Source: an optimization exercise on an open RTL-to-GDS flow (aim: small area). Production flows keep margins and buffers that such runs may drop. RTL that was checked went through simulation tests only; none was proved equivalent to the original. The series may have gaps, and a smaller design here may also do less where the tests do not look. Only the layout flow was run in runs 4, 6 and 7; the RTL was not checked for function there. The flow treats the clock pin as an ideal source. Dropping or thinning the clock tree relies on that and would not hold on a real chip.

$ cat flow/config.mk
export PLATFORM = sky130hd
export DESIGN_NAME = hello
export DESIGN_NICKNAME = hello
export VERILOG_FILES = /design/flow/design.v
export SDC_FILE = /design/flow/constraint.sdc
export NUM_CORES = 4
export LEC_CHECK = 0
export CAP_MARGIN = 20
export CORE_MARGIN = 2
export CORE_UTILIZATION = 40
export PLACE_DENSITY = 0.6
export SLEW_MARGIN = 20
$ cat flow/constraint.sdc
create_clock -name core_clock -period 10.0 [get_ports {clk}]
set_input_delay 2.0000 -clock core_clock [delete_from_list [all_inputs] [get_ports {clk}]]
set_output_delay 2.0000 -clock core_clock [all_outputs]
set_load 0.01 [all_outputs]
$ cat flow/design.v
`timescale 1ns / 1ps
module hello(clk, rst, LED_F12, LCD_E, LCD_RS, LCD_RW, DB, SF_CE0,
                  BTN_NORTH, BTN_SOUTH, BTN_WEST, BTN_EAST
    );
input clk, rst, BTN_NORTH, BTN_SOUTH, BTN_WEST, BTN_EAST;
output reg LED_F12, LCD_RS, LCD_E, LCD_RW, SF_CE0;
output reg [3:0] DB;
localparam [0:(128*8)-1] first_line = "Hello World. This is a verilog module displaying on the LCD.                                                                   ";
localparam [0:(128*8)-1] second_line = "Second line of text. This is a string stored as a bit array.                                                                   ";
reg [31:0] lcd_init_wait_cur;
reg [31:0] cmd_wait_cur;
reg [8:0] display_init_command_cur;
reg [1:0] disp_state;
reg [1:0] disp_state_nxt;
reg [31:0] init_counter;
reg [31:0] cmd_counter;
reg [31:0] wait_after_clear;
reg [7:0] current_command;
reg [8:0] send_data_commands [17*2-1:0] ;
reg [3:0] current_init_step;
reg [2:0] current_cmd_step;
reg clear_display;
reg display_change;
reg btn_north_detected, btn_east_detected, btn_west_detected;
reg btn_east, btn_west, btn_north;
reg [5:0] cur_ptr;
integer loop;
reg cmd_ready;
reg cmd_or_data; reg [7:0] cmd; reg cmd_valid;
reg [1:0] cmd_state;
reg [1:0] cmd_state_nxt;
always @(*)
begin
    case (current_init_step)
        4'd0: lcd_init_wait_cur = 750000 ;
        4'd1: lcd_init_wait_cur = 750000 + 12 ;
        4'd2: lcd_init_wait_cur = 750000 + 12 + 205000 ;
        4'd3: lcd_init_wait_cur = 750000 + 12 + 205000 + 12 ;
        4'd4: lcd_init_wait_cur = 750000 + 12 + 205000 + 12 + 5000;
        4'd5: lcd_init_wait_cur = 750000 + 12 + 205000 + 12 + 5000 + 12 ;
        4'd6: lcd_init_wait_cur = 750000 + 12 + 205000 + 12 + 5000 + 12 + 2000 ;
        4'd7: lcd_init_wait_cur = 750000 + 12 + 205000 + 12 + 5000 + 12 + 2000 + 12 ;
        4'd8: lcd_init_wait_cur = 750000 + 12 + 205000 + 12 + 5000 + 12 + 2000 + 12 + 2000 ;
        default: lcd_init_wait_cur = 0;
    endcase
end
always @(*)
begin
    case (current_cmd_step)
        3'd0: cmd_wait_cur = 1;
        3'd1: cmd_wait_cur = 1 + 15;
        3'd2: cmd_wait_cur = 1 + 15 + 50;
        3'd3: cmd_wait_cur = 1 + 15 + 50 + 15;
        3'd4: cmd_wait_cur = 1 + 15 + 50 + 15 + 4000;
        default: cmd_wait_cur = 0;
    endcase
end
always @(*)
begin
    case (current_command[1:0])
        2'd0: display_init_command_cur = {1'b0, 8'h28};
        2'd1: display_init_command_cur = {1'b0, 8'b110};
        2'd2: display_init_command_cur = {1'b0, 8'h0c};
        default: display_init_command_cur = {1'b0, 8'b1};
    endcase
end
always @(posedge clk)
begin
    if (rst)
    begin
        clear_display <= 0;
        display_change <= 0;
        cur_ptr = 0;
        LED_F12 <= 0;
        btn_east <= 0;
        btn_west <= 0;
        btn_north <= 0;
        btn_east_detected <= 0;
        btn_west_detected <= 0;
        btn_north_detected <= 0;
    end
    else
    begin
    if (btn_north != BTN_NORTH)
    begin
        btn_north_detected <= 1;
        btn_north <= BTN_NORTH;
    end
    else btn_north_detected <= 0;
    if (btn_east != BTN_EAST)
    begin
        btn_east_detected <= 1;
        btn_east <= BTN_EAST;
    end
    else btn_east_detected <= 0;
    if (btn_west != BTN_WEST)
    begin
        btn_west_detected <= 1;
        btn_west <= BTN_WEST;
    end
    else btn_west_detected <= 0;
    if (disp_state == 3)
    begin
        if (btn_east_detected == 1 && btn_east == 1)
        begin
            display_change <= 1;
            cur_ptr = cur_ptr + 6'b1;
        end
        if (btn_west_detected == 1 && btn_west == 1)
        begin
            display_change <= 1;
            if (cur_ptr != 0) cur_ptr = cur_ptr - 6'b1;
        end
        if (btn_north_detected == 1 && btn_north == 1)
        begin
            clear_display <= 1;
        end
    end
    if (display_change == 1)
    begin
        LED_F12 <= ~LED_F12;
        display_change <= 0;
    end
    if (clear_display == 1)
        clear_display <= 0;
    end
end
task write_command_nibble;
    input [3:0] cmd;
    begin
        LCD_RW <= 0;
        DB <= cmd;
        LCD_E <=1;
     end
endtask
task write_pause;
    LCD_E <= 0;
endtask
task write_cmd_or_data(input [31:0] index, input cmd_or_data_, input [7:0] cmd_);
    begin
    if ((cmd_ready != 0) && (cmd_valid == 0))
    begin
        if (cmd_ready == 1)
        begin
            cmd_or_data <= cmd_or_data_;
            cmd <= cmd_;
            cmd_valid <= 1;
        end
    end
    if ((cmd_ready == 0) && (cmd_valid == 1))
    begin
        cmd_valid <= 0;
        current_command <= current_command + 1;
    end
    end
endtask
always @(posedge clk)
begin
    if (rst)
    begin
        cmd_state <= 0;
        cmd_state_nxt <= 0;
        cmd_ready <= 1;
        cmd_counter <= 0;
        current_cmd_step <= 0;
        LCD_E <= 0;
        DB <= 3'h3;
        LCD_RS <= 0;
        LCD_RW <= 0;
    end
    else
    begin
    case (cmd_state)
        0:
        begin
            if (cmd_valid == 1)
            begin
                cmd_state_nxt <= 1;
                cmd_ready <= 0;
            end
            cmd_counter <= 0;
            current_cmd_step <= 0;
        end
        1:
        begin
            LCD_RS <= cmd_or_data;
            if (cmd_counter == cmd_wait_cur )
            begin
                case (current_cmd_step)
                    0: write_command_nibble( cmd [7:4] );
                    1: LCD_E <= 0;
                    2: write_command_nibble( cmd [3:0] );
                    3: LCD_E <= 0;
                    4:
                        begin
                            cmd_state_nxt <= 0;
                            cmd_ready <= 1;
                        end
                endcase
                current_cmd_step <= (current_cmd_step + 3'h1);
            end
            cmd_counter <= cmd_counter + 1;
        end
    endcase
    cmd_state <= cmd_state_nxt;
    end
end
always @(posedge clk)
begin
    if (rst)
    begin
        disp_state <= 0;
        disp_state_nxt <= 0;
        init_counter <= 0;
        current_init_step <= 0;
        current_command <= 0;
        wait_after_clear <= 0;
        cmd_valid <= 0;
        cmd_or_data <= 0;
        cmd <= 0;
        SF_CE0 <= 0;
    end
    else
    begin
    case (disp_state)
        0:
        begin
            SF_CE0 <= 1;
            if (init_counter == lcd_init_wait_cur)
            begin
                if (current_init_step != 9-1)
                    current_init_step <= (current_init_step + 4'h1);
            end
            if (current_init_step == 9-1)
            begin
                disp_state_nxt <= 1;
                current_init_step <= 0;
                init_counter <= 0;
            end
            else
            begin
                init_counter <= init_counter + 1;
            end
            end
        1:
        begin
            if (current_command < 4)
                write_cmd_or_data( current_command, display_init_command_cur[8], display_init_command_cur[7:0]  );
            if ((current_command==4) && (cmd_ready != 0) && wait_after_clear <= 82000 ) wait_after_clear <= wait_after_clear + 1;
            if (wait_after_clear > 82000) begin
                wait_after_clear <=0;
                current_command <= 0;
                disp_state_nxt <= 2;
            end
        end
        2:
        begin
            send_data_commands[0] <= {1'b0, 8'h80};
            for (loop = 1; loop < 17; loop = loop + 1)
            begin
                send_data_commands[loop] <= {1'b1, first_line[(loop+cur_ptr)*8+:8] };
            end
            send_data_commands[17] <= {1'b0, 8'h80 | 8'h40};
            for (loop = 18; loop < 34; loop = loop + 1)
            begin
                send_data_commands[loop] <= {1'b1, second_line[(loop-17+cur_ptr)*8+:8] };
            end
            if (current_command < 34) write_cmd_or_data(current_command, send_data_commands[current_command][8], send_data_commands[current_command][7:0]);
            if ( (current_command==34) && (cmd_ready != 0) && (cmd_valid == 0) )
            begin
                current_command <= 0;
                disp_state_nxt <= 3;
            end
        end
        3:
        begin
            if (clear_display) disp_state_nxt <= 1;
            if (display_change) disp_state_nxt <= 2;
        end
        default:
        begin
        end
    endcase
    disp_state <= disp_state_nxt;
    end
end
endmodule
$ cat flow/run.sh
#!/bin/bash
# synth_recipe.tcl (not shown) runs the flow's synth.tcl, then flattens the netlist and writes it again
# the make line also repeats each setting of config.mk as NAME=value (left out here)
make -C /OpenROAD-flow-scripts/flow DESIGN_CONFIG=/design/flow/config.mk WORK_HOME=/design/flow/orfs CLKGATE_MAP_FILE= SYNTH_SCRIPT=/design/flow/synth_recipe.tcl finish
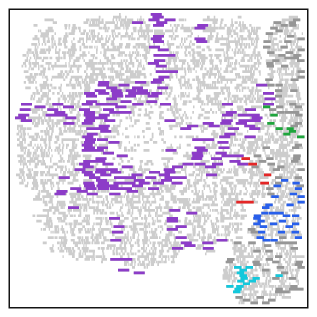
Fig. 1. Register map, names as in the netlist (run 1).
(1 px per um) Other sequential cells in the stronger gray, the rest of the logic in the fainter gray.
purple -> send_data_commands  # sequential cells 224
blue -> wait_after_clear  # sequential cells 32
red -> cur_ptr  # sequential cells 6, where east
cyan -> lcd_init_wait_cur  # sequential cells 15, where south-east
green -> cmd  # sequential cells 8, where east

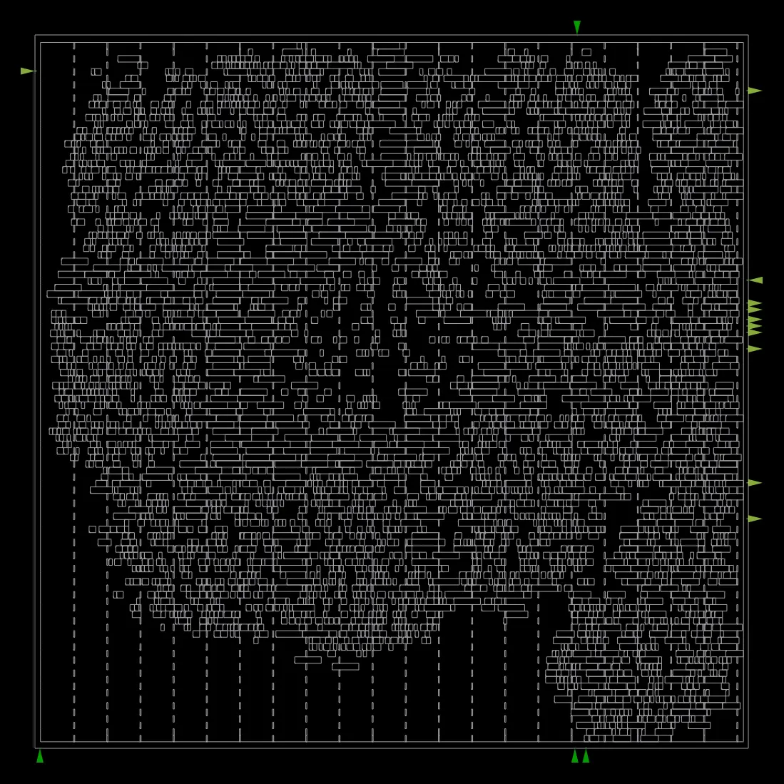
Fig. 2. Cell outlines without signal wires (run 1).
Seq area share: 0.271
Tapcells: 1,144
number of cell rows: 107
number of sequential cells: 389

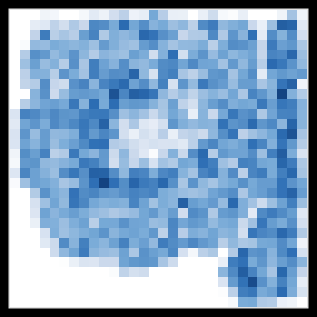
Fig. 3. Placement density heat map (run 1).
(1 px per um) The die is cut into 30 by 30 equal tiles; white is low, dark blue is high, 0 to 100% covered.
fullest tile = 93%
emptiest ninth of the die = south-west
nearly empty tiles = 15%
tiles over 75% full = 4.2%
Util after Layout: 0.436
Initial Utilization: 0.403

==> flow_summary_export.csv, run 1 <==
group,metric,value,unit
synth,ys_seq_area_frac,0.292,
timing,layout_setup_ws,4.85,ns
route,finalWirelength,165000,um
synth,synth_cells,4652,
place,dp_worst_setup_slack,5.07,ns
worst_setup_path,r2r-start,"cur_ptr[2]",
route,first_iter_violations,6758,
grt,antenna_found_initial,10,
worst_setup_path,crit_path_max_fanout,69,
place,numPortBuffers,12,
worst_setup_path,criticalPathCategory,"reg2reg",
timing,rsz0062_at_grt,"false",
floorplanning,chipHeight,297,um
grt,grtUsageTotal,0.356,
route,drc,0,
floorplanning,dieArea,88100,um^2
final_layout,final_net_count,4470,
final_layout,final_layout_size_suffix_gt1_frac,0.0804,
min_path,min-delay-start,"clear_display",
timing,final-setup-viol-count,0,
final_layout,seq_area,10000,um^2
timing,slew_viol_final,0,
clock_network,clock_latency,0.63,ns
timing,final_hold_viol_count,0,
synth,syn_area,34300,um^2
timing,post-route-period-util,0.515,
final_layout,layout_common_cells,"nand2_1 (580), nor2_1 (568), a21oi_1 (440)",
clock_network,cts_hold_buf,0,
synth,syn_avg_cell_area,7.38,um^2
outcome,status,"timing/DRC/antenna clean",
final_layout,final_cell_area,37100,um^2
floorplanning,dieWidth,297,um
synth,ys_ff_latch,389,
route,first_pass_iters,8,
timing,setup_tns,0,ns
worst_setup_path,worstSetupStartpoint,"cur_ptr[2]",
synth,ys.flop_type,"edfxtp_1",
place,gp_congestion,1.09,
worst_setup_path,worstSetupStartpointType,"flip-flop",
worst_setup_path,required,10.27,ns
clock_network,cts_tree,"yes",
clock_network,clkSlewWorstSetupHoldPaths,0.06,ns
clock_network,cts_repair_resize_count,0,
timing,fin_skew,0.0418,ns
route,via_per_inst,6.97,
grt,grt_max_degree,142,
timing,whs,0.432,ns
grt,grt_pass1_wl,238000,um
final_layout,final_common_cell,"nand2_1",
synth,ys_warn_count,2,
grt,grt_pass1_vias,34100,
clock_network,ctsHtreeMaxLevel,2,
timing,tightest_slew,1.26,ns
timing,fmax,194,MHz
job,maxCapViolations,0,
synth,synth_cell_type_count,93,
clock_network,numCtsBuffers,45,
synth,syn_nets,4730,
route,wire_per_inst,29.7,um
floorplanning,core,85100,um^2
floorplanning,io_pins,15,
clock_network,cts-root-buf,"clkbuf_16",
final_layout,multi_input_area,22600,um^2
final_layout,fillCellCount,8742,
worst_setup_path,arrival,5.42,ns
timing,slew_headroom,0.155,
route,postRouteAntennaNets,0,
synth,synth_async_sr_flop_share,0,
place,dp_hpwl,112000,um
min_path,hp-class,"reg2reg",
timing,finalCriticalPeriod,5.15,ns
place,placed_cell_area,35600,um^2
clock_network,cts_setup_buffers,0,
clock_network,clock_sinks,389,
worst_setup_path,endpoint_kind,"flip-flop",
final_layout,area_delta_synth_final,8.20,%
synth,synth_edf_count,224,
clock_network,cts_max_path_buffers,3,
route,num_vias,38800,
grt,grt-ovfl-total,0,
==> run 1: cells in the mapped netlist, types with 30 or more instances <==
master,count,area share
a211oi_1,148,0.032
a21oi_1,440,0.064
a221oi_1,36,0.0092
a22oi_1,112,0.025
a311oi_1,55,0.014
a31oi_1,74,0.013
and2_1,31,0.0057
buf_1,67,0.0073
clkbuf_1,390,0.043
dfxtp_1,165,0.096
edfxtp_1,224,0.20
ha_1,72,0.026
inv_1,62,0.0068
mux4_2,33,0.022
nand2_1,580,0.063
nand2b_1,54,0.0098
nand3_1,123,0.018
nand4_1,51,0.0093
nor2_1,574,0.063
nor2b_1,41,0.0075
nor3_1,136,0.020
o211ai_1,92,0.020
o21ai_0,339,0.049
o22ai_1,56,0.010
o311ai_0,30,0.0077
o31ai_1,39,0.0085
xnor2_1,112,0.029
xor2_1,54,0.014
==> run 1: sequential cells by signal, summed over array words and instances (netlist names), 2 cells and up <==
| name | count |
|---|---|
| send_data_commands | 224 |
| DB | 4 |
| current_cmd_step | 3 |
| cur_ptr | 6 |
| current_command | 8 |
| cmd | 8 |
| cmd_counter | 32 |
| wait_after_clear | 32 |
| init_counter | 32 |
| disp_state_nxt | 2 |
| disp_state | 2 |
| lcd_init_wait_cur | 15 |
| current_init_step | 4 |
==> run 1: per-layer routing <==
| metal | vias up | GRT usage | wire [um] |
|---|---|---|---|
| met2 | 3030 | 0.499 | 66200 |
| met3 | 674 | 0.0979 | 23400 |
| met1 | 18300 | 0.482 | 63300 |
| met4 | 10 | 0.216 | 12400 |
| li1 | 16900 | - | - |
| met5 | - | 0 | 70 |
==> run 1: cell families (layout without fill, tap and decap cells) <==
group / count (synthesis) / in the layout / share of synthesized area
AO/OA/AOI/OAI: 1678 / 1678 / 0.320
AND/OR/NAND/NOR: 1745 / 1745 / 0.228
other: 1 / 4 / 0.000109
flip-flops: 389 / 389 / 0.292
multiplexers: 64 / 64 / 0.0308
buffers and inverters: 534 / 308 / 0.0595
XOR/XNOR: 166 / 166 / 0.0424
adder cells (fa/ha/maj): 75 / 75 / 0.0271
==> run 1: final cells by class <==
class,instances,area share
clock inverter,20,0.00748
multi-input combinational,3729,0.610
clock buffer,61,0.0335
tap,1144,0.0386
antenna,3,0.000202
sequential,389,0.271
inverter,69,0.00698
timing repair buffer,158,0.0330
==> run 1: worst paths after layout <==
kind	to	slack, ns	depth (start not counted)
max	send_data_commands[18][3]	4.85	6
min	clear_display	0.43	1
max reg2reg	send_data_commands[18][3]	4.85	6
min reg2reg	clear_display	0.43	1
==> run 1: metrics by stage <==
step,cells
detailed placement,5489
global placement,5489
finish,5573
global route,5570
CTS,5570
floorplan,4652
==> run 1: worst max-delay path: stages (launching register included) <==
cell     delay, ns
dfxtp_4       0.68
buf_4         0.52
buf_4         0.63
ha_1          0.98
nand2_1       0.73
nor2_1        1.00
nor3_1        0.25
## Run 2: files that changed since run 1, shown whole
==> flow/design.v <==
`timescale 1ns / 1ps
module hello(clk, rst, LED_F12, LCD_E, LCD_RS, LCD_RW, DB, SF_CE0,
             BTN_NORTH, BTN_SOUTH, BTN_WEST, BTN_EAST);
input clk, rst, BTN_NORTH, BTN_SOUTH, BTN_WEST, BTN_EAST;
output reg LED_F12, LCD_RS, SF_CE0;
output LCD_E, LCD_RW;
output reg [3:0] DB;
function [6:0] text_rom(input [7:0] x);
begin
    text_rom = 7'bx;
    case (x)
    8'd2: text_rom = 7'h48;
    8'd3: text_rom = 7'h65;
    8'd4: text_rom = 7'h6c;
    8'd5: text_rom = 7'h6c;
    8'd6: text_rom = 7'h6f;
    8'd7: text_rom = 7'h20;
    8'd8: text_rom = 7'h57;
    8'd9: text_rom = 7'h6f;
    8'd10: text_rom = 7'h72;
    8'd11: text_rom = 7'h6c;
    8'd12: text_rom = 7'h64;
    8'd13: text_rom = 7'h2e;
    8'd14: text_rom = 7'h20;
    8'd15: text_rom = 7'h54;
    8'd16: text_rom = 7'h68;
    8'd17: text_rom = 7'h69;
    8'd18: text_rom = 7'h73;
    8'd19: text_rom = 7'h20;
    8'd20: text_rom = 7'h69;
    8'd21: text_rom = 7'h73;
    8'd22: text_rom = 7'h20;
    8'd23: text_rom = 7'h61;
    8'd24: text_rom = 7'h20;
    8'd25: text_rom = 7'h76;
    8'd26: text_rom = 7'h65;
    8'd27: text_rom = 7'h72;
    8'd28: text_rom = 7'h69;
    8'd29: text_rom = 7'h6c;
    8'd30: text_rom = 7'h6f;
    8'd31: text_rom = 7'h67;
    8'd32: text_rom = 7'h20;
    8'd33: text_rom = 7'h6d;
    8'd34: text_rom = 7'h6f;
    8'd35: text_rom = 7'h64;
    8'd36: text_rom = 7'h75;
    8'd37: text_rom = 7'h6c;
    8'd38: text_rom = 7'h65;
    8'd39: text_rom = 7'h20;
    8'd40: text_rom = 7'h64;
    8'd41: text_rom = 7'h69;
    8'd42: text_rom = 7'h73;
    8'd43: text_rom = 7'h70;
    8'd44: text_rom = 7'h6c;
    8'd45: text_rom = 7'h61;
    8'd46: text_rom = 7'h79;
    8'd47: text_rom = 7'h69;
    8'd48: text_rom = 7'h6e;
    8'd49: text_rom = 7'h67;
    8'd50: text_rom = 7'h20;
    8'd51: text_rom = 7'h6f;
    8'd52: text_rom = 7'h6e;
    8'd53: text_rom = 7'h20;
    8'd54: text_rom = 7'h74;
    8'd55: text_rom = 7'h68;
    8'd56: text_rom = 7'h65;
    8'd57: text_rom = 7'h20;
    8'd58: text_rom = 7'h4c;
    8'd59: text_rom = 7'h43;
    8'd60: text_rom = 7'h44;
    8'd61: text_rom = 7'h2e;
    8'd62: text_rom = 7'h20;
    8'd63: text_rom = 7'h20;
    8'd64: text_rom = 7'h20;
    8'd65: text_rom = 7'h20;
    8'd66: text_rom = 7'h20;
    8'd67: text_rom = 7'h20;
    8'd68: text_rom = 7'h20;
    8'd69: text_rom = 7'h20;
    8'd70: text_rom = 7'h20;
    8'd71: text_rom = 7'h20;
    8'd72: text_rom = 7'h20;
    8'd73: text_rom = 7'h20;
    8'd74: text_rom = 7'h20;
    8'd75: text_rom = 7'h20;
    8'd76: text_rom = 7'h20;
    8'd77: text_rom = 7'h20;
    8'd78: text_rom = 7'h20;
    8'd79: text_rom = 7'h20;
    8'd80: text_rom = 7'h20;
    8'd147: text_rom = 7'h53;
    8'd148: text_rom = 7'h65;
    8'd149: text_rom = 7'h63;
    8'd150: text_rom = 7'h6f;
    8'd151: text_rom = 7'h6e;
    8'd152: text_rom = 7'h64;
    8'd153: text_rom = 7'h20;
    8'd154: text_rom = 7'h6c;
    8'd155: text_rom = 7'h69;
    8'd156: text_rom = 7'h6e;
    8'd157: text_rom = 7'h65;
    8'd158: text_rom = 7'h20;
    8'd159: text_rom = 7'h6f;
    8'd160: text_rom = 7'h66;
    8'd161: text_rom = 7'h20;
    8'd162: text_rom = 7'h74;
    8'd163: text_rom = 7'h65;
    8'd164: text_rom = 7'h78;
    8'd165: text_rom = 7'h74;
    8'd166: text_rom = 7'h2e;
    8'd167: text_rom = 7'h20;
    8'd168: text_rom = 7'h54;
    8'd169: text_rom = 7'h68;
    8'd170: text_rom = 7'h69;
    8'd171: text_rom = 7'h73;
    8'd172: text_rom = 7'h20;
    8'd173: text_rom = 7'h69;
    8'd174: text_rom = 7'h73;
    8'd175: text_rom = 7'h20;
    8'd176: text_rom = 7'h61;
    8'd177: text_rom = 7'h20;
    8'd178: text_rom = 7'h73;
    8'd179: text_rom = 7'h74;
    8'd180: text_rom = 7'h72;
    8'd181: text_rom = 7'h69;
    8'd182: text_rom = 7'h6e;
    8'd183: text_rom = 7'h67;
    8'd184: text_rom = 7'h20;
    8'd185: text_rom = 7'h73;
    8'd186: text_rom = 7'h74;
    8'd187: text_rom = 7'h6f;
    8'd188: text_rom = 7'h72;
    8'd189: text_rom = 7'h65;
    8'd190: text_rom = 7'h64;
    8'd191: text_rom = 7'h20;
    8'd192: text_rom = 7'h61;
    8'd193: text_rom = 7'h73;
    8'd194: text_rom = 7'h20;
    8'd195: text_rom = 7'h61;
    8'd196: text_rom = 7'h20;
    8'd197: text_rom = 7'h62;
    8'd198: text_rom = 7'h69;
    8'd199: text_rom = 7'h74;
    8'd200: text_rom = 7'h20;
    8'd201: text_rom = 7'h61;
    8'd202: text_rom = 7'h72;
    8'd203: text_rom = 7'h72;
    8'd204: text_rom = 7'h61;
    8'd205: text_rom = 7'h79;
    8'd206: text_rom = 7'h2e;
    8'd207: text_rom = 7'h20;
    8'd208: text_rom = 7'h20;
    8'd209: text_rom = 7'h20;
    8'd210: text_rom = 7'h20;
    8'd211: text_rom = 7'h20;
    8'd212: text_rom = 7'h20;
    8'd213: text_rom = 7'h20;
    8'd214: text_rom = 7'h20;
    8'd215: text_rom = 7'h20;
    8'd216: text_rom = 7'h20;
    8'd217: text_rom = 7'h20;
    8'd218: text_rom = 7'h20;
    8'd219: text_rom = 7'h20;
    8'd220: text_rom = 7'h20;
    8'd221: text_rom = 7'h20;
    8'd222: text_rom = 7'h20;
    8'd223: text_rom = 7'h20;
    8'd224: text_rom = 7'h20;
    8'd225: text_rom = 7'h20;
    endcase
end
endfunction
localparam K_RS  = 2;
localparam K_HI  = 1 + 2;
localparam K_E0  = 1 + 15 + 2;
localparam K_LO  = 1 + 15 + 50 + 2;
localparam K_E1  = K_LO + 15;
localparam K_END = K_E1 + 4000 + 1;
localparam W_END = K_END + 82000 + 1;
localparam I_END = 750000 + 4*12 + 205000 + 5000 + 2000 + 2;
reg [19:0] T;
reg B, V, P;
reg [1:0] ds, dn;
reg [5:0] cc;
reg [5:0] cur_ptr;
reg be, bw, bn, pe, pw, pn;
reg dchg, clr;
wire [12:0] K = T[12:0];
wire kend = B && (K == K_END);
wire R = !B || kend;
wire W = (ds == 1) && (cc == 4);
assign LCD_RW = 1'b0;
assign LCD_E = B && ((K >= K_HI+1 && K <= K_E0) || (K >= K_LO+1 && K <= K_E1));
wire [6:0] a = cc + cur_ptr;
wire [6:0] ch = text_rom({cc >= 19, a});
reg [8:0] sel;
always @(*) begin
    sel = {1'b0, 8'h80};
    if (ds == 1 || ds == 2) begin
        if (cc == 1 && !P) sel = {1'b0, 8'h28};
        if (ds == 1) begin
            if (cc == 2) sel = {1'b0, 8'b110};
            if (cc == 3) sel = {1'b0, 8'h0c};
            if (cc == 4) sel = {1'b0, 8'b1};
        end else begin
            if (cc >= 2 && cc <= 17) sel = {1'b1, 1'b0, ch};
            if (cc == 18) sel = {1'b0, 8'h80 | 8'h40};
            if (cc >= 19) sel = {1'b1, 1'b0, ch};
        end
    end
end
always @(posedge clk) begin
    if (rst) begin
        T <= 0;
        B <= 0;
    end else if (ds == 0) begin
        T <= (T == I_END) ? 20'd0 : T + 20'd1;
    end else if (B) begin
        if (kend) begin
            B <= 0;
            T <= W ? T + 20'd1 : 20'd0;
        end else
            T <= T + 20'd1;
    end else if (V) begin
        B <= 1;
        T <= T + 20'd1;
    end else if (W) begin
        T <= (T == W_END) ? 20'd0 : T + 20'd1;
    end
end
always @(posedge clk) begin
    if (rst) begin
        LCD_RS <= 0;
        DB <= 4'h3;
    end else if (B) begin
        if (K == K_RS) LCD_RS <= sel[8];
        if (K == K_HI) DB <= sel[7:4];
        if (K == K_LO) DB <= sel[3:0];
    end
end
always @(posedge clk) SF_CE0 <= !rst;
always @(posedge clk) begin
    if (rst) begin
        ds <= 0;
        dn <= 0;
        cc <= 0;
        V <= 0;
        P <= 0;
    end else begin
        ds <= dn;
        case (ds)
        0:
            if (T == I_END) begin
                ds <= 1;
                dn <= 1;
            end
        1: begin
            if (cc < 4) begin
                if (R && !V) V <= 1;
                if (!R && V) begin V <= 0; cc <= cc + 1; end
            end
            if (cc >= 2) P <= 0;
            if (W && !B && T == W_END) begin
                cc <= 0;
                dn <= 2;
            end
        end
        2: begin
            if (cc < 34) begin
                if (R && !V) V <= 1;
                if (!R && V) begin V <= 0; cc <= cc + 1; end
            end
            if (cc == 34 && R && !V) begin
                cc <= 0;
                dn <= 3;
            end
        end
        3: begin
            P <= 1;
            if (clr) dn <= 1;
            if (dchg) dn <= 2;
        end
        endcase
    end
end
always @(posedge clk) begin
    be <= BTN_EAST;
    bw <= BTN_WEST;
    bn <= BTN_NORTH;
    pe <= BTN_EAST & ~be;
    pw <= BTN_WEST & ~bw;
    pn <= BTN_NORTH & ~bn;
end
always @(posedge clk) begin
    if (rst) begin
        dchg <= 0;
        clr <= 0;
        LED_F12 <= 0;
        cur_ptr <= 0;
    end else begin
        dchg <= !dchg && ds == 3 && (pe || pw);
        clr <= !clr && ds == 3 && pn;
        if (dchg) LED_F12 <= !LED_F12;
        if (ds == 3) begin
            if (pe && !pw)
                cur_ptr <= cur_ptr + 6'd1;
            else if (pw && !pe) begin
                if (cur_ptr != 0) cur_ptr <= cur_ptr - 6'd1;
            end else if (pe && pw && cur_ptr == 6'd63)
                cur_ptr <= 0;
        end
    end
end
endmodule
==> run 2 against run 1 <==
  * Still clean
  * Fmax grew 16%
  * Sequential cell count fell by 335
  * Final cell count down 86%
  * Largest cell class unchanged
==> flow_summary_export.csv, run 2 <==
group,metric,value,unit
outcome,status,"timing/DRC/antenna clean",
timing,fmax,225,MHz
worst_setup_path,crit_chain,"or4_1 > or3_4 > and4b_1 > clkdlybuf4s50_1",
timing,tightest_slew,0.931,ns
synth,ys_warn_count,1,
floorplanning,num_rows,40,
timing,final_hold_viol_count,0,
clock_network,cts_repair_resize_count,0,
grt,grt_max_degree,30,
clock_network,cts_max_path_buffers,2,
route,first_pass_iters,5,
final_layout,final_cell_area,5240,um^2
timing,finalCriticalPeriod,4.45,ns
final_layout,regMostFlops,"T",
worst_setup_path,arrival,2.45,ns
final_layout,largest_reg_flops,20,
final_layout,largest_registers,"T x20, cc x6, cur_ptr x6",
clock_network,cts_hold_buf,0,
synth,synth_top_area_frac,0.222,
clock_network,cts_tree,"yes",
floorplanning,io_pins,15,
synth,synthTopCellsByCount,"nor2_1 (79), nand2_1 (75), dfxtp_1 (54), ha_1 (34), a21oi_1 (30)",
route,via_per_inst,6.18,
timing,slew_headroom,0.379,
timing,slew_viol_final,0,
grt,antenna_found_initial,0,
timing,post-route-period-util,0.445,
final_layout,multi_input_area,3520,um^2
final_layout,antenna_cells,0,
final_layout,final_layout_size_suffix_gt1_frac,0.0711,
worst_setup_path,worstSetupStartpointType,"flip-flop",
place,dp_hpwl,10200,um
clock_network,clkSlewWorstSetupHoldPaths,0.07,ns
final_layout,seq_area,1080,um^2
min_path,hold-path-cell-count,1,
worst_setup_path,criticalPathCategory,"reg2out",
worst_setup_path,setup.reg_to_reg.worst_slack,6.25,ns
synth,synth_cell_type_count,85,
route,num_vias,4823,
place,numPortBuffers,12,
synth,ys_seq_area_frac,0.222,
worst_setup_path,endpoint_kind,"output pin",
grt,grt-ovfl-total,0,
route,postRouteAntennaNets,0,
final_layout,layout_common_cells,"nor2_1 (79), nand2_1 (75), dfxtp_1 (54)",
floorplanning,chipHeight,114,um
worst_setup_path,slowest_stage,"or4_1",
job,maxCapViolations,0,
synth,synth_area_leaders,"dfxtp_1 (22%), ha_1 (8.7%), nor2_1 (6.1%)",
worst_setup_path,slowest_delay,0.61,ns
clock_network,clock_sinks,54,
timing,final-setup-viol-count,0,
route,first_iter_violations,457,
place,gp_congestion,0.966,
worst_setup_path,worstRegToRegCells,9,
synth,syn_area,4880,um^2
synth,ys.flop_type,"dfxtp_1",
grt,grt_pass1_wl,22700,um
timing,setup_tns,0,ns
final_layout,fillCellCount,1232,
synth,synth_cells,644,
synth,synth_async_sr_flop_share,0,
grt,grt_pass1_vias,4605,
synth,synth_most_common_cell,"nor2_1",
timing,fin_skew,0.00778,ns
floorplanning,start_util,0.408,
worst_setup_path,crit_path_max_fanout,6,
synth,yosys.area.top_type,"dfxtp_1",
clock_network,numCtsBuffers,5,
final_layout,final_net_count,673,
synth,synth_edf_count,0,
final_layout,area_delta_synth_final,7.41,%
floorplanning,dieArea,13100,um^2
min_path,hp-class,"reg2reg",
floorplanning,dieWidth,114,um
synth,syn_avg_cell_area,7.58,um^2
synth,ys_ff_latch,54,
clock_network,cts_setup_buffers,0,
route,drc,0,
clock_network,ctsHtreeMaxLevel,2,
timing,rsz0062_at_grt,"false",
place,placed_cell_area,5050,um^2
clock_network,cts-root-buf,"clkbuf_16",
worst_setup_path,required,8.00,ns
synth,syn_nets,685,
floorplanning,core,12000,um^2
clock_network,clock_latency,0.30,ns
## run 2: final cells by class
class                           instances  area share
Multi-Input combinational cell        529       0.672
Sequential cell                        54       0.206
Tap cell                              147      0.0351
Timing Repair Buffer                   19      0.0329
Clock buffer                            5      0.0239
Inverter                               23      0.0165
Clock inverter                          3      0.0131
## run 2: kinds of logic (layout without fill, tap and decap cells)
logic type / after synthesis / after routing / synth area share
other: 1 / 1 / 0.000768
adders and majority gates: 35 / 35 / 0.0913
muxes: 4 / 4 / 0.00846
DFF: 54 / 54 / 0.222
and+or+nand+nor: 283 / 283 / 0.295
AOI/OAI and AO/OA: 177 / 177 / 0.270
buffers and inverters: 61 / 50 / 0.0579
xor gates and xnor gates: 29 / 29 / 0.0551
## run 2: metrics by stage
stage | hold slack [ns] | setup slack [ns] | instances | util
floorplan | 0.367 | 6.46 | 644 | -
global placement | 0.372 | 5.87 | 772 | 0.422
detailed placement | 0.375 | 5.86 | 772 | 0.422
CTS | 0.385 | 5.53 | 780 | 0.438
global route | 0.390 | 5.47 | 780 | 0.438
finish | 0.383 | 5.55 | 780 | 0.438
## run 2: critical path, delay by kind of cell, from the launching register on
kind                   cells  cell delay (ns)
buffers and inverters      1             0.54
DFF                        1             0.37
and+or+nand+nor            3             1.25
## run 2: path summary, 6_finish.rpt
path	start	endpoint
worst min register to register	be	pe
worst max register to register	cc[2]	DB[1]
worst max-delay path	T[8]	LCD_E
worst min-delay path	be	pe
## run 2: layer usage
| metal | GRT usage | up-vias | routed length (um) |
|---|---|---|---|
| li1 | - | 2348 | - |
| met1 | 0.274 | 2249 | 6200 |
| met2 | 0.355 | 182 | 6470 |
| met3 | 0.0291 | 44 | 802 |
| met4 | 0.101 | 0 | 485 |
| met5 | 0 | - | 0 |
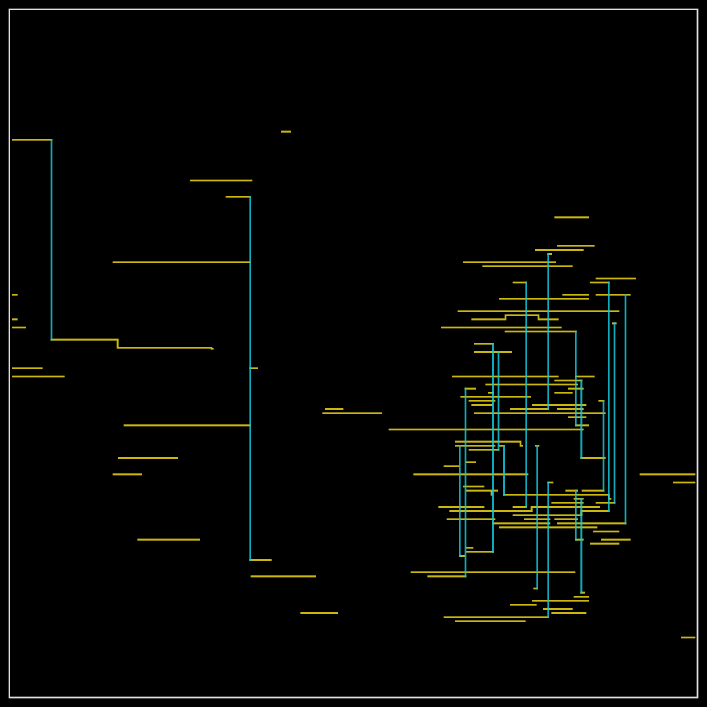
Fig. 4. Metal layers overlaid (run 2).
(6 px per um) Only two layers are drawn.
yellow -> metal 3  # wire length 802 um
cyan -> metal 4  # wire length 486 um
GRT Resource Usage Total: 0.214
Routed WL per cell: 17.9 um
Routed Wire Length: 14,000 um

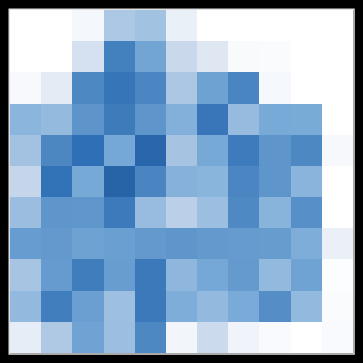
Fig. 5. Placement density heat map (run 2).
(3 px per um) The die is cut into 11 by 11 equal tiles; white is low, dark blue is high, 0 to 100% covered.
tiles over 75% full = 1.7%
fullest tile = 79%
mean over tiles = 39%
emptiest ninth of the die = north-east
nearly empty tiles = 15%

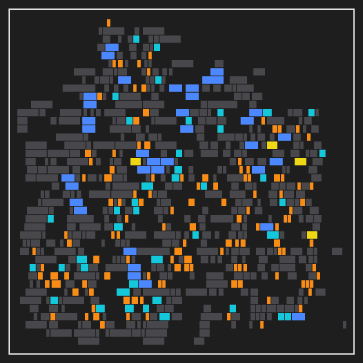
Fig. 6. Gate families picked out (run 2).
(3 px per um)
yellow -> multiplexers  # cells 4, where east
cyan -> AND and OR gates  # cells 41
blue -> adder and majority cells  # cells 35
orange -> NAND gates  # cells 120
Layout Cells excl Fill: 780
most common cell after layout, fill and taps aside: nor2_1
multi-input combinational area share: 0.672

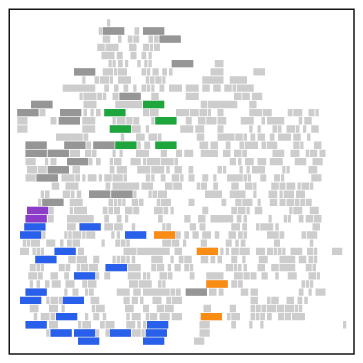
Fig. 7. Register map, names as in the netlist (run 2).
(3 px per um) Other sequential cells in the stronger gray, the rest of the logic in the fainter gray.
green -> cc  # sequential cells 6
orange -> DB  # sequential cells 4, where south
blue -> T  # sequential cells 20, where south-west
purple -> dn  # sequential cells 2

==> run 3: changes to the inputs <==
==> flow/flow/run.sh (new file) <==
#!/bin/bash
# Standard synthesis, then an area-oriented re-mapping of the combinational
# logic (flip-flops kept as they are, same names and cells), then the
# standard layout steps from the floorplan on.
set -euo pipefail
HERE=$(pwd)
RES=$HERE/orfs/results/$FLOW_PLATFORM/hello/base
LIB=$FLOW_HOME/platforms/$FLOW_PLATFORM/lib/sky130_fd_sc_hd__tt_025C_1v80.lib

bash standard.sh synth > standard_synth.log 2>&1

cp $RES/1_2_yosys.v $HERE/1_2_yosys_standard.v
DU=$(sed -n '/DONT_USE_CELLS += /,/^$/p' $FLOW_HOME/platforms/$FLOW_PLATFORM/config.mk \
     | grep -o "sky130_fd_sc_hd__[a-z0-9_]*" | sed 's/^/-dont_use /' | tr '\n' ' ')
yosys -p "
read_liberty -ignore_miss_func $LIB
read_verilog -overwrite $HERE/flow/ff_stubs.v
read_verilog $HERE/1_2_yosys_standard.v
hierarchy -top $FLOW_TOP
flatten
opt_clean -purge
read_liberty -lib -overwrite $LIB
abc -liberty $LIB $DU -script $HERE/flow/abc_area.scr
opt_clean -purge
setundef -zero
hilomap -singleton -hicell sky130_fd_sc_hd__conb_1 HI -locell sky130_fd_sc_hd__conb_1 LO
splitnets
opt_clean -purge
stat -liberty $LIB
check -assert
write_verilog -noattr -noexpr -nohex -nodec $HERE/1_2_yosys_area.v
" > reopt.log 2>&1

cp $HERE/1_2_yosys_area.v $RES/1_2_yosys.v
rm -f $RES/1_synth.odb
bash standard.sh finish > standard_finish.log 2>&1
==> flow/flow/abc_area.scr (new file) <==
strash
&get -n
&deepsyn -T 60 -S 1
&dch -f
&nf -R 1000
&put
==> flow/flow/ff_stubs.v (new file) <==
// Flip-flop cells kept as they are while the combinational logic is re-mapped.
(* blackbox *) module sky130_fd_sc_hd__dfxtp_1(input CLK, input D, output Q); endmodule
==> flow/standard.sh (new file) <==
#!/bin/bash
# synth_recipe.tcl (not shown) runs the flow's synth.tcl, then flattens the netlist and writes it again
# the make line also repeats each setting of config.mk as NAME=value (left out here)
make -C /OpenROAD-flow-scripts/flow DESIGN_CONFIG=/design/flow/config.mk WORK_HOME=/design/flow/orfs CLKGATE_MAP_FILE= SYNTH_SCRIPT=/design/flow/synth_recipe.tcl "${@:-finish}"
removed: flow/run.sh
==> run 3 against run 2 <==
  * Register-to-register slack got worse by 1.4 ns
  * First-iteration DRC count fell by 37%
  * Critical endpoint is now DB[2]
  * Fmax decreased by 13%
  * Sequential share of layout area increased by 8.1 points
==> flow_summary_export.csv, run 3 <==
group,metric,value,unit
clock_network,clock_latency,0.31,ns
worst_setup_path,setup.reg_to_reg.worst_slack,4.88,ns
grt,grt_pass1_wl,15900,um
job,maxCapViolations,0,
route,wl_met3,795,um
clock_network,cts_tree,"yes",
synth,ys_warn_count,1,
worst_setup_path,worstSetupStartpointType,"flip-flop",
grt,grt_max_degree,21,
timing,final_hold_viol_count,0,
route,num_vias,3709,
timing,post-route-period-util,0.512,
final_layout,regMostFlops,"T",
synth,syn_area,3390,um^2
floorplanning,dieWidth,96,um
final_layout,final_net_count,499,
timing,final-setup-viol-count,0,
place,numPortBuffers,12,
grt,grtUsageTotal,0.223,
grt,grt_pass1_vias,3184,
route,via_per_inst,6.20,
final_layout,final_layout_size_suffix_gt1_frac,0.0264,
final_layout,largest_registers,"T x20, cc x6, cur_ptr x6",
route,finalWirelength,10200,um
route,met1_length,4640,um
place,gp_congestion,0.979,
synth,synth_cells,468,
route,dr.max_layer_used,"met4",
clock_network,numCtsBuffers,5,
clock_network,cts_hold_buf,0,
floorplanning,core,8220,um^2
clock_network,cts_max_path_buffers,2,
place,dp_hpwl,7630,um
clock_network,clock_sinks,54,
worst_setup_path,crit_path_max_fanout,9,
worst_setup_path,reg2reg_to,"DB[2]",
clock_network,ctsHtreeMaxLevel,2,
synth,syn_nets,474,
min_path,hp-class,"reg2reg",
clock_network,clkSlewWorstSetupHoldPaths,0.10,ns
timing,fmax,195,MHz
worst_setup_path,arrival,5.30,ns
route,dr_wl_met2,4290,um
place,dp_worst_setup_slack,4.99,ns
grt,grt-ovfl-total,0,
route,wire_per_inst,17.0,um
final_layout,antenna_cells,0,
timing,finalCriticalPeriod,5.12,ns
floorplanning,io_pins,15,
route,first_iter_violations,286,
floorplanning,chipHeight,96,um
worst_setup_path,endpoint_kind,"flip-flop",
final_layout,area_delta_synth_final,11.2,%
outcome,status,"timing/DRC/antenna clean",
worst_setup_path,crit_end,"DB[2]",
timing,setup_tns,0,ns
worst_setup_path,worstRegToRegCells,18,
timing,layout_setup_ws,4.88,ns
final_layout,final_common_cell,"nor2_1",
worst_setup_path,criticalPathCategory,"reg2reg",
worst_setup_path,r2r-start,"cc[1]",
final_layout,largest_reg_flops,20,
route,drc,0,
worst_setup_path,worstSetupStartpoint,"cc[1]",
clock_network,cts-root-buf,"clkbuf_8",
route,first_pass_iters,5,
timing,fin_skew,0.00562,ns
min_path,min-delay-start,"be",
clock_network,cts_setup_buffers,0,
grt,antenna_found_initial,0,
timing,slew_viol_final,0,
timing,tightest_slew,0.849,ns
timing,rsz0062_at_grt,"false",
floorplanning,dieArea,9220,um^2
floorplanning,start_util,0.412,
clock_network,cts_repair_resize_count,0,
final_layout,layout_common_cells,"nor2_1 (68), dfxtp_1 (54), nand2_1 (52)",
timing,slew_headroom,0.432,
route,postRouteAntennaNets,0,
worst_setup_path,required,10.18,ns
synth,syn_avg_cell_area,7.23,um^2
run 3: cell count changes in the layout (fill, tap and decap cells not counted), sizes merged, moves of 12 or more:
cell,change
inv,-22
nor2,-12
ha,-34
o211ai,-12
o21ai,+12
a21oi,+16
nand3,-15
nand2,-23
run 3: cell type report:
class                      instances  area, um^2
fill                             828        4450
clock buffer                       5        68.8
clock inverter                     2        13.8
tap                              105         131
multi-input combinational        403        2260
inverter                          11        41.3
timing repair buffer              18         165
sequential                        54        1080
run 3: worst min-delay path by stage:
stage	to	depth (start not counted)
after floorplan	pe	1
after global placement	pe	1
after detailed placement	pe	1
after CTS	pe	1
after global routing	pn	1
final	pe	1
run 3: layer usage:
| layer | global-route usage | up-vias |
|---|---|---|
| li1 | - | 1784 |
| met1 | 0.317 | 1679 |
| met2 | 0.329 | 199 |
| met3 | 0.0298 | 47 |
| met4 | 0.108 | 0 |
| met5 | 0 | - |
run 3: metrics by stage:
stage	instance area (um^2)	hold slack, ns	instances	utilization
after global placement	3680	0.372	591	0.448
final	3760	0.385	598	0.458
after floorplan	3390	0.367	468	-
after global routing	3760	0.395	598	0.458
after detailed placement	3680	0.372	591	0.448
after CTS	3760	0.386	598	0.458
run 3: worst max-delay path, cell delays in order (launching register included):
cell and delay, ns:
dfxtp_1 0.43, xnor2_1 0.44, a21oi_1 0.10, nor2_1 0.24, maj3_1 0.37, xor2_1 0.54
nor2_1 0.27, o41ai_1 0.64, a21oi_1 0.28, nand3b_1 0.25, a21oi_1 0.10, a21oi_1 0.24
nor2_1 0.11, a21oi_1 0.12, nor2_1 0.05, a2111oi_0 0.38, nor4_1 0.11, a211oi_1 0.23
nor3_1 0.08
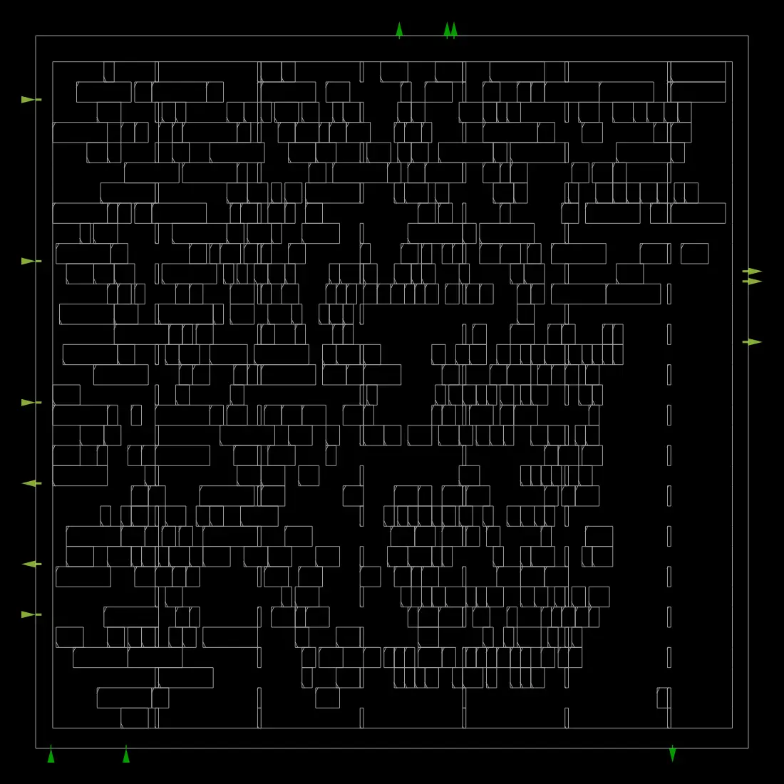
Fig. 8. Cell outlines without signal wires (run 3).
Tapcells: 105
Layout Cells excl Fill: 598
number of cell rows: 33

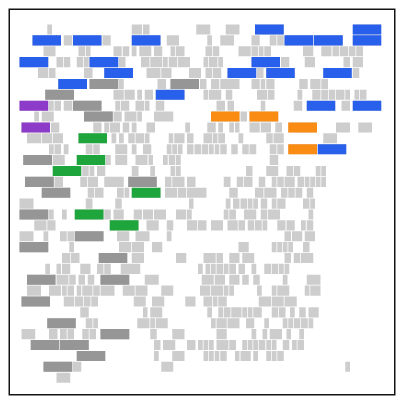
Fig. 9. Register map, names as in the netlist (run 3).
(4 px per um) Other sequential cells in the stronger gray, the rest of the logic in the fainter gray.
purple -> dn  # sequential cells 2
blue -> T  # sequential cells 20
orange -> DB  # sequential cells 4
green -> cc  # sequential cells 6, where west
not colored = 22

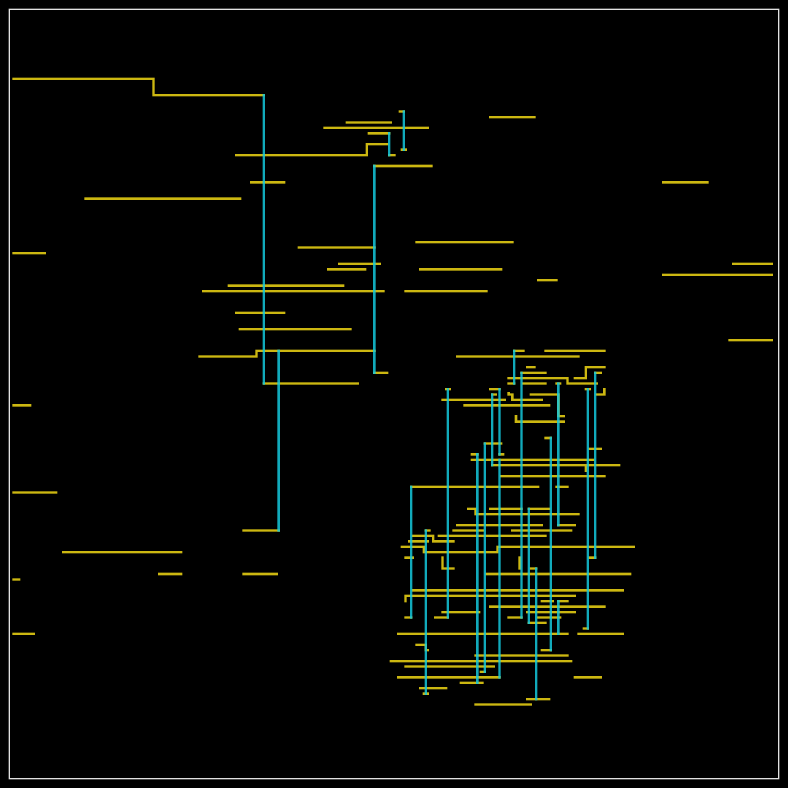
Fig. 10. Metal layers overlaid (run 3).
(8 px per um) Only two layers are drawn.
cyan -> metal 4  # wire length 425 um
yellow -> metal 3  # wire length 795 um

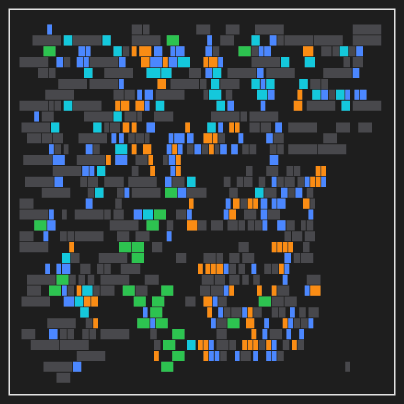
Fig. 11. Gate families picked out (run 3).
(4 px per um)
green -> XOR/XNOR gates  # cells 25
cyan -> AND and OR gates  # cells 39
orange -> NAND gates  # cells 73
blue -> NOR gates  # cells 119, where all over the die

==> run 4: changes to the inputs <==
--- a/flow/design.v
+++ b/flow/design.v
@@ -176,19 +176,29 @@
 localparam K_LO  = 1 + 15 + 50 + 2;
 localparam K_E1  = K_LO + 15;
 localparam K_END = K_E1 + 4000 + 1;
-localparam W_END = K_END + 82000 + 1;
-localparam I_END = 750000 + 4*12 + 205000 + 5000 + 2000 + 2;
+localparam [19:0] W_END = (4 << 13) + K_END + 82000 + 1;
+localparam [19:0] I_END = 750000 + 4*12 + 205000 + 5000 + 2000 + 2;
 reg [19:0] T;
 reg B, V, P;
 reg [1:0] ds, dn;
-reg [5:0] cc;
 reg [5:0] cur_ptr;
 reg be, bw, bn, pe, pw, pn;
 reg dchg, clr;
 wire [12:0] K = T[12:0];
+wire [5:0] cc = T[18:13];
+wire in_init = ds == 0;
+wire in_clr = ds == 1;
+wire in_dsp = ds == 2;
 wire kend = B && (K == K_END);
 wire R = !B || kend;
-wire W = (ds == 1) && (cc == 4);
+wire ccge4 = |cc[5:2];
+wire W = in_clr && ccge4;                   
+wire wend = W && !B && ((T & W_END) == W_END);
+wire dend = in_dsp && cc == 34 && R && !V;
+wire iend = in_init && ((T & I_END) == I_END);
+wire sending = (in_clr && !ccge4) || (in_dsp && cc < 34);
+wire cc_inc = sending && !R && V;
+wire t_inc = in_init || B || V || W;
 assign LCD_RW = 1'b0;
 assign LCD_E = B && ((K >= K_HI+1 && K <= K_E0) || (K >= K_LO+1 && K <= K_E1));
 wire [6:0] a = cc + cur_ptr;
@@ -196,9 +206,9 @@
 reg [8:0] sel;
 always @(*) begin
     sel = {1'b0, 8'h80};
-    if (ds == 1 || ds == 2) begin
+    if (in_clr || in_dsp) begin
         if (cc == 1 && !P) sel = {1'b0, 8'h28};
-        if (ds == 1) begin
+        if (in_clr) begin
             if (cc == 2) sel = {1'b0, 8'b110};
             if (cc == 3) sel = {1'b0, 8'h0c};
             if (cc == 4) sel = {1'b0, 8'b1};
@@ -210,23 +220,18 @@
     end
 end
 always @(posedge clk) begin
-    if (rst) begin
+    if (rst || iend || wend || dend)
         T <= 0;
+    else if (kend && !W)
+        T <= {T[19:13], 13'd0};
+    else
+        T <= T + {cc_inc, 12'd0, t_inc};
+end
+always @(posedge clk) begin
+    if (rst || kend)
         B <= 0;
-    end else if (ds == 0) begin
-        T <= (T == I_END) ? 20'd0 : T + 20'd1;
-    end else if (B) begin
-        if (kend) begin
-            B <= 0;
-            T <= W ? T + 20'd1 : 20'd0;
-        end else
-            T <= T + 20'd1;
-    end else if (V) begin
+    else if (V)
         B <= 1;
-        T <= T + 20'd1;
-    end else if (W) begin
-        T <= (T == W_END) ? 20'd0 : T + 20'd1;
-    end
 end
 always @(posedge clk) begin
     if (rst) begin
@@ -243,44 +248,24 @@
     if (rst) begin
         ds <= 0;
         dn <= 0;
-        cc <= 0;
         V <= 0;
         P <= 0;
     end else begin
         ds <= dn;
-        case (ds)
-        0:
-            if (T == I_END) begin
-                ds <= 1;
-                dn <= 1;
-            end
-        1: begin
-            if (cc < 4) begin
-                if (R && !V) V <= 1;
-                if (!R && V) begin V <= 0; cc <= cc + 1; end
-            end
-            if (cc >= 2) P <= 0;
-            if (W && !B && T == W_END) begin
-                cc <= 0;
-                dn <= 2;
-            end
-        end
-        2: begin
-            if (cc < 34) begin
-                if (R && !V) V <= 1;
-                if (!R && V) begin V <= 0; cc <= cc + 1; end
-            end
-            if (cc == 34 && R && !V) begin
-                cc <= 0;
-                dn <= 3;
-            end
+        if (sending && R && !V) V <= 1;
+        if (sending && !R && V) V <= 0;
+        if (iend) begin
+            ds <= 1;
+            dn <= 1;
         end
-        3: begin
+        if (in_clr && cc >= 2) P <= 0;
+        if (wend) dn <= 2;
+        if (dend) dn <= 3;
+        if (ds == 3) begin
             P <= 1;
             if (clr) dn <= 1;
             if (dchg) dn <= 2;
         end
-        endcase
     end
 end
 always @(posedge clk) begin
--- a/flow/flow/run.sh
+++ b/flow/flow/run.sh
@@ -8,6 +8,10 @@
 LIB=$FLOW_HOME/platforms/$FLOW_PLATFORM/lib/sky130_fd_sc_hd__tt_025C_1v80.lib
 
 bash standard.sh synth > standard_synth.log 2>&1
+# only plain D flip-flops are expected (kept as they are below)
+if grep -o "sky130_fd_sc_hd__[a-z0-9_]*" $RES/1_2_yosys.v | sort -u | grep -E "__(df|edf|sdf|sedf|dl)" | grep -qv "__dfxtp_1$"; then
+  echo "unexpected sequential cell" >&2; exit 1
+fi
 
 cp $RES/1_2_yosys.v $HERE/1_2_yosys_standard.v
 DU=$(sed -n '/DONT_USE_CELLS += /,/^$/p' $FLOW_HOME/platforms/$FLOW_PLATFORM/config.mk \
@@ -33,4 +37,7 @@
 
 cp $HERE/1_2_yosys_area.v $RES/1_2_yosys.v
 rm -f $RES/1_synth.odb
+# smallest buffer on each port; no dummy loads in the clock tree
+export BUFFER_PORTS_ARGS="-buffer_cell sky130_fd_sc_hd__buf_1"
+export CTS_ARGS="-sink_clustering_enable -repair_clock_nets -dont_use_dummy_load"
 bash standard.sh finish > standard_finish.log 2>&1
--- a/flow/config.mk
+++ b/flow/config.mk
@@ -8,5 +8,6 @@
 export CAP_MARGIN = 20
 export CORE_MARGIN = 2
 export CORE_UTILIZATION = 40
+export GPL_TIMING_DRIVEN = 0
 export PLACE_DENSITY = 0.6
 export SLEW_MARGIN = 20
==> run 4 against run 3 <==
  * Via count shrank 6.6%
  * Still clean
  * Synthesized area decreased by 7.1%
  * Count of clock-buffer cells in the layout unchanged
  * Final cell count is 5.5% lower
  * Clock skew rose by 0.012 ns
  * First-iteration DRC count grew 34%
  * Fmax decreased by 15%
  * Critical endpoint is now DB[3]
  * Critical path type unchanged
  * Register-to-register slack got worse by 0.90 ns
  * Global-route usage grew 0.63 points
  * Largest cell class unchanged
==> flow_summary_export.csv, run 4 <==
group,metric,value,unit
place,numPortBuffers,12,
floorplanning,io_pins,15,
grt,antenna_found_initial,0,
worst_setup_path,worstSetupStartpointType,"flip-flop",
final_layout,layout_common_cells,"nor2_1 (65), nand2_1 (65), dfxtp_1 (48)",
final_layout,final_net_count,471,
route,first_pass_iters,5,
floorplanning,chipHeight,92.7,um
final_layout,antenna_cells,0,
place,gp_congestion,0.980,
worst_setup_path,worstRegToRegCells,19,
synth,syn_avg_cell_area,7.07,um^2
route,via_per_inst,6.13,
final_layout,largest_registers,"T x20, cur_ptr x6, DB x4",
place,dp_cells,559,
worst_setup_path,r2r-start,"T[14]",
clock_network,clock_latency,0.30,ns
worst_setup_path,reg2reg_to,"DB[3]",
place,placed_cell_area,3320,um^2
floorplanning,dieArea,8590,um^2
synth,syn_area,3150,um^2
final_layout,fillCellCount,815,
clock_network,clkSlewWorstSetupHoldPaths,0.09,ns
clock_network,numCtsBuffers,5,
worst_setup_path,endpoint_kind,"flip-flop",
worst_setup_path,crit_path_max_fanout,14,
worst_setup_path,required,10.14,ns
clock_network,cts-root-buf,"clkbuf_8",
final_layout,regMostFlops,"T",
final_layout,largest_reg_flops,20,
grt,grt_max_degree,19,
outcome,status,"timing/DRC/antenna clean",
worst_setup_path,worstSetupStartpoint,"T[14]",
floorplanning,dieWidth,92.7,um
timing,final-setup-viol-count,0,
worst_setup_path,setup.reg_to_reg.worst_slack,3.98,ns
route,postRouteAntennaNets,0,
final_layout,seq_area,961,um^2
worst_setup_path,criticalPathCategory,"reg2reg",
place,dp_hpwl,7250,um
clock_network,clock_sinks,48,
route,drc,0,
timing,final_hold_viol_count,0,
timing,slew_viol_final,0,
timing,fmax,166,MHz
synth,synth_cells,445,
timing,setup_tns,0,ns
final_layout,final_cell_area,3400,um^2
timing,post-route-period-util,0.602,
clock_network,cts_hold_buf,0,
clock_network,cts_setup_buffers,0,
route,first_iter_violations,384,
timing,tightest_slew,1.01,ns
final_layout,multi_input_area,2170,um^2
min_path,hp-class,"reg2reg",
grt,grt_pass1_vias,3234,
clock_network,ctsHtreeMaxLevel,2,
clock_network,cts_max_path_buffers,2,
clock_network,cts_tree,"yes",
final_layout,area_delta_synth_final,8.15,%
timing,rsz0062_at_grt,"false",
grt,grt_pass1_wl,15800,um
-- run 4: metal layers --
metal / global-route usage / part of all wire / vias up
met2: 0.345 / 0.43 / 168
met1: 0.320 / 0.47 / 1573
met5: 0 / 0 / -
li1: - / - / 1689
met3: 0.0366 / 0.070 / 35
met4: 0.107 / 0.039 / 0
-- run 4: area by class of cell --
type                    count  share of cell area
inverters                   5             0.00551
well taps                 102              0.0375
repair buffers             13              0.0154
flip-flops and latches     48               0.282
clock buffers               5              0.0202
multi-input cells         392               0.639
-- run 4: worst min-delay path by stage --
stage                     endpoint  slack, ns  cells after the start  startpoint
after floorplan                 pe       0.37                      1          be
after global placement          pe       0.37                      1          be
after detailed placement        pe       0.37                      1          be
after CTS                       pe       0.39                      1          be
after global routing            pe       0.40                      1          be
final                           pe       0.39                      1          be
-- run 4: worst max-delay path, stage by stage (launching register included) --
cell	delay, ns
dfxtp_1	0.64
xor2_1	0.42
nand2_1	0.21
o21a_1	0.20
maj3_1	0.42
maj3_1	0.44
xnor2_2	0.56
nand2_1	0.31
or3_1	0.45
nor2_1	0.26
a311o_1	0.22
nand2_1	0.08
o211ai_1	0.23
o21ai_0	0.19
xnor2_1	0.18
a21oi_1	0.11
a2111oi_0	0.57
nor4bb_1	0.12
o21ai_0	0.12
a31oi_1	0.11
-- run 4: per-stage QoR --
step	util	setup WS [ns]	hold slack (ns)
4_1_cts	0.441	3.68	0.387
3_3_place_gp	0.432	3.55	0.373
2_1_floorplan	-	5.18	0.367
6_report	0.443	3.98	0.385
3_5_place_dp	0.432	3.70	0.373
5_1_grt	0.443	3.61	0.397
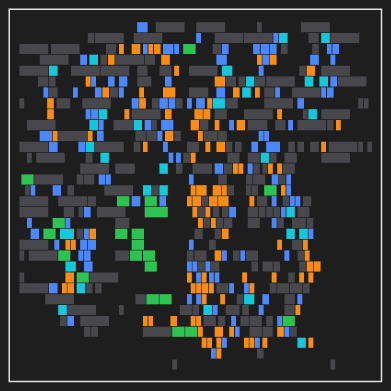
Fig. 12. Gate families picked out (run 4).
(4 px per um)
orange -> NAND gates  # cells 101
cyan -> AND and OR gates  # cells 30, where all over the die
green -> XOR/XNOR gates  # cells 21
blue -> NOR gates  # cells 113
multi-input combinational area share: 0.639
Layout Cells excl Fill: 565

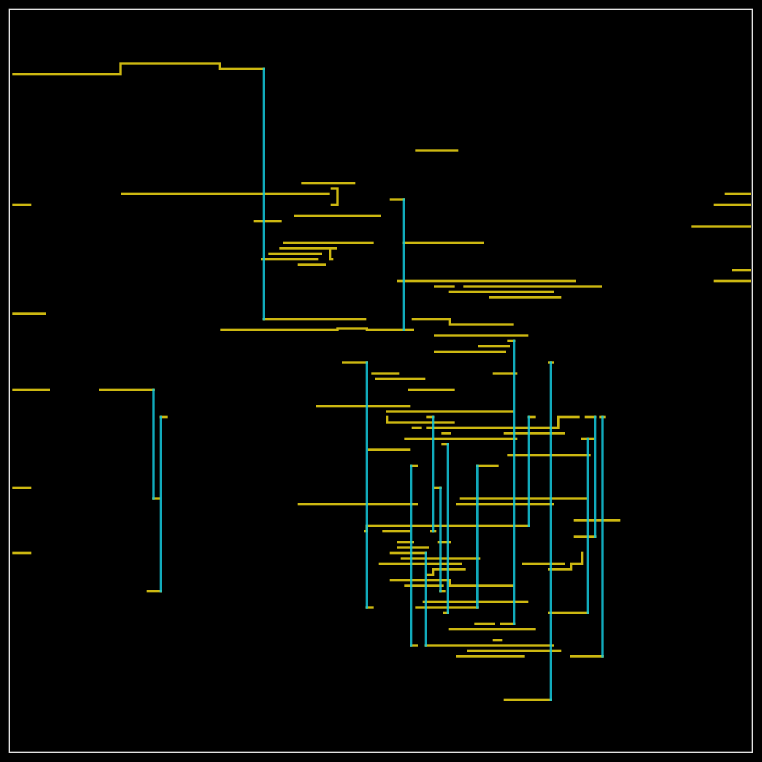
Fig. 13. Metal layers overlaid (run 4).
(8 px per um) Only two layers are drawn.
cyan -> metal 4  # wire length 371 um
yellow -> metal 3  # wire length 673 um
Routed WL per cell: 16.9 um
Via Count: 3,465
GRT Resource Usage Total: 0.229
Routed Wire Length: 9540 um

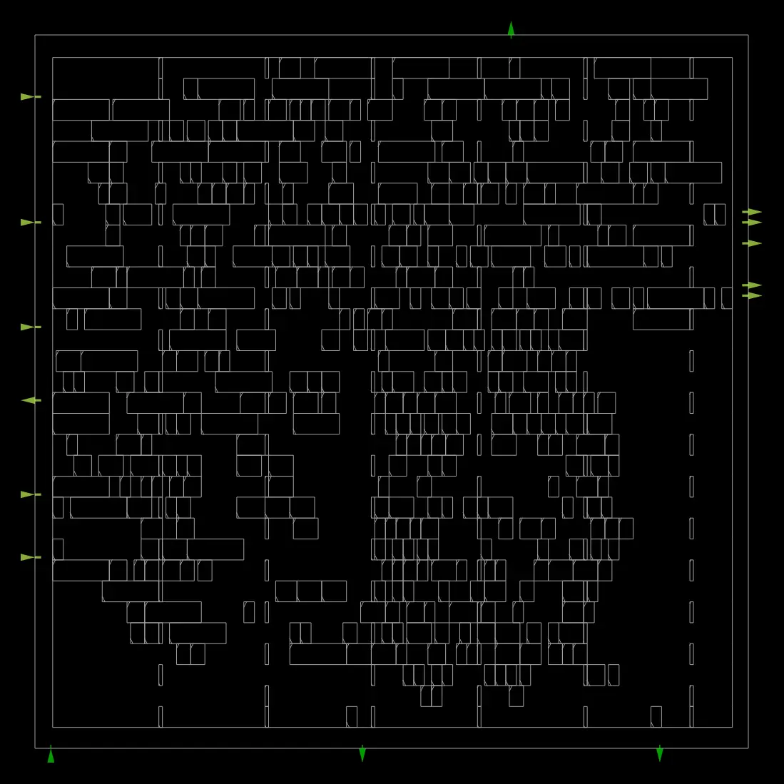
Fig. 14. Cell outlines without signal wires (run 4).
Util after Layout: 0.443
number of cell rows: 32

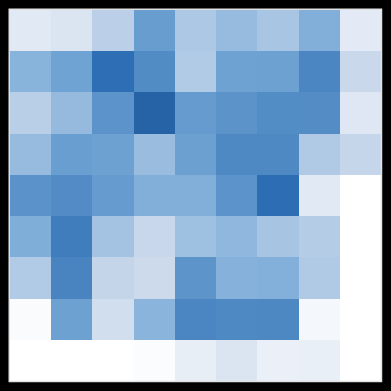
Fig. 15. Placement density heat map (run 4).
(4 px per um) The die is cut into 9 by 9 equal tiles; white is low, dark blue is high, 0 to 100% covered.
emptiest ninth of the die = south-east
nearly empty tiles = 11%
mean over tiles = 38%
fullest tile = 80%
tiles over 75% full = 3.7%
core area: 7690 um^2
Initial Utilization: 0.409

==> run 5: changes to the inputs <==
--- a/flow/design.v
+++ b/flow/design.v
@@ -179,10 +179,10 @@
 localparam [19:0] W_END = (4 << 13) + K_END + 82000 + 1;
 localparam [19:0] I_END = 750000 + 4*12 + 205000 + 5000 + 2000 + 2;
 reg [19:0] T;
-reg B, V, P;
+reg B, V;
 reg [1:0] ds, dn;
 reg [5:0] cur_ptr;
-reg be, bw, bn, pe, pw, pn;
+reg be, bw, bn, pew, pn;
 reg dchg, clr;
 wire [12:0] K = T[12:0];
 wire [5:0] cc = T[18:13];
@@ -207,7 +207,7 @@
 always @(*) begin
     sel = {1'b0, 8'h80};
     if (in_clr || in_dsp) begin
-        if (cc == 1 && !P) sel = {1'b0, 8'h28};
+        if (cc == 1 && DB[2:0] != 0) sel = {1'b0, 8'h28};
         if (in_clr) begin
             if (cc == 2) sel = {1'b0, 8'b110};
             if (cc == 3) sel = {1'b0, 8'h0c};
@@ -249,7 +249,6 @@
         ds <= 0;
         dn <= 0;
         V <= 0;
-        P <= 0;
     end else begin
         ds <= dn;
         if (sending && R && !V) V <= 1;
@@ -258,22 +257,21 @@
             ds <= 1;
             dn <= 1;
         end
-        if (in_clr && cc >= 2) P <= 0;
         if (wend) dn <= 2;
         if (dend) dn <= 3;
         if (ds == 3) begin
-            P <= 1;
             if (clr) dn <= 1;
             if (dchg) dn <= 2;
         end
     end
 end
+wire ne = BTN_EAST & ~be;
+wire nw = BTN_WEST & ~bw;
 always @(posedge clk) begin
     be <= BTN_EAST;
     bw <= BTN_WEST;
     bn <= BTN_NORTH;
-    pe <= BTN_EAST & ~be;
-    pw <= BTN_WEST & ~bw;
+    pew <= ne | nw;
     pn <= BTN_NORTH & ~bn;
 end
 always @(posedge clk) begin
@@ -283,15 +281,15 @@
         LED_F12 <= 0;
         cur_ptr <= 0;
     end else begin
-        dchg <= !dchg && ds == 3 && (pe || pw);
+        dchg <= !dchg && ds == 3 && pew;
         clr <= !clr && ds == 3 && pn;
         if (dchg) LED_F12 <= !LED_F12;
-        if (ds == 3) begin
-            if (pe && !pw)
+        if (dn == 3) begin
+            if (ne && !nw)
                 cur_ptr <= cur_ptr + 6'd1;
-            else if (pw && !pe) begin
+            else if (nw && !ne) begin
                 if (cur_ptr != 0) cur_ptr <= cur_ptr - 6'd1;
-            end else if (pe && pw && cur_ptr == 6'd63)
+            end else if (ne && nw && cur_ptr == 6'd63)
                 cur_ptr <= 0;
         end
     end
--- a/flow/flow/run.sh
+++ b/flow/flow/run.sh
@@ -16,7 +16,12 @@
 cp $RES/1_2_yosys.v $HERE/1_2_yosys_standard.v
 DU=$(sed -n '/DONT_USE_CELLS += /,/^$/p' $FLOW_HOME/platforms/$FLOW_PLATFORM/config.mk \
      | grep -o "sky130_fd_sc_hd__[a-z0-9_]*" | sed 's/^/-dont_use /' | tr '\n' ' ')
-yosys -p "
+# ABC's deepsyn is a randomized search: run it with 4 seeds at once and keep
+# the smallest result
+remap() {
+  local S=$1
+  printf 'strash\n&get -n\n&deepsyn -T %s -S %s\n&dch -f\n&nf -R 1000 -p\n&put\n' "$DEEPSYN_T" "$S" > $HERE/abc_area_$S.scr
+  yosys -p "
 read_liberty -ignore_miss_func $LIB
 read_verilog -overwrite $HERE/flow/ff_stubs.v
 read_verilog $HERE/1_2_yosys_standard.v
@@ -24,16 +29,31 @@
 flatten
 opt_clean -purge
 read_liberty -lib -overwrite $LIB
-abc -liberty $LIB $DU -script $HERE/flow/abc_area.scr
+abc -liberty $LIB $DU -script $HERE/abc_area_$S.scr
 opt_clean -purge
 setundef -zero
 hilomap -singleton -hicell sky130_fd_sc_hd__conb_1 HI -locell sky130_fd_sc_hd__conb_1 LO
 splitnets
 opt_clean -purge
-stat -liberty $LIB
+tee -o $HERE/remap_$S.stat stat -liberty $LIB
 check -assert
-write_verilog -noattr -noexpr -nohex -nodec $HERE/1_2_yosys_area.v
-" > reopt.log 2>&1
+write_verilog -noattr -noexpr -nohex -nodec $HERE/1_2_yosys_area_$S.v
+" > remap_$S.log 2>&1
+}
+DEEPSYN_T=${DEEPSYN_T:-240}
+for S in 1 2 3 4; do remap $S & done
+wait
+best=""; bestA=""
+for S in 1 2 3 4; do
+  [ -s $HERE/1_2_yosys_area_$S.v ] || continue
+  grep -q "Found and reported 0 problems" remap_$S.log || continue
+  A=$(grep "Chip area" $HERE/remap_$S.stat | awk '{print $NF}')
+  echo "seed $S: $A" >> remap_summary.log
+  if [ -z "$best" ] || awk "BEGIN {exit !($A < $bestA)}"; then best=$S; bestA=$A; fi
+done
+[ -n "$best" ] || { echo "re-mapping failed" >&2; exit 1; }
+echo "best: seed $best ($bestA)" >> remap_summary.log
+cp $HERE/1_2_yosys_area_$best.v $HERE/1_2_yosys_area.v
 
 cp $HERE/1_2_yosys_area.v $RES/1_2_yosys.v
 rm -f $RES/1_synth.odb
removed: flow/flow/abc_area.scr
==> run 5 against run 4 <==
  * Highest routed layer unchanged
  * Via count shrank 6.4%
  * First-iteration DRC count shrank 23%
  * Still clean
  * Clock skew grew 0.0076 ns
  * Critical path depth is the same
==> flow_summary_export.csv, run 5 <==
group,metric,value,unit
outcome,status,"timing/DRC/antenna clean",
place,dp_hpwl,6890,um
final_layout,final_net_count,441,
min_path,hp-class,"reg2reg",
timing,post-route-period-util,0.639,
worst_setup_path,worstRegToRegCells,19,
grt,grt_pass1_wl,14800,um
clock_network,clock_sinks,46,
final_layout,largest_registers,"T x20, cur_ptr x6, DB x4",
clock_network,cts-root-buf,"clkbuf_8",
final_layout,multi_input_area,2050,um^2
grt,grt_pass1_vias,2998,
synth,syn_nets,422,
timing,slew_viol_final,0,
worst_setup_path,arrival,6.55,ns
route,first_iter_violations,295,
floorplanning,dieWidth,90.2,um
clock_network,cts_hold_buf,0,
route,via_per_inst,6.09,
worst_setup_path,reg2reg_to,"DB[2]",
clock_network,cts_tree,"yes",
worst_setup_path,setup.reg_to_reg.worst_slack,3.61,ns
worst_setup_path,criticalPathCategory,"reg2reg",
worst_setup_path,crit_chain,"xnor2_1 > a21oi_1 > nor2_1 > maj3_1 > maj3_1 > xor2_1 > nor2_1 > a21oi_1 > a21boi_0 > a21oi_1 > a21oi_1 > a21oi_1 > a21oi_1 > a21oi_1 > o31ai_1 > o311ai_0 > a31oi_1 > o221ai_1 > o211a_1",
grt,antenna_found_initial,0,
worst_setup_path,worstSetupStartpoint,"T[14]",
final_layout,antenna_cells,0,
clock_network,clock_latency,0.29,ns
floorplanning,io_pins,15,
clock_network,numCtsBuffers,5,
floorplanning,chipHeight,90.2,um
final_layout,final_common_cell,"nor2_1",
worst_setup_path,cp_common_cell,"a21oi_1",
synth,syn_area,2980,um^2
final_layout,regMostFlops,"T",
place,numPortBuffers,12,
worst_setup_path,crit_path_max_fanout,13,
worst_setup_path,slowest_stage,"xor2_1",
timing,tightest_slew,0.997,ns
timing,final_hold_viol_count,0,
worst_setup_path,worstSetupStartpointType,"flip-flop",
timing,fmax,157,MHz
timing,finalCriticalPeriod,6.39,ns
clock_network,cts_max_path_buffers,2,
timing,final-setup-viol-count,0,
worst_setup_path,r2r-start,"T[14]",
worst_setup_path,endpoint_kind,"flip-flop",
grt,grt_max_degree,17,
route,drc,0,
final_layout,area_delta_synth_final,8.49,%
clock_network,ctsHtreeMaxLevel,2,
clock_network,cts_repair_resize_count,0,
timing,setup_tns,0,ns
clock_network,cts_setup_buffers,0,
place,gp_congestion,0.953,
final_layout,fillCellCount,783,
worst_setup_path,required,10.17,ns
synth,synth_cells,416,
final_layout,layout_common_cells,"nor2_1 (65), dfxtp_1 (46), nand2_1 (46)",
min_path,hold-path-cell-count,1,
timing,slew_headroom,0.330,
timing,rsz0062_at_grt,"false",
route,postRouteAntennaNets,0,
final_layout,seq_area,921,um^2
synth,ys_warn_count,1,
route,first_pass_iters,5,
place,dp_cells,527,
final_layout,largest_reg_flops,20,
floorplanning,dieArea,8140,um^2
worst_setup_path,slowest_delay,0.74,ns
synth,syn_avg_cell_area,7.15,um^2
clock_network,clkSlewWorstSetupHoldPaths,0.09,ns
==> run 5: through the flow <==
step	instance area [um^2]	setup slack, ns	hold WS [ns]
2_1_floorplan	2980	5.29	0.367
3_3_place_gp	3140	3.54	0.374
3_5_place_dp	3150	3.83	0.382
4_1_cts	3220	3.80	0.395
5_1_grt	3230	3.22	0.429
6_report	3230	3.61	0.391
==> run 5: worst min path at each step <==
stage | slack, ns | end | start
floorplan | 0.37 | pn | bn
global placement | 0.37 | pn | bn
detailed placement | 0.38 | pn | bn
CTS | 0.39 | pn | bn
global route | 0.43 | pn | bn
finish | 0.39 | pn | bn
==> run 5: area by class of cell <==
cell class              instances  share of cell area
clock buffers                   5              0.0213
inverters                       6             0.00698
multi-input cells             364               0.634
flip-flops and latches         46               0.285
well taps                      99              0.0384
repair buffers                 12              0.0140
==> run 5: worst max-delay path, delay by kind of cell (launching register included) <==
family,cells,cell delay (ns)
AO/OA/AOI/OAI,13,3.30
XOR/XNOR,2,0.94
flip-flops,1,0.63
AND/OR/NAND/NOR,2,0.53
adder cells (fa/ha/maj),2,0.89
==> run 5: metal layers <==
metal  routed length (um)  up-vias  global-route usage
met2                 4400      113               0.372
met4                  327        0               0.117
met3                  398       24              0.0226
met1                 3930     1515               0.281
met5                    0        -                   0
li1                     -     1590                   -
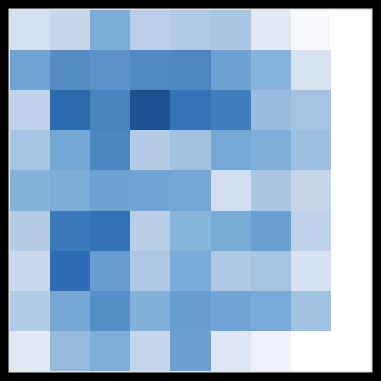
Fig. 16. Placement density heat map (run 5).
(4 px per um) The die is cut into 9 by 9 equal tiles; white is low, dark blue is high, 0 to 100% covered.
nearly empty tiles = 12%
tiles over 75% full = 3.7%
mean over tiles = 38%
fullest tile = 87%
Initial Utilization: 0.412
core area: 7210 um^2

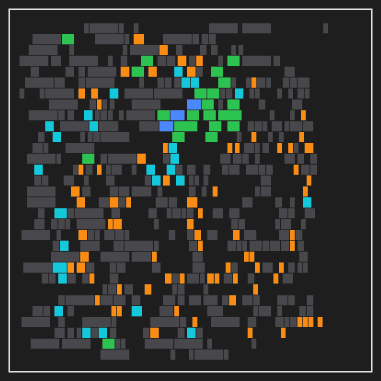
Fig. 17. Gate families picked out (run 5).
(4 px per um)
blue -> adder and majority cells  # cells 3
cyan -> AND and OR gates  # cells 26
orange -> NAND gates  # cells 75
green -> XOR/XNOR gates  # cells 21
Layout Cells excl Fill: 532
multi-input combinational area share: 0.634

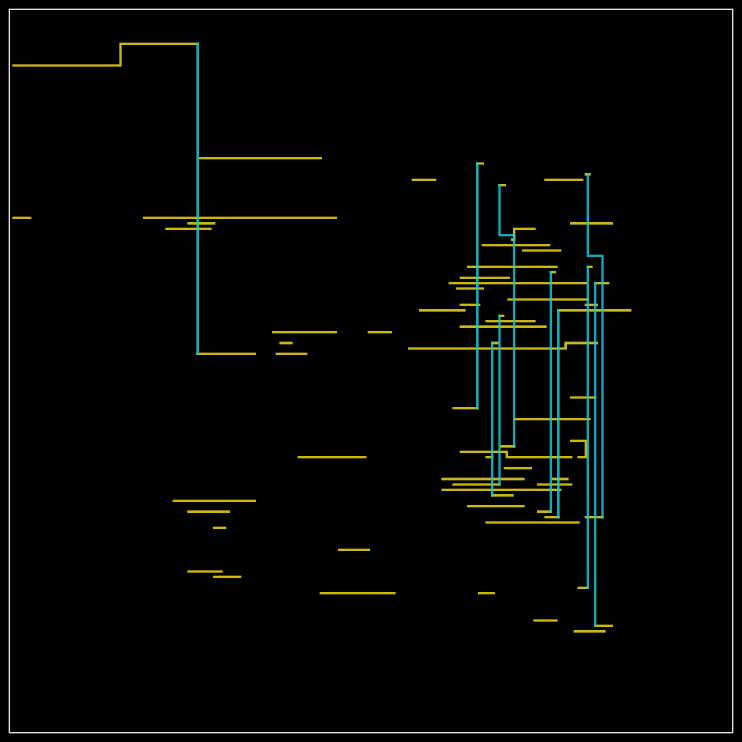
Fig. 18. Metal layers overlaid (run 5).
(8 px per um) Only two layers are drawn.
yellow -> metal 3  # wire length 398 um
cyan -> metal 4  # wire length 327 um
Via Count: 3,242
Routed WL per cell: 17.0 um
Routed Wire Length: 9050 um
GRT Resource Usage Total: 0.222

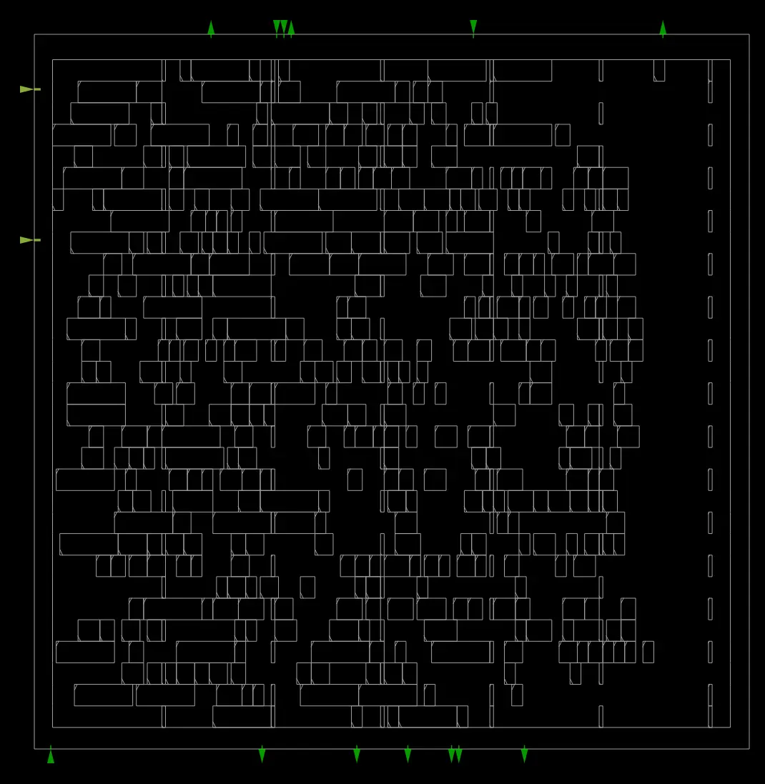
Fig. 19. Cell outlines without signal wires (run 5).
number of sequential cells: 46
number of cell rows: 31
Util after Layout: 0.447

==> run 6: changes to the inputs <==
--- a/flow/design.v
+++ b/flow/design.v
@@ -2,8 +2,8 @@
 module hello(clk, rst, LED_F12, LCD_E, LCD_RS, LCD_RW, DB, SF_CE0,
              BTN_NORTH, BTN_SOUTH, BTN_WEST, BTN_EAST);
 input clk, rst, BTN_NORTH, BTN_SOUTH, BTN_WEST, BTN_EAST;
-output reg LED_F12, LCD_RS, SF_CE0;
-output LCD_E, LCD_RW;
+output reg LED_F12, LCD_RS;
+output LCD_E, LCD_RW, SF_CE0;
 output reg [3:0] DB;
 function [6:0] text_rom(input [7:0] x);
 begin
@@ -219,13 +219,11 @@
         end
     end
 end
-always @(posedge clk) begin
-    if (rst || iend || wend || dend)
-        T <= 0;
-    else if (kend && !W)
-        T <= {T[19:13], 13'd0};
-    else
-        T <= T + {cc_inc, 12'd0, t_inc};
+wire [13:0] tlo_inc = {1'b0, T[12:0]} + t_inc;
+wire t_clr = rst || iend || wend || dend;
+always @(posedge clk) begin
+    T[12:0] <= (t_clr || (kend && !W)) ? 13'd0 : tlo_inc[12:0];
+    T[19:13] <= t_clr ? 7'd0 : T[19:13] + (tlo_inc[13] | cc_inc);
 end
 always @(posedge clk) begin
     if (rst || kend)
@@ -243,16 +241,16 @@
         if (K == K_LO) DB <= sel[3:0];
     end
 end
-always @(posedge clk) SF_CE0 <= !rst;
+assign SF_CE0 = !(in_init && dn != 0);
 always @(posedge clk) begin
     if (rst) begin
         ds <= 0;
-        dn <= 0;
+        dn <= 1;
         V <= 0;
     end else begin
-        ds <= dn;
-        if (sending && R && !V) V <= 1;
-        if (sending && !R && V) V <= 0;
+        ds <= in_init ? 0 : dn;
+        if (in_init) dn <= 0;
+        if (sending) V <= R;    
         if (iend) begin
             ds <= 1;
             dn <= 1;
@@ -267,6 +265,8 @@
 end
 wire ne = BTN_EAST & ~be;
 wire nw = BTN_WEST & ~bw;
+wire ptr_inc = ne && (!nw || &cur_ptr);
+wire ptr_dec = nw && !ne && |cur_ptr;
 always @(posedge clk) begin
     be <= BTN_EAST;
     bw <= BTN_WEST;
@@ -284,14 +284,8 @@
         dchg <= !dchg && ds == 3 && pew;
         clr <= !clr && ds == 3 && pn;
         if (dchg) LED_F12 <= !LED_F12;
-        if (dn == 3) begin
-            if (ne && !nw)
-                cur_ptr <= cur_ptr + 6'd1;
-            else if (nw && !ne) begin
-                if (cur_ptr != 0) cur_ptr <= cur_ptr - 6'd1;
-            end else if (ne && nw && cur_ptr == 6'd63)
-                cur_ptr <= 0;
-        end
+        if (dn == 3)
+            cur_ptr <= cur_ptr + {{5{ptr_dec}}, ptr_inc | ptr_dec};
     end
 end
 endmodule
--- a/flow/flow/run.sh
+++ b/flow/flow/run.sh
@@ -40,7 +40,7 @@
 write_verilog -noattr -noexpr -nohex -nodec $HERE/1_2_yosys_area_$S.v
 " > remap_$S.log 2>&1
 }
-DEEPSYN_T=${DEEPSYN_T:-240}
+DEEPSYN_T=${DEEPSYN_T:-60}
 for S in 1 2 3 4; do remap $S & done
 wait
 best=""; bestA=""
@@ -57,7 +57,9 @@
 
 cp $HERE/1_2_yosys_area.v $RES/1_2_yosys.v
 rm -f $RES/1_synth.odb
-# smallest buffer on each port; no dummy loads in the clock tree
+# smallest buffer on each port; no dummy loads in the clock tree, and the
+# clock port drives the tree's leaf buffers directly (post_cts.tcl)
 export BUFFER_PORTS_ARGS="-buffer_cell sky130_fd_sc_hd__buf_1"
 export CTS_ARGS="-sink_clustering_enable -repair_clock_nets -dont_use_dummy_load"
+export POST_CTS_TCL=$HERE/flow/post_cts.tcl
 bash standard.sh finish > standard_finish.log 2>&1
==> flow/flow/post_cts.tcl (new file) <==
proc drop_clock_root { max_leaves } {
  set block [ord::get_db_block]
  set clk_net [$block findNet clk]
  set roots {}
  foreach it [$clk_net getITerms] { if {[$it isInputSignal]} { lappend roots $it } }
  if {[llength $roots] != 1} { puts "drop_clock_root: [llength $roots] cells on the clock port, left as is"; return }
  set root [[lindex $roots 0] getInst]
  if {![string match "*clkbuf*" [[$root getMaster] getName]]} { puts "drop_clock_root: root is not a buffer, left as is"; return }
  set root_out ""
  foreach it [$root getITerms] { if {[$it isOutputSignal]} { set root_out [$it getNet] } }
  set leaves {}
  foreach it [$root_out getITerms] {
    if {![$it isInputSignal]} continue
    if {![string match "*clkbuf*" [[[$it getInst] getMaster] getName]]} { puts "drop_clock_root: root drives a non-buffer, left as is"; return }
    lappend leaves $it
  }
  if {[llength $leaves] < 1 || [llength $leaves] > $max_leaves} { puts "drop_clock_root: [llength $leaves] leaves, left as is"; return }
  foreach it $leaves { $it disconnect; $it connect $clk_net }
  foreach it [$root getITerms] { if {[$it isInputSignal]} { $it disconnect } }
  set name [$root getName]
  odb::dbInst_destroy $root
  odb::dbNet_destroy $root_out
  puts "drop_clock_root: removed $name; [llength $leaves] leaf buffers on the clock port"
}
drop_clock_root 4
estimate_parasitics -placement
report_clock_skew
--- a/flow/config.mk
+++ b/flow/config.mk
@@ -7,7 +7,7 @@
 export LEC_CHECK = 0
 export CAP_MARGIN = 20
 export CORE_MARGIN = 2
-export CORE_UTILIZATION = 40
+export CORE_UTILIZATION = 65
 export GPL_TIMING_DRIVEN = 0
-export PLACE_DENSITY = 0.6
+export PLACE_DENSITY = 0.75
 export SLEW_MARGIN = 20
==> run 6 against run 5 <==
  * Critical path type unchanged
  * Fmax is 25% higher
  * Sequential cell count shrank 1
  * Hold slack gained 0.0063 ns
  * Wire length fell by 11%
  * Still clean on timing, DRC and antenna
  * Design area shrank 2.2%
  * Register-to-register slack gained 1.3 ns
  * Synthesized cell count rose by 2.9%
  * Via count increased by 3.5%
  * First-iteration DRC count rose to 2.5 times the previous value
  * Non-clock buffer count is the same
==> flow_summary_export.csv, run 6 <==
group,metric,value,unit
floorplanning,core,4380,um^2
timing,rsz0062_at_grt,"false",
place,dp_worst_setup_slack,5.10,ns
timing,slew_viol_final,0,
grt,grt_pass1_wl,13600,um
min_path,hold-path-cell-count,1,
min_path,hp-class,"reg2reg",
place,numPortBuffers,12,
final_layout,area_delta_synth_final,5.52,%
final_layout,largest_reg_flops,20,
floorplanning,io_pins,15,
worst_setup_path,crit_path_max_fanout,18,
worst_setup_path,criticalPathCategory,"reg2reg",
worst_setup_path,setup.reg_to_reg.worst_slack,4.90,ns
worst_setup_path,cp.depth,16,
final_layout,regMostFlops,"T",
worst_setup_path,worstSetupStartpointType,"flip-flop",
timing,finalCriticalPeriod,5.10,ns
timing,tightest_slew,0.983,ns
timing,layout_setup_ws,4.90,ns
grt,use_met2,0.495,
grt,grt_max_degree,20,
final_layout,antenna_cells,0,
grt,grt_pass1_vias,2992,
place,gp_congestion,1.07,
final_layout,final_net_count,452,
worst_setup_path,arrival,5.13,ns
grt,grtUsageTotal,0.326,
grt,top_usage_layer,"met2",
timing,final-setup-viol-count,0,
synth,synth_cells,428,
route,wire_per_inst,16.3,um
route,drc,0,
final_layout,largest_registers,"T x20, cur_ptr x6, DB x4",
place,dp_hpwl,5940,um
final_layout,layout_common_cells,"nor2_1 (75), nand2_1 (54), dfxtp_1 (45)",
worst_setup_path,crit_family,"compound AO/OA/AOI/OAI gates",
route,num_vias,3357,
clock_network,clock_sinks,45,
synth,syn_area,2990,um^2
worst_setup_path,slowest_delay,0.59,ns
route,first_pass_iters,5,
worst_setup_path,required,10.03,ns
timing,slew_headroom,0.344,
route,via_per_inst,6.77,
floorplanning,num_rows,24,
worst_setup_path,slowest_stage,"dfxtp_1",
floorplanning,dieWidth,71.8,um
final_layout,final_common_cell,"nor2_1",
clock_network,clkSlewWorstSetupHoldPaths,0.08,ns
outcome,status,"timing/DRC/antenna clean",
place,dp_cells,492,
grt,antenna_found_initial,0,
floorplanning,dieArea,5160,um^2
worst_setup_path,endpoint_kind,"flip-flop",
synth,syn_avg_cell_area,6.99,um^2
worst_setup_path,worstRegToRegCells,16,
[run 6: changes by cell type in the layout (fill, tap and decap cells not counted), moves of 4 or more]
cell,before,now
nor3_1,21,28
clkinv_1,6,2
o31ai_1,7,2
or2_0,2,8
nor3b_1,11,3
o21bai_1,0,4
o21ai_0,27,32
nor2_1,65,75
nand4_1,7,3
nand2_1,46,54
a21oi_1,42,32
[run 6: path summary, 6_finish.rpt]
check             startpoint    end
hold reg to reg           bn     pn
setup reg to reg       T[14]  DB[2]
setup / recovery       T[14]  DB[2]
hold / removal            bn     pn
[run 6: stage by stage]
step / cell area (um^2) / utilization / hold WS (ns)
floorplan: 2990 / - / 0.367
global placement: 3100 / 0.707 / 0.375
detailed placement: 3100 / 0.707 / 0.390
global route: 3160 / 0.720 / 0.408
finish: 3160 / 0.720 / 0.397
[run 6: final cells by class]
cell class / count / area [um^2] / area share
clock buffers: 4 / 55.1 / 0.0174
inverters: 2 / 7.51 / 0.00238
repair buffers: 12 / 45.0 / 0.0143
multi-input cells: 381 / 2080 / 0.660
flip-flops and latches: 45 / 901 / 0.285
well taps: 52 / 65.1 / 0.0206
[run 6: metal layers]
metal	part of all wire	vias up
li1	-	1610
met1	0.45	1500
met5	0	-
met2	0.43	207
met4	0.035	0
met3	0.082	40
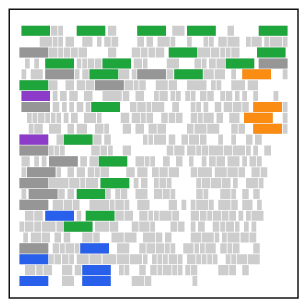
Fig. 20. Register map, names as in the netlist (run 6).
(4 px per um) Other sequential cells in the stronger gray, the rest of the logic in the fainter gray.
orange -> DB  # sequential cells 4
blue -> cur_ptr  # sequential cells 6, where south-west
purple -> dn  # sequential cells 2
green -> T  # sequential cells 20
not colored = 13

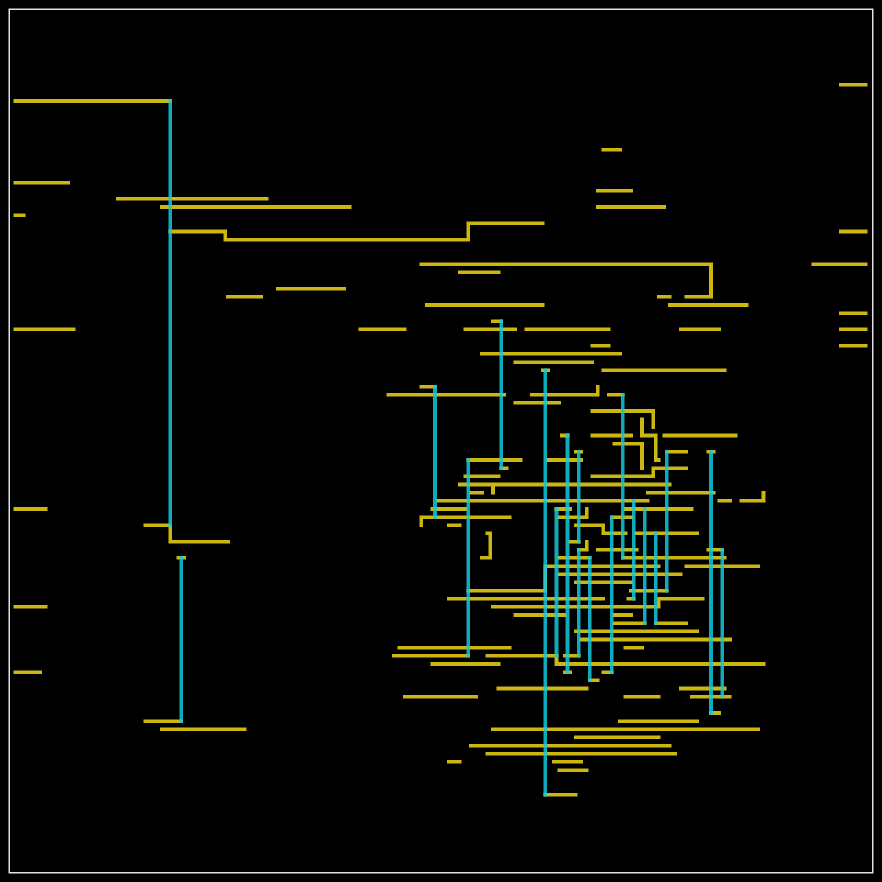
Fig. 21. Metal layers overlaid (run 6).
(12 px per um) Only two layers are drawn.
yellow -> metal 3  # wire length 660 um
cyan -> metal 4  # wire length 280 um

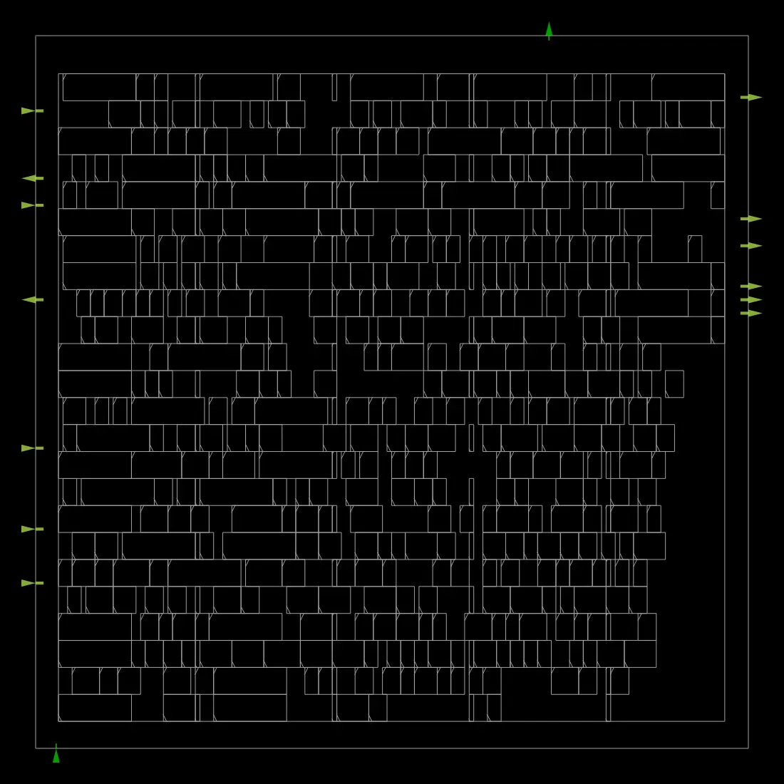
Fig. 22. Cell outlines without signal wires (run 6).
number of sequential cells: 45
Layout Cells excl Fill: 496

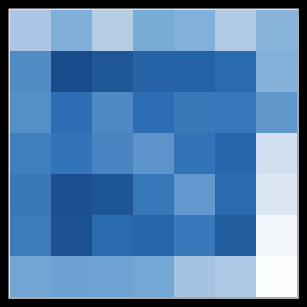
Fig. 23. Placement density heat map (run 6).
(4 px per um) The die is cut into 7 by 7 equal tiles; white is low, dark blue is high, 0 to 100% covered.
tiles over 75% full = 31%
fullest tile = 89%
nearly empty tiles = 2.0%
emptiest ninth of the die = south-east
Initial Utilization: 0.682
Util after Layout: 0.720

==> run 7: changes to the inputs <==
--- a/flow/config.mk
+++ b/flow/config.mk
@@ -7,7 +7,7 @@
 export LEC_CHECK = 0
 export CAP_MARGIN = 20
 export CORE_MARGIN = 2
-export CORE_UTILIZATION = 65
+export CORE_UTILIZATION = 40
 export GPL_TIMING_DRIVEN = 0
-export PLACE_DENSITY = 0.75
+export PLACE_DENSITY = 0.6
 export SLEW_MARGIN = 20
==> run 7 against run 6 <==
  * Setup slack got worse by 0.25 ns
  * Die area rose by 59%
  * Synthesized cell count did not move
  * Wire length rose by 7.9%
  * Clock skew fell by 0.010 ns
  * Count of clock-buffer cells in the layout did not move
  * Fmax fell by 4.8%
  * Via count fell by 3.6%
  * Sequential share of layout area fell by 0.52 points
  * Core utilization fell by 28 points
==> flow_summary_export.csv, run 7 <==
group,metric,value,unit
final_layout,final_common_cell,"nor2_1",
grt,grt-ovfl-total,0,
worst_setup_path,crit_chain,"xnor2_1 > a21oi_1 > nor2_1 > maj3_1 > maj3_1 > or2_0 > and2_0 > nor2_1 > o21ai_0 > a2111oi_0 > o21ai_0 > nand3_1 > o21ai_0 > a21oi_1 > o21ai_0 > a32o_1",
worst_setup_path,criticalPathCategory,"reg2reg",
worst_setup_path,cp_common_cell,"o21ai_0",
final_layout,layout_common_cells,"nor2_1 (75), nand2_1 (54), dfxtp_1 (45)",
timing,setup_tns,0,ns
place,placed_cell_area,3160,um^2
route,drc,0,
final_layout,regMostFlops,"T",
timing,finalCriticalPeriod,5.35,ns
route,finalWirelength,8720,um
route,wire_per_inst,16.1,um
synth,syn_avg_cell_area,6.99,um^2
route,first_iter_violations,241,
timing,final-setup-viol-count,0,
worst_setup_path,worstSetupStartpointType,"flip-flop",
route,num_vias,3237,
place,gp_congestion,0.968,
route,first_pass_iters,4,
synth,ys_warn_count,1,
timing,slew_headroom,0.302,
worst_setup_path,slowest_delay,0.63,ns
route,postRouteAntennaNets,0,
final_layout,area_delta_synth_final,7.49,%
worst_setup_path,crit_path_max_fanout,18,
clock_network,clkSlewWorstSetupHoldPaths,0.08,ns
floorplanning,dieArea,8190,um^2
min_path,hp-class,"reg2reg",
worst_setup_path,arrival,5.38,ns
route,via_per_inst,5.96,
timing,rsz0062_at_grt,"false",
final_layout,final_net_count,452,
floorplanning,chipHeight,90.5,um
grt,grt_pass1_wl,14700,um
job,maxCapViolations,0,
final_layout,antenna_cells,0,
synth,synth_cells,428,
synth,syn_area,2990,um^2
grt,use_met2,0.352,
final_layout,final_cell_area,3220,um^2
floorplanning,io_pins,15,
grt,grtUsageTotal,0.214,
outcome,status,"timing/DRC/antenna clean",
place,numPortBuffers,12,
grt,grt_max_degree,20,
clock_network,clock_latency,0.14,ns
place,dp_hpwl,6600,um
worst_setup_path,setup.reg_to_reg.worst_slack,4.65,ns
grt,grt_pass1_vias,3051,
final_layout,largest_registers,"T x20, cur_ptr x6, DB x4",
worst_setup_path,endpoint_kind,"flip-flop",
synth,syn_nets,434,
worst_setup_path,required,10.03,ns
floorplanning,num_rows,31,
timing,final_hold_viol_count,0,
grt,top_usage_layer,"met2",
grt,antenna_found_initial,0,
grt,use_met1,0.271,
timing,slew_viol_final,0,
timing,post-route-period-util,0.535,
timing,fmax,187,MHz
floorplanning,dieWidth,90.5,um
grt,grtUsageMet3,0.0284,
final_layout,final_layout_size_suffix_gt1_frac,0.00901,
worst_setup_path,slowest_stage,"a2111oi_0",
timing,fin_skew,0.0138,ns
final_layout,largest_reg_flops,20,
clock_network,clock_sinks,45,
timing,tightest_slew,1.05,ns
run 7: stage by stage:
step | std cells | hold slack [ns] | setup slack [ns] | utilization
6_report | 543 | 0.384 | 4.65 | 0.443
5_1_grt | 543 | 0.408 | 4.26 | 0.443
3_5_place_dp | 539 | 0.377 | 4.83 | 0.436
3_3_place_gp | 539 | 0.374 | 4.70 | 0.436
2_1_floorplan | 428 | 0.367 | 5.89 | -
run 7: metal layers:
layer | vias up | share of wire
li1 | 1607 | -
met2 | 148 | 0.45
met4 | 0 | 0.042
met3 | 32 | 0.055
met5 | - | 0
met1 | 1450 | 0.45
run 7: critical path, delay by kind of cell, from the launching register on:
kind,cells,cell delay (ns)
AO/OA/AOI/OAI,8,1.96
AND/OR/NAND/NOR,5,1.61
adder cells (fa/ha/maj),2,0.83
flip-flops,1,0.61
XOR/XNOR,1,0.21
run 7: worst paths after layout:
| path | start | end | cells after the start |
|---|---|---|---|
| worst max-delay path | T[14] | DB[2] | 16 |
| worst min register to register | bn | pn | 1 |
| worst max register to register | T[14] | DB[2] | 16 |
| worst min-delay path | bn | pn | 1 |
run 7: cell type report:
type / count / area (um^2)
fillers: 775 / 4040
well taps: 99 / 124
inverters: 2 / 7.51
multi-input cells: 381 / 2080
clock buffers: 4 / 55.1
flip-flops and latches: 45 / 901
repair buffers: 12 / 45.0
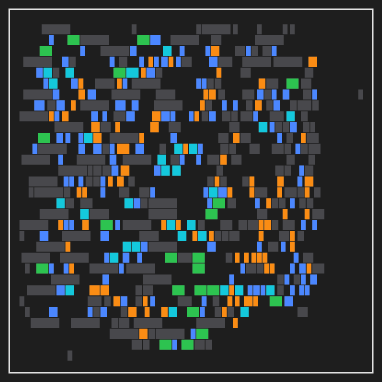
Fig. 24. Gate families picked out (run 7).
(4 px per um)
blue -> NOR gates  # cells 121, where all over the die
green -> XOR/XNOR gates  # cells 21
cyan -> AND and OR gates  # cells 30
orange -> NAND gates  # cells 81
multi-input combinational area share: 0.648
Layout Cells excl Fill: 543

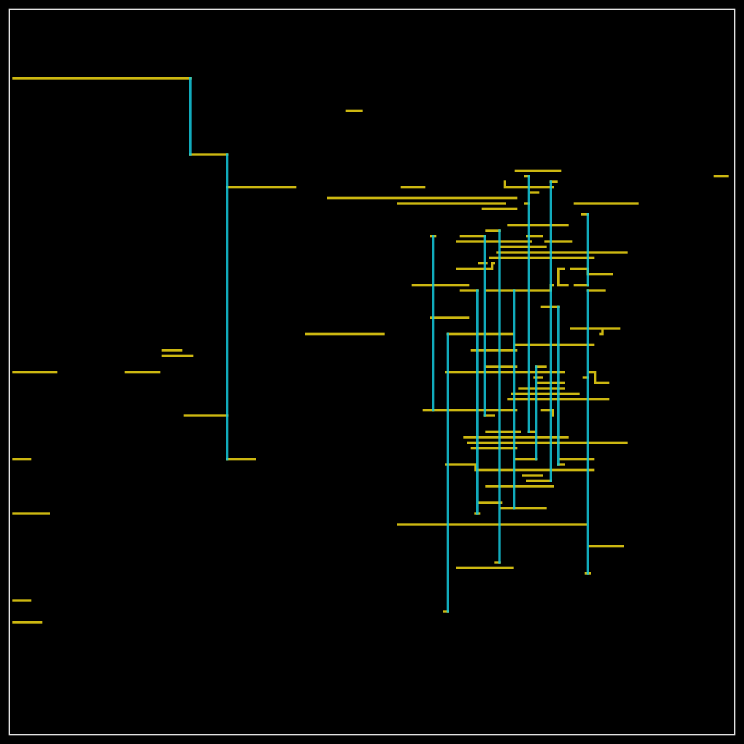
Fig. 25. Metal layers overlaid (run 7).
(8 px per um) Only two layers are drawn.
cyan -> metal 4  # wire length 368 um
yellow -> metal 3  # wire length 481 um

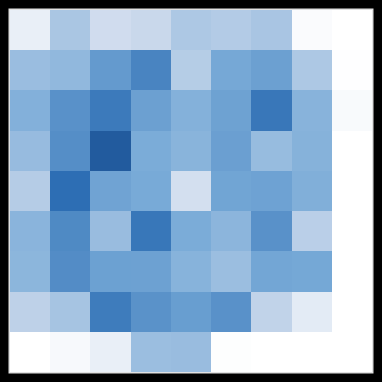
Fig. 26. Placement density heat map (run 7).
(4 px per um) The die is cut into 9 by 9 equal tiles; white is low, dark blue is high, 0 to 100% covered.
fullest tile = 83%
densest ninth of the die = west
nearly empty tiles = 15%
mean over tiles = 38%
tiles over 75% full = 2.5%
Initial Utilization: 0.412
core area: 7250 um^2

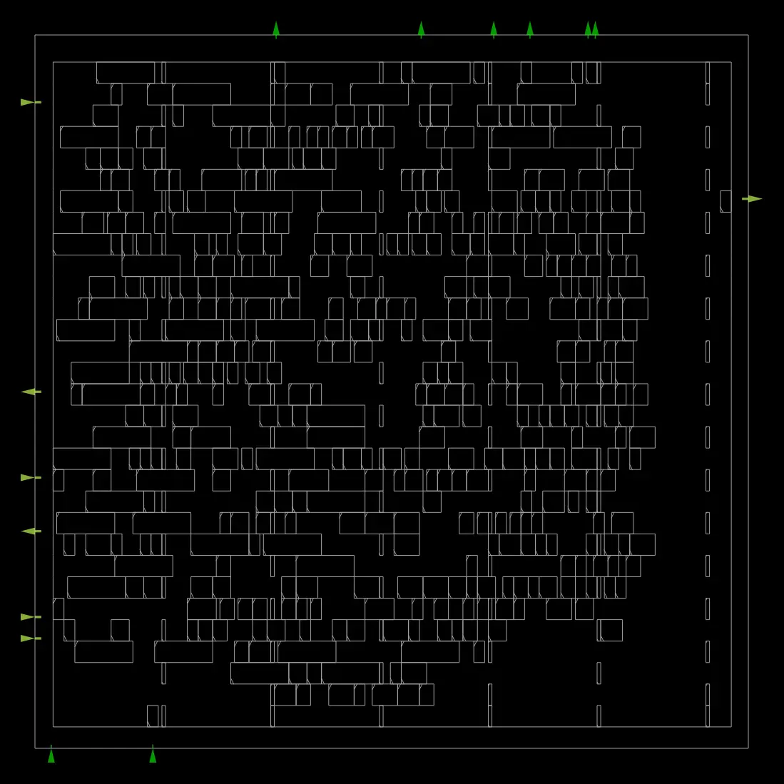
Fig. 27. Cell outlines without signal wires (run 7).
Util after Layout: 0.443
Seq area share: 0.280

==> run 8: changes to the inputs <==
--- a/flow/design.v
+++ b/flow/design.v
@@ -2,8 +2,8 @@
 module hello(clk, rst, LED_F12, LCD_E, LCD_RS, LCD_RW, DB, SF_CE0,
              BTN_NORTH, BTN_SOUTH, BTN_WEST, BTN_EAST);
 input clk, rst, BTN_NORTH, BTN_SOUTH, BTN_WEST, BTN_EAST;
-output reg LED_F12, LCD_RS;
-output LCD_E, LCD_RW, SF_CE0;
+output reg LED_F12, LCD_RS, SF_CE0;
+output LCD_E, LCD_RW;
 output reg [3:0] DB;
 function [6:0] text_rom(input [7:0] x);
 begin
@@ -241,15 +241,14 @@
         if (K == K_LO) DB <= sel[3:0];
     end
 end
-assign SF_CE0 = !(in_init && dn != 0);
+always @(posedge clk) SF_CE0 <= !rst;
 always @(posedge clk) begin
     if (rst) begin
         ds <= 0;
-        dn <= 1;
+        dn <= 0;
         V <= 0;
     end else begin
-        ds <= in_init ? 0 : dn;
-        if (in_init) dn <= 0;
+        ds <= dn;
         if (sending) V <= R;    
         if (iend) begin
             ds <= 1;
--- a/flow/flow/run.sh
+++ b/flow/flow/run.sh
@@ -40,7 +40,7 @@
 write_verilog -noattr -noexpr -nohex -nodec $HERE/1_2_yosys_area_$S.v
 " > remap_$S.log 2>&1
 }
-DEEPSYN_T=${DEEPSYN_T:-60}
+DEEPSYN_T=${DEEPSYN_T:-240}
 for S in 1 2 3 4; do remap $S & done
 wait
 best=""; bestA=""
==> run 8 against run 7 <==
  * Non-clock buffer count rose by 1
  * Critical path depth rose by 3
  * First-iteration DRC count fell by 1.2%
  * Largest cell class unchanged
  * Count of clock-buffer cells in the layout did not move
  * Setup slack got worse by 0.12 ns
  * Hold slack improved by 0.0079 ns
  * Critical path type unchanged
==> flow_summary_export.csv, run 8 <==
group,metric,value,unit
outcome,status,"timing/DRC/antenna clean",
worst_setup_path,arrival,5.49,ns
floorplanning,dieWidth,89.9,um
place,dp_worst_setup_slack,4.76,ns
grt,grtUsageTotal,0.222,
final_layout,antenna_cells,0,
synth,ys_warn_count,1,
final_layout,final_net_count,435,
timing,post-route-period-util,0.547,
worst_setup_path,crit_chain,"a22oi_1 > nor2_1 > maj3_1 > maj3_1 > xnor2_1 > nor3_1 > nor2_1 > nand2_1 > nor2_1 > o41ai_1 > nor2_1 > a32oi_1 > nor2b_1 > o22ai_1 > o21ai_0 > xnor2_1 > o22ai_1 > a21oi_1 > o21ai_0",
floorplanning,dieArea,8080,um^2
final_layout,regMostFlops,"T",
clock_network,clock_sinks,46,
timing,final_hold_viol_count,0,
grt,grt_max_degree,17,
worst_setup_path,slowest_stage,"nor3_1",
grt,grt-ovfl-total,0,
synth,syn_nets,416,
final_layout,largest_registers,"T x20, cur_ptr x6, DB x4",
route,first_pass_iters,5,
timing,slew_viol_final,0,
timing,setup_tns,0,ns
synth,syn_avg_cell_area,7.19,um^2
worst_setup_path,criticalPathCategory,"reg2reg",
route,via_per_inst,6.12,
place,gp_congestion,0.990,
min_path,hp-class,"reg2reg",
route,first_iter_violations,238,
worst_setup_path,crit_family,"compound AO/OA/AOI/OAI gates",
worst_setup_path,endpoint_kind,"flip-flop",
grt,grt_pass1_vias,2958,
place,dp_cells,521,
worst_setup_path,path_buf_inv,0,
final_layout,fin_cells,526,
final_layout,area_delta_synth_final,8.36,%
timing,fin_skew,0.0205,ns
floorplanning,num_rows,31,
place,placed_cell_area,3130,um^2
route,wire_per_inst,17.2,um
route,drc,0,
worst_setup_path,crit_path_max_fanout,15,
place,numPortBuffers,12,
floorplanning,start_util,0.409,
timing,fmax,183,MHz
place,dp_hpwl,6840,um
final_layout,final_layout_size_suffix_gt1_frac,0.0164,
final_layout,layout_common_cells,"nor2_1 (69), dfxtp_1 (46), nand2_1 (37)",
timing,tightest_slew,0.934,ns
timing,finalCriticalPeriod,5.47,ns
grt,grt_pass1_wl,14800,um
grt,antenna_found_initial,0,
worst_setup_path,required,10.02,ns
job,maxCapViolations,0,
route,finalWirelength,9070,um
worst_setup_path,slowest_delay,0.60,ns
floorplanning,core,7210,um^2
timing,rsz0062_at_grt,"false",
worst_setup_path,worstSetupStartpointType,"flip-flop",
worst_setup_path,cp_common_cell,"nor2_1",
timing,slew_headroom,0.373,
timing,final-setup-viol-count,0,
clock_network,clock_latency,0.15,ns
synth,synth_cells,410,
final_layout,final_common_cell,"nor2_1",
timing,layout_setup_ws,4.53,ns
route,num_vias,3220,
route,postRouteAntennaNets,0,
floorplanning,chipHeight,89.9,um
synth,syn_area,2950,um^2
final_layout,final_cell_area,3200,um^2
clock_network,clkSlewWorstSetupHoldPaths,0.09,ns
final_layout,largest_reg_flops,20,
floorplanning,io_pins,15,
run 8: per-stage QoR:
step	utilization	hold slack (ns)
final	0.443	0.392
after global routing	0.443	0.421
after detailed placement	0.434	0.378
after global placement	0.432	0.378
after floorplan	-	0.367
run 8: per-layer routing:
metal	GRT usage	up-vias	routed length (um)
li1	-	1563	-
met1	0.272	1500	3820
met2	0.388	125	4410
met3	0.0226	32	465
met4	0.114	0	377
met5	0	-	0
run 8: layout make-up:
type                    count  area, um^2
inverters                   3        11.3
flip-flops and latches     46         921
multi-input cells         361        2030
well taps                  99         124
clock buffers               4        55.1
fillers                   806        4020
repair buffers             13        52.6
run 8: path summary, 6_finish.rpt:
check | endpoint | slack (ns) | from | depth (start not counted)
hold reg to reg | pn | 0.39 | bn | 1
setup / recovery | DB[0] | 4.53 | T[13] | 19
hold / removal | pn | 0.39 | bn | 1
setup reg to reg | DB[0] | 4.53 | T[13] | 19
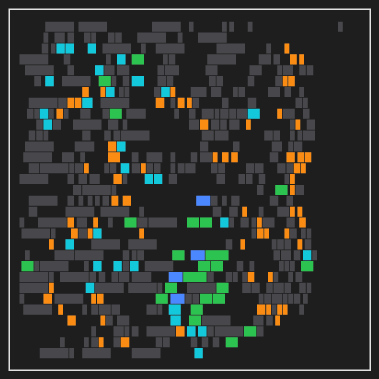
Fig. 28. Gate families picked out (run 8).
(4 px per um)
blue -> adder and majority cells  # cells 4
green -> XOR/XNOR gates  # cells 23
orange -> NAND gates  # cells 68, where all over the die
cyan -> AND and OR gates  # cells 30

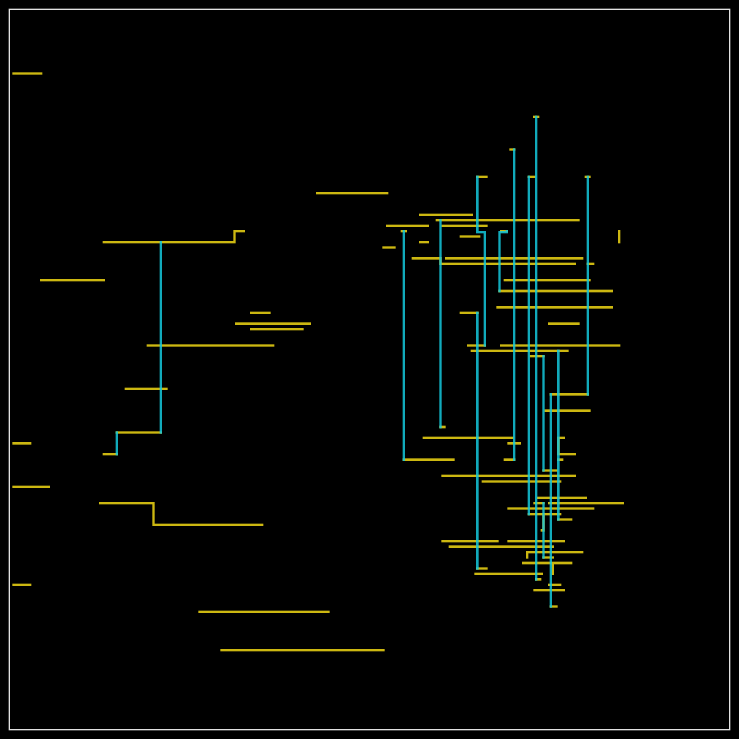
Fig. 29. Metal layers overlaid (run 8).
(8 px per um) Only two layers are drawn.
yellow -> metal 3  # wire length 466 um
cyan -> metal 4  # wire length 378 um

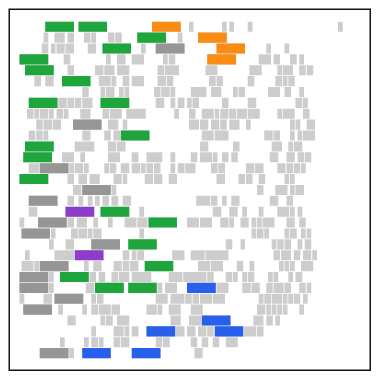
Fig. 30. Register map, names as in the netlist (run 8).
(4 px per um) Other sequential cells in the stronger gray, the rest of the logic in the fainter gray.
purple -> dn  # sequential cells 2
green -> T  # sequential cells 20
blue -> cur_ptr  # sequential cells 6, where south
orange -> DB  # sequential cells 4, where north
not colored = 14
Util after Layout: 0.443
Storage cell area: 921 um^2
Seq area share: 0.288

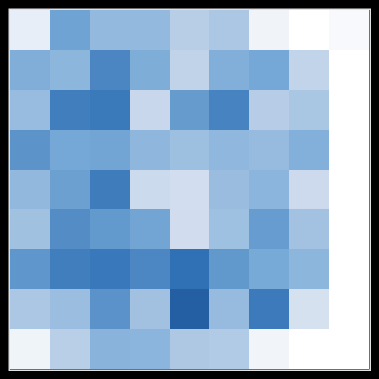
Fig. 31. Placement density heat map (run 8).
(4 px per um) The die is cut into 9 by 9 equal tiles; white is low, dark blue is high, 0 to 100% covered.
fullest tile = 81%
emptiest ninth of the die = north-east
nearly empty tiles = 12%

==> run 9: too many edits to list; what changed since run 8 <==
flow/design.v: 290 -> 297 lines; modules unchanged: 0
  hello: edited, 289 -> 296 lines
--- a/flow/flow/run.sh
+++ b/flow/flow/run.sh
@@ -41,5 +41,5 @@
 " > remap_$S.log 2>&1
 }
-DEEPSYN_T=${DEEPSYN_T:-240}
+DEEPSYN_T=${DEEPSYN_T:-900}
 for S in 1 2 3 4; do remap $S & done
 wait
==> run 9 against run 8 <==
  * Die area is 5.6% lower
  * Synthesized area is 5.9% lower
  * Hold slack got worse by 0.0050 ns
  * Via count down 9.4%
  * Synthesized cell count is 6.1% lower
  * Non-clock buffer count shrank 1
  * Fmax increased by 6.4%
  * Clock skew down 0.0071 ns
  * Register-to-register slack better by 0.33 ns
  * Critical path type unchanged
  * Largest cell class unchanged
==> flow_summary_export.csv, run 9 <==
group,metric,value,unit
clock_network,clock_latency,0.14,ns
final_layout,regMostFlops,"T",
timing,tightest_slew,1.01,ns
timing,fmax,194,MHz
worst_setup_path,slowest_delay,0.86,ns
worst_setup_path,crit_path_max_fanout,22,
final_layout,buffers_excl_clock,12,
final_layout,nNonClkInverters,8,
final_layout,num-multi-input-gates,331,
final_layout,layout_common_cells,"nor2_1 (62), nand2_1 (49), dfxtp_1 (46)",
final_layout,antenna_cells,0,
synth,syn_avg_cell_area,7.21,um^2
outcome,status,"timing/DRC/antenna clean",
clock_network,clock_sinks,46,
timing,final-setup-viol-count,0,
final_layout,seq_area,921,um^2
min_path,hp-class,"reg2reg",
route,postRouteAntennaNets,0,
worst_setup_path,required,10.08,ns
final_layout,multi_input_area,1830,um^2
final_layout,clock_area_frac,0.0185,
final_layout,final_common_cell,"nor2_1",
timing,setup_tns,0,ns
worst_setup_path,cp_common_cell,"nand2_1",
timing,rsz0062_at_grt,"false",
route,first_iter_violations,215,
floorplanning,dieArea,7620,um^2
final_layout,largest_registers,"T x20, ptr x7, DB x4",
place,dp_hpwl,5650,um
worst_setup_path,criticalPathCategory,"reg2reg",
synth,syn_nets,391,
route,first_pass_iters,5,
place,placed_cell_area,2920,um^2
synth,ys_warn_count,1,
timing,fin_skew,0.0135,ns
final_layout,final_layout_size_suffix_gt1_frac,0.00998,
run 9: routing by layer:
metal  track usage  vias up  share of wire
met2         0.306      110           0.43
met1         0.299     1338           0.50
met4        0.0517        0          0.016
met5             0        -              0
li1              -     1454              -
met3        0.0322       16          0.056
run 9: worst reg2reg max path: stages (launching register included):
cell and delay, ns:
dfxtp_1 0.86, nand2_1 0.28, nand2b_1 0.35, nor2_1 0.09, o31ai_1 0.37, a31o_1 0.20
nor3_1 0.07, a21oi_1 0.16, a21oi_1 0.08, o21ai_0 0.12, nand2_1 0.14, o221ai_1 0.34
nand2_1 0.15, nand2_1 0.10, a221o_1 0.16, o21a_1 0.21, nor3_1 0.08, a311oi_1 0.34
o211ai_1 0.13, o21ai_0 0.13, a21oi_1 0.11, or4_1 0.51, o21ai_0 0.14
run 9: final timing paths:
| check | from | depth (start not counted) | slack [ns] | endpoint |
|---|---|---|---|---|
| worst max-delay path | ptr[0] | 22 | 4.86 | DB[1] |
| worst min-delay path | bn | 1 | 0.39 | pn |
| worst max register to register | ptr[0] | 22 | 4.86 | DB[1] |
| worst min register to register | bn | 1 | 0.39 | pn |
run 9: metrics by stage:
| step | setup WS, ns | instances | hold WS, ns |
|---|---|---|---|
| global route | 4.40 | 481 | 0.391 |
| finish | 4.86 | 481 | 0.387 |
| global placement | 4.81 | 477 | 0.372 |
| detailed placement | 5.05 | 477 | 0.377 |
| floorplan | 5.94 | 385 | 0.367 |
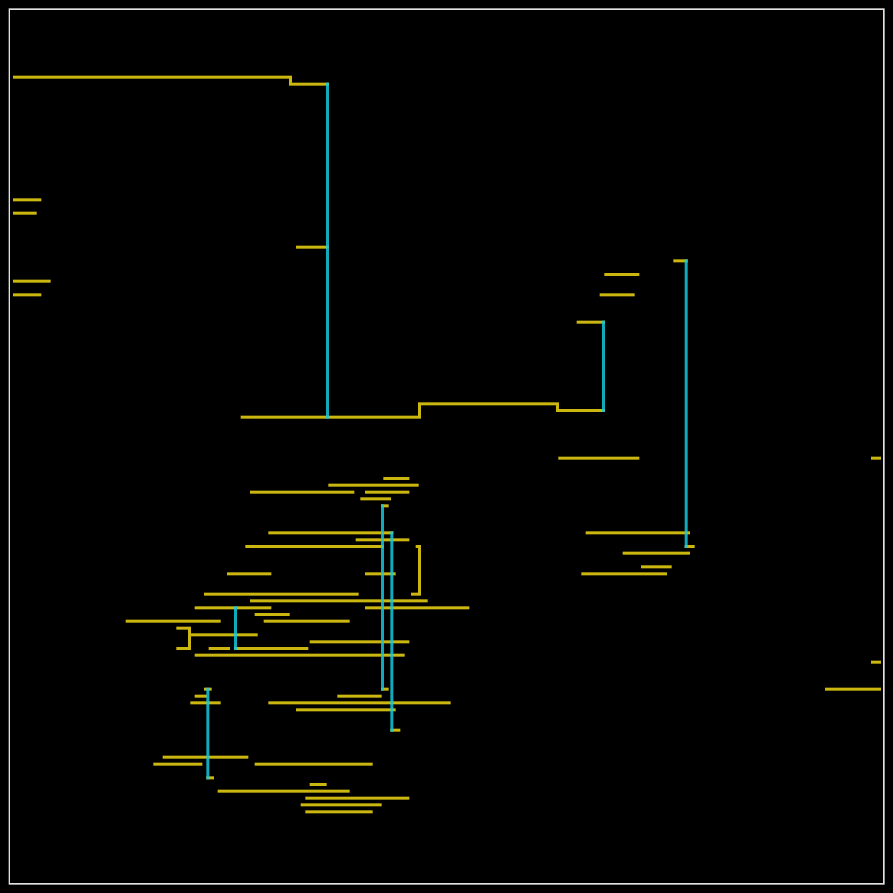
Fig. 32. Metal layers overlaid (run 9).
(10 px per um) Only two layers are drawn.
yellow -> metal 3  # wire length 429 um
cyan -> metal 4  # wire length 122 um
GRT Resource Usage Total: 0.202
Routed Wire Length: 7640 um
Via Count: 2,918
Routed WL per cell: 15.9 um

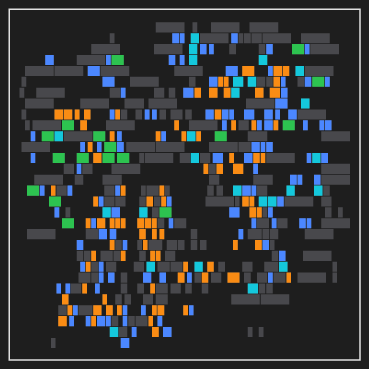
Fig. 33. Gate families picked out (run 9).
(4 px per um)
cyan -> AND and OR gates  # cells 25
orange -> NAND gates  # cells 85
green -> XOR/XNOR gates  # cells 17
blue -> NOR gates  # cells 107, where all over the die

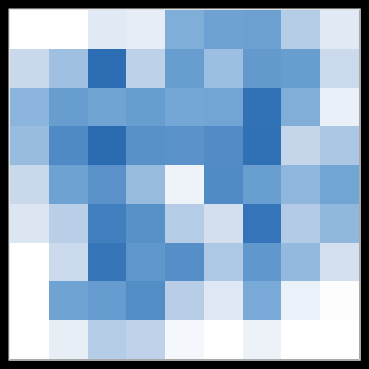
Fig. 34. Placement density heat map (run 9).
(4 px per um) The die is cut into 9 by 9 equal tiles; white is low, dark blue is high, 0 to 100% covered.
nearly empty tiles = 11%
tiles over 75% full = 2.5%
emptiest ninth of the die = south-east
mean over tiles = 38%
fullest tile = 76%

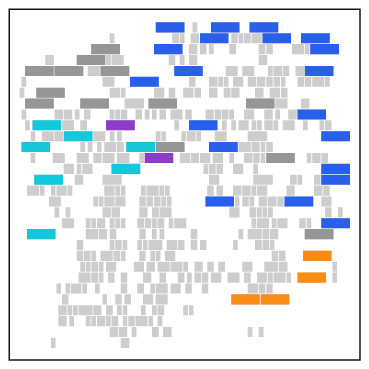
Fig. 35. Register map, names as in the netlist (run 9).
(4 px per um) Other sequential cells in the stronger gray, the rest of the logic in the fainter gray.
purple -> dn  # sequential cells 2
blue -> T  # sequential cells 20
orange -> DB  # sequential cells 4, where south-east
cyan -> ptr  # sequential cells 7, where west
not colored = 13


## Gallery

Cell outlines without signal wires.
(a)
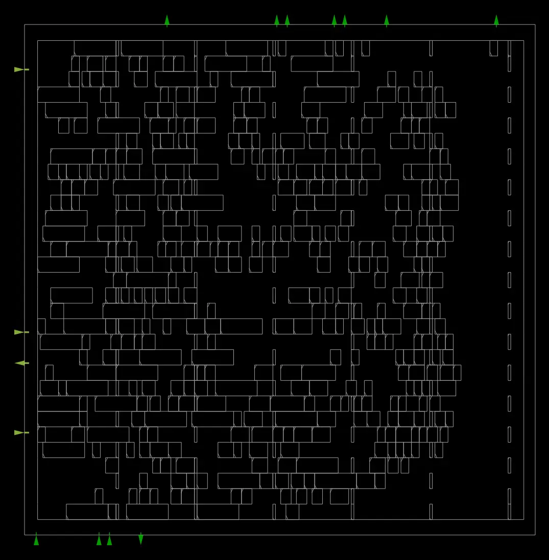
(b)
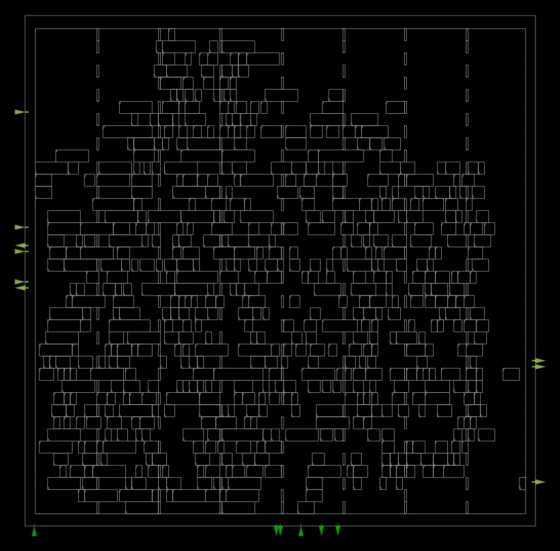
(c)
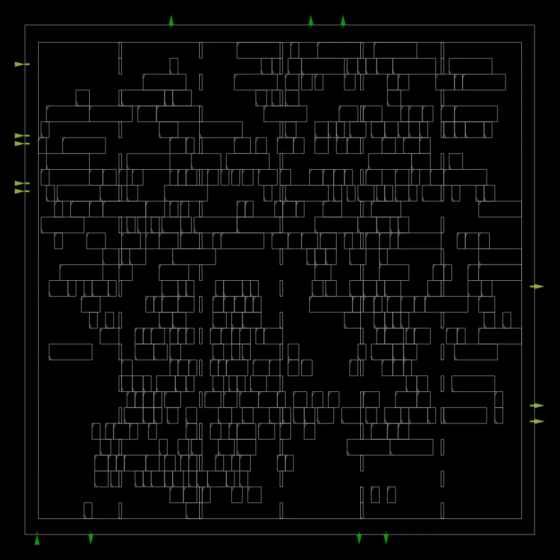
Run 2 is (b).
Run 9 is (c).
Run 8 is (a).


==> layout pictures side by side <==
Register map, names as in the netlist.
(4 px per um) Other sequential cells in the stronger gray, the rest of the logic in the fainter gray.
Plate I
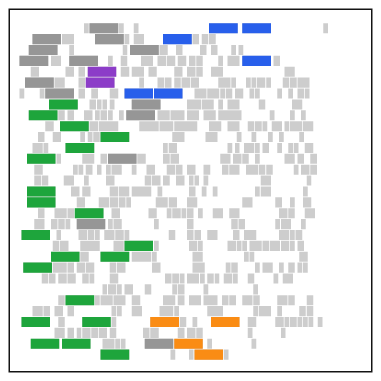
Plate II
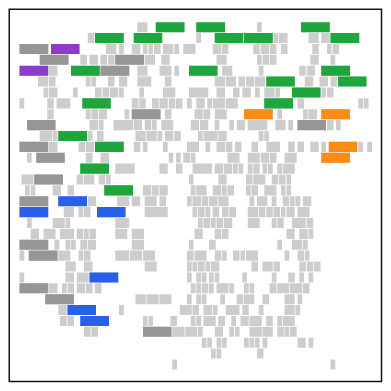
Plate III
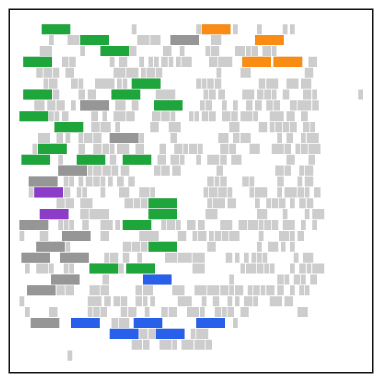
| from | picture |
|---|---|
| run 5 | Plate I |
| run 4 | Plate II |
| run 7 | Plate III |

Key to Plate II:
orange -> DB  # sequential cells 4
purple -> dn  # sequential cells 2
green -> T  # sequential cells 20
blue -> cur_ptr  # sequential cells 6
not colored = 16

-- what the ideal ports hide --
In the flow no input, the clock included, has a driving cell. The finished layouts below were timed again as built, in two steps. Step 1 sets driving cells, clkbuf_16 on the clock port and buf_2 on the other inputs (assumed; they add their load-dependent delay and slew). Step 2 moves the port delays by t, midway between the first and last clock arrival at a register: inputs arrive t later, outputs are due t later. That takes back most of the time a late clock gives input paths. a / b / c = ideal ports / drivers / drivers and shift; a / b = the first two.
| run | shift t [ns] | setup WS [ns] | worst hold slack (ns) | worst setup path after step 2 |
|---|---|---|---|---|
| run 1 | 0.678 | 4.850 / 4.850 / 4.850 | 0.432 / 0.432 / 0.432 | register to register |
| run 2 | 0.326 | 5.549 / 5.516 / 5.842 | 0.383 / 0.383 / 0.383 | register to output |
| run 3 | 0.344 | 4.884 / 4.884 / 4.884 | 0.385 / 0.385 / 0.385 | register to register |
| run 4 | 0.322 | 3.982 / 3.982 / 3.982 | 0.385 / 0.385 / 0.385 | register to register |
| run 5 | 0.309 | 3.612 / 3.612 / 3.612 | 0.391 / 0.391 / 0.391 | register to register |
| run 6 | 0.186 | 4.903 / 4.903 / 4.903 | 0.397 / 0.397 / 0.397 | register to register |
| run 7 | 0.186 | 4.649 / 4.649 / 4.649 | 0.384 / 0.384 / 0.384 | register to register |
| run 8 | 0.194 | 4.527 / 4.527 / 4.527 | 0.392 / 0.392 / 0.392 | register to register |
| run 9 | 0.191 | 4.856 / 4.856 / 4.856 | 0.387 / 0.387 / 0.387 | register to register |
After both steps every run listed still meets setup and hold.
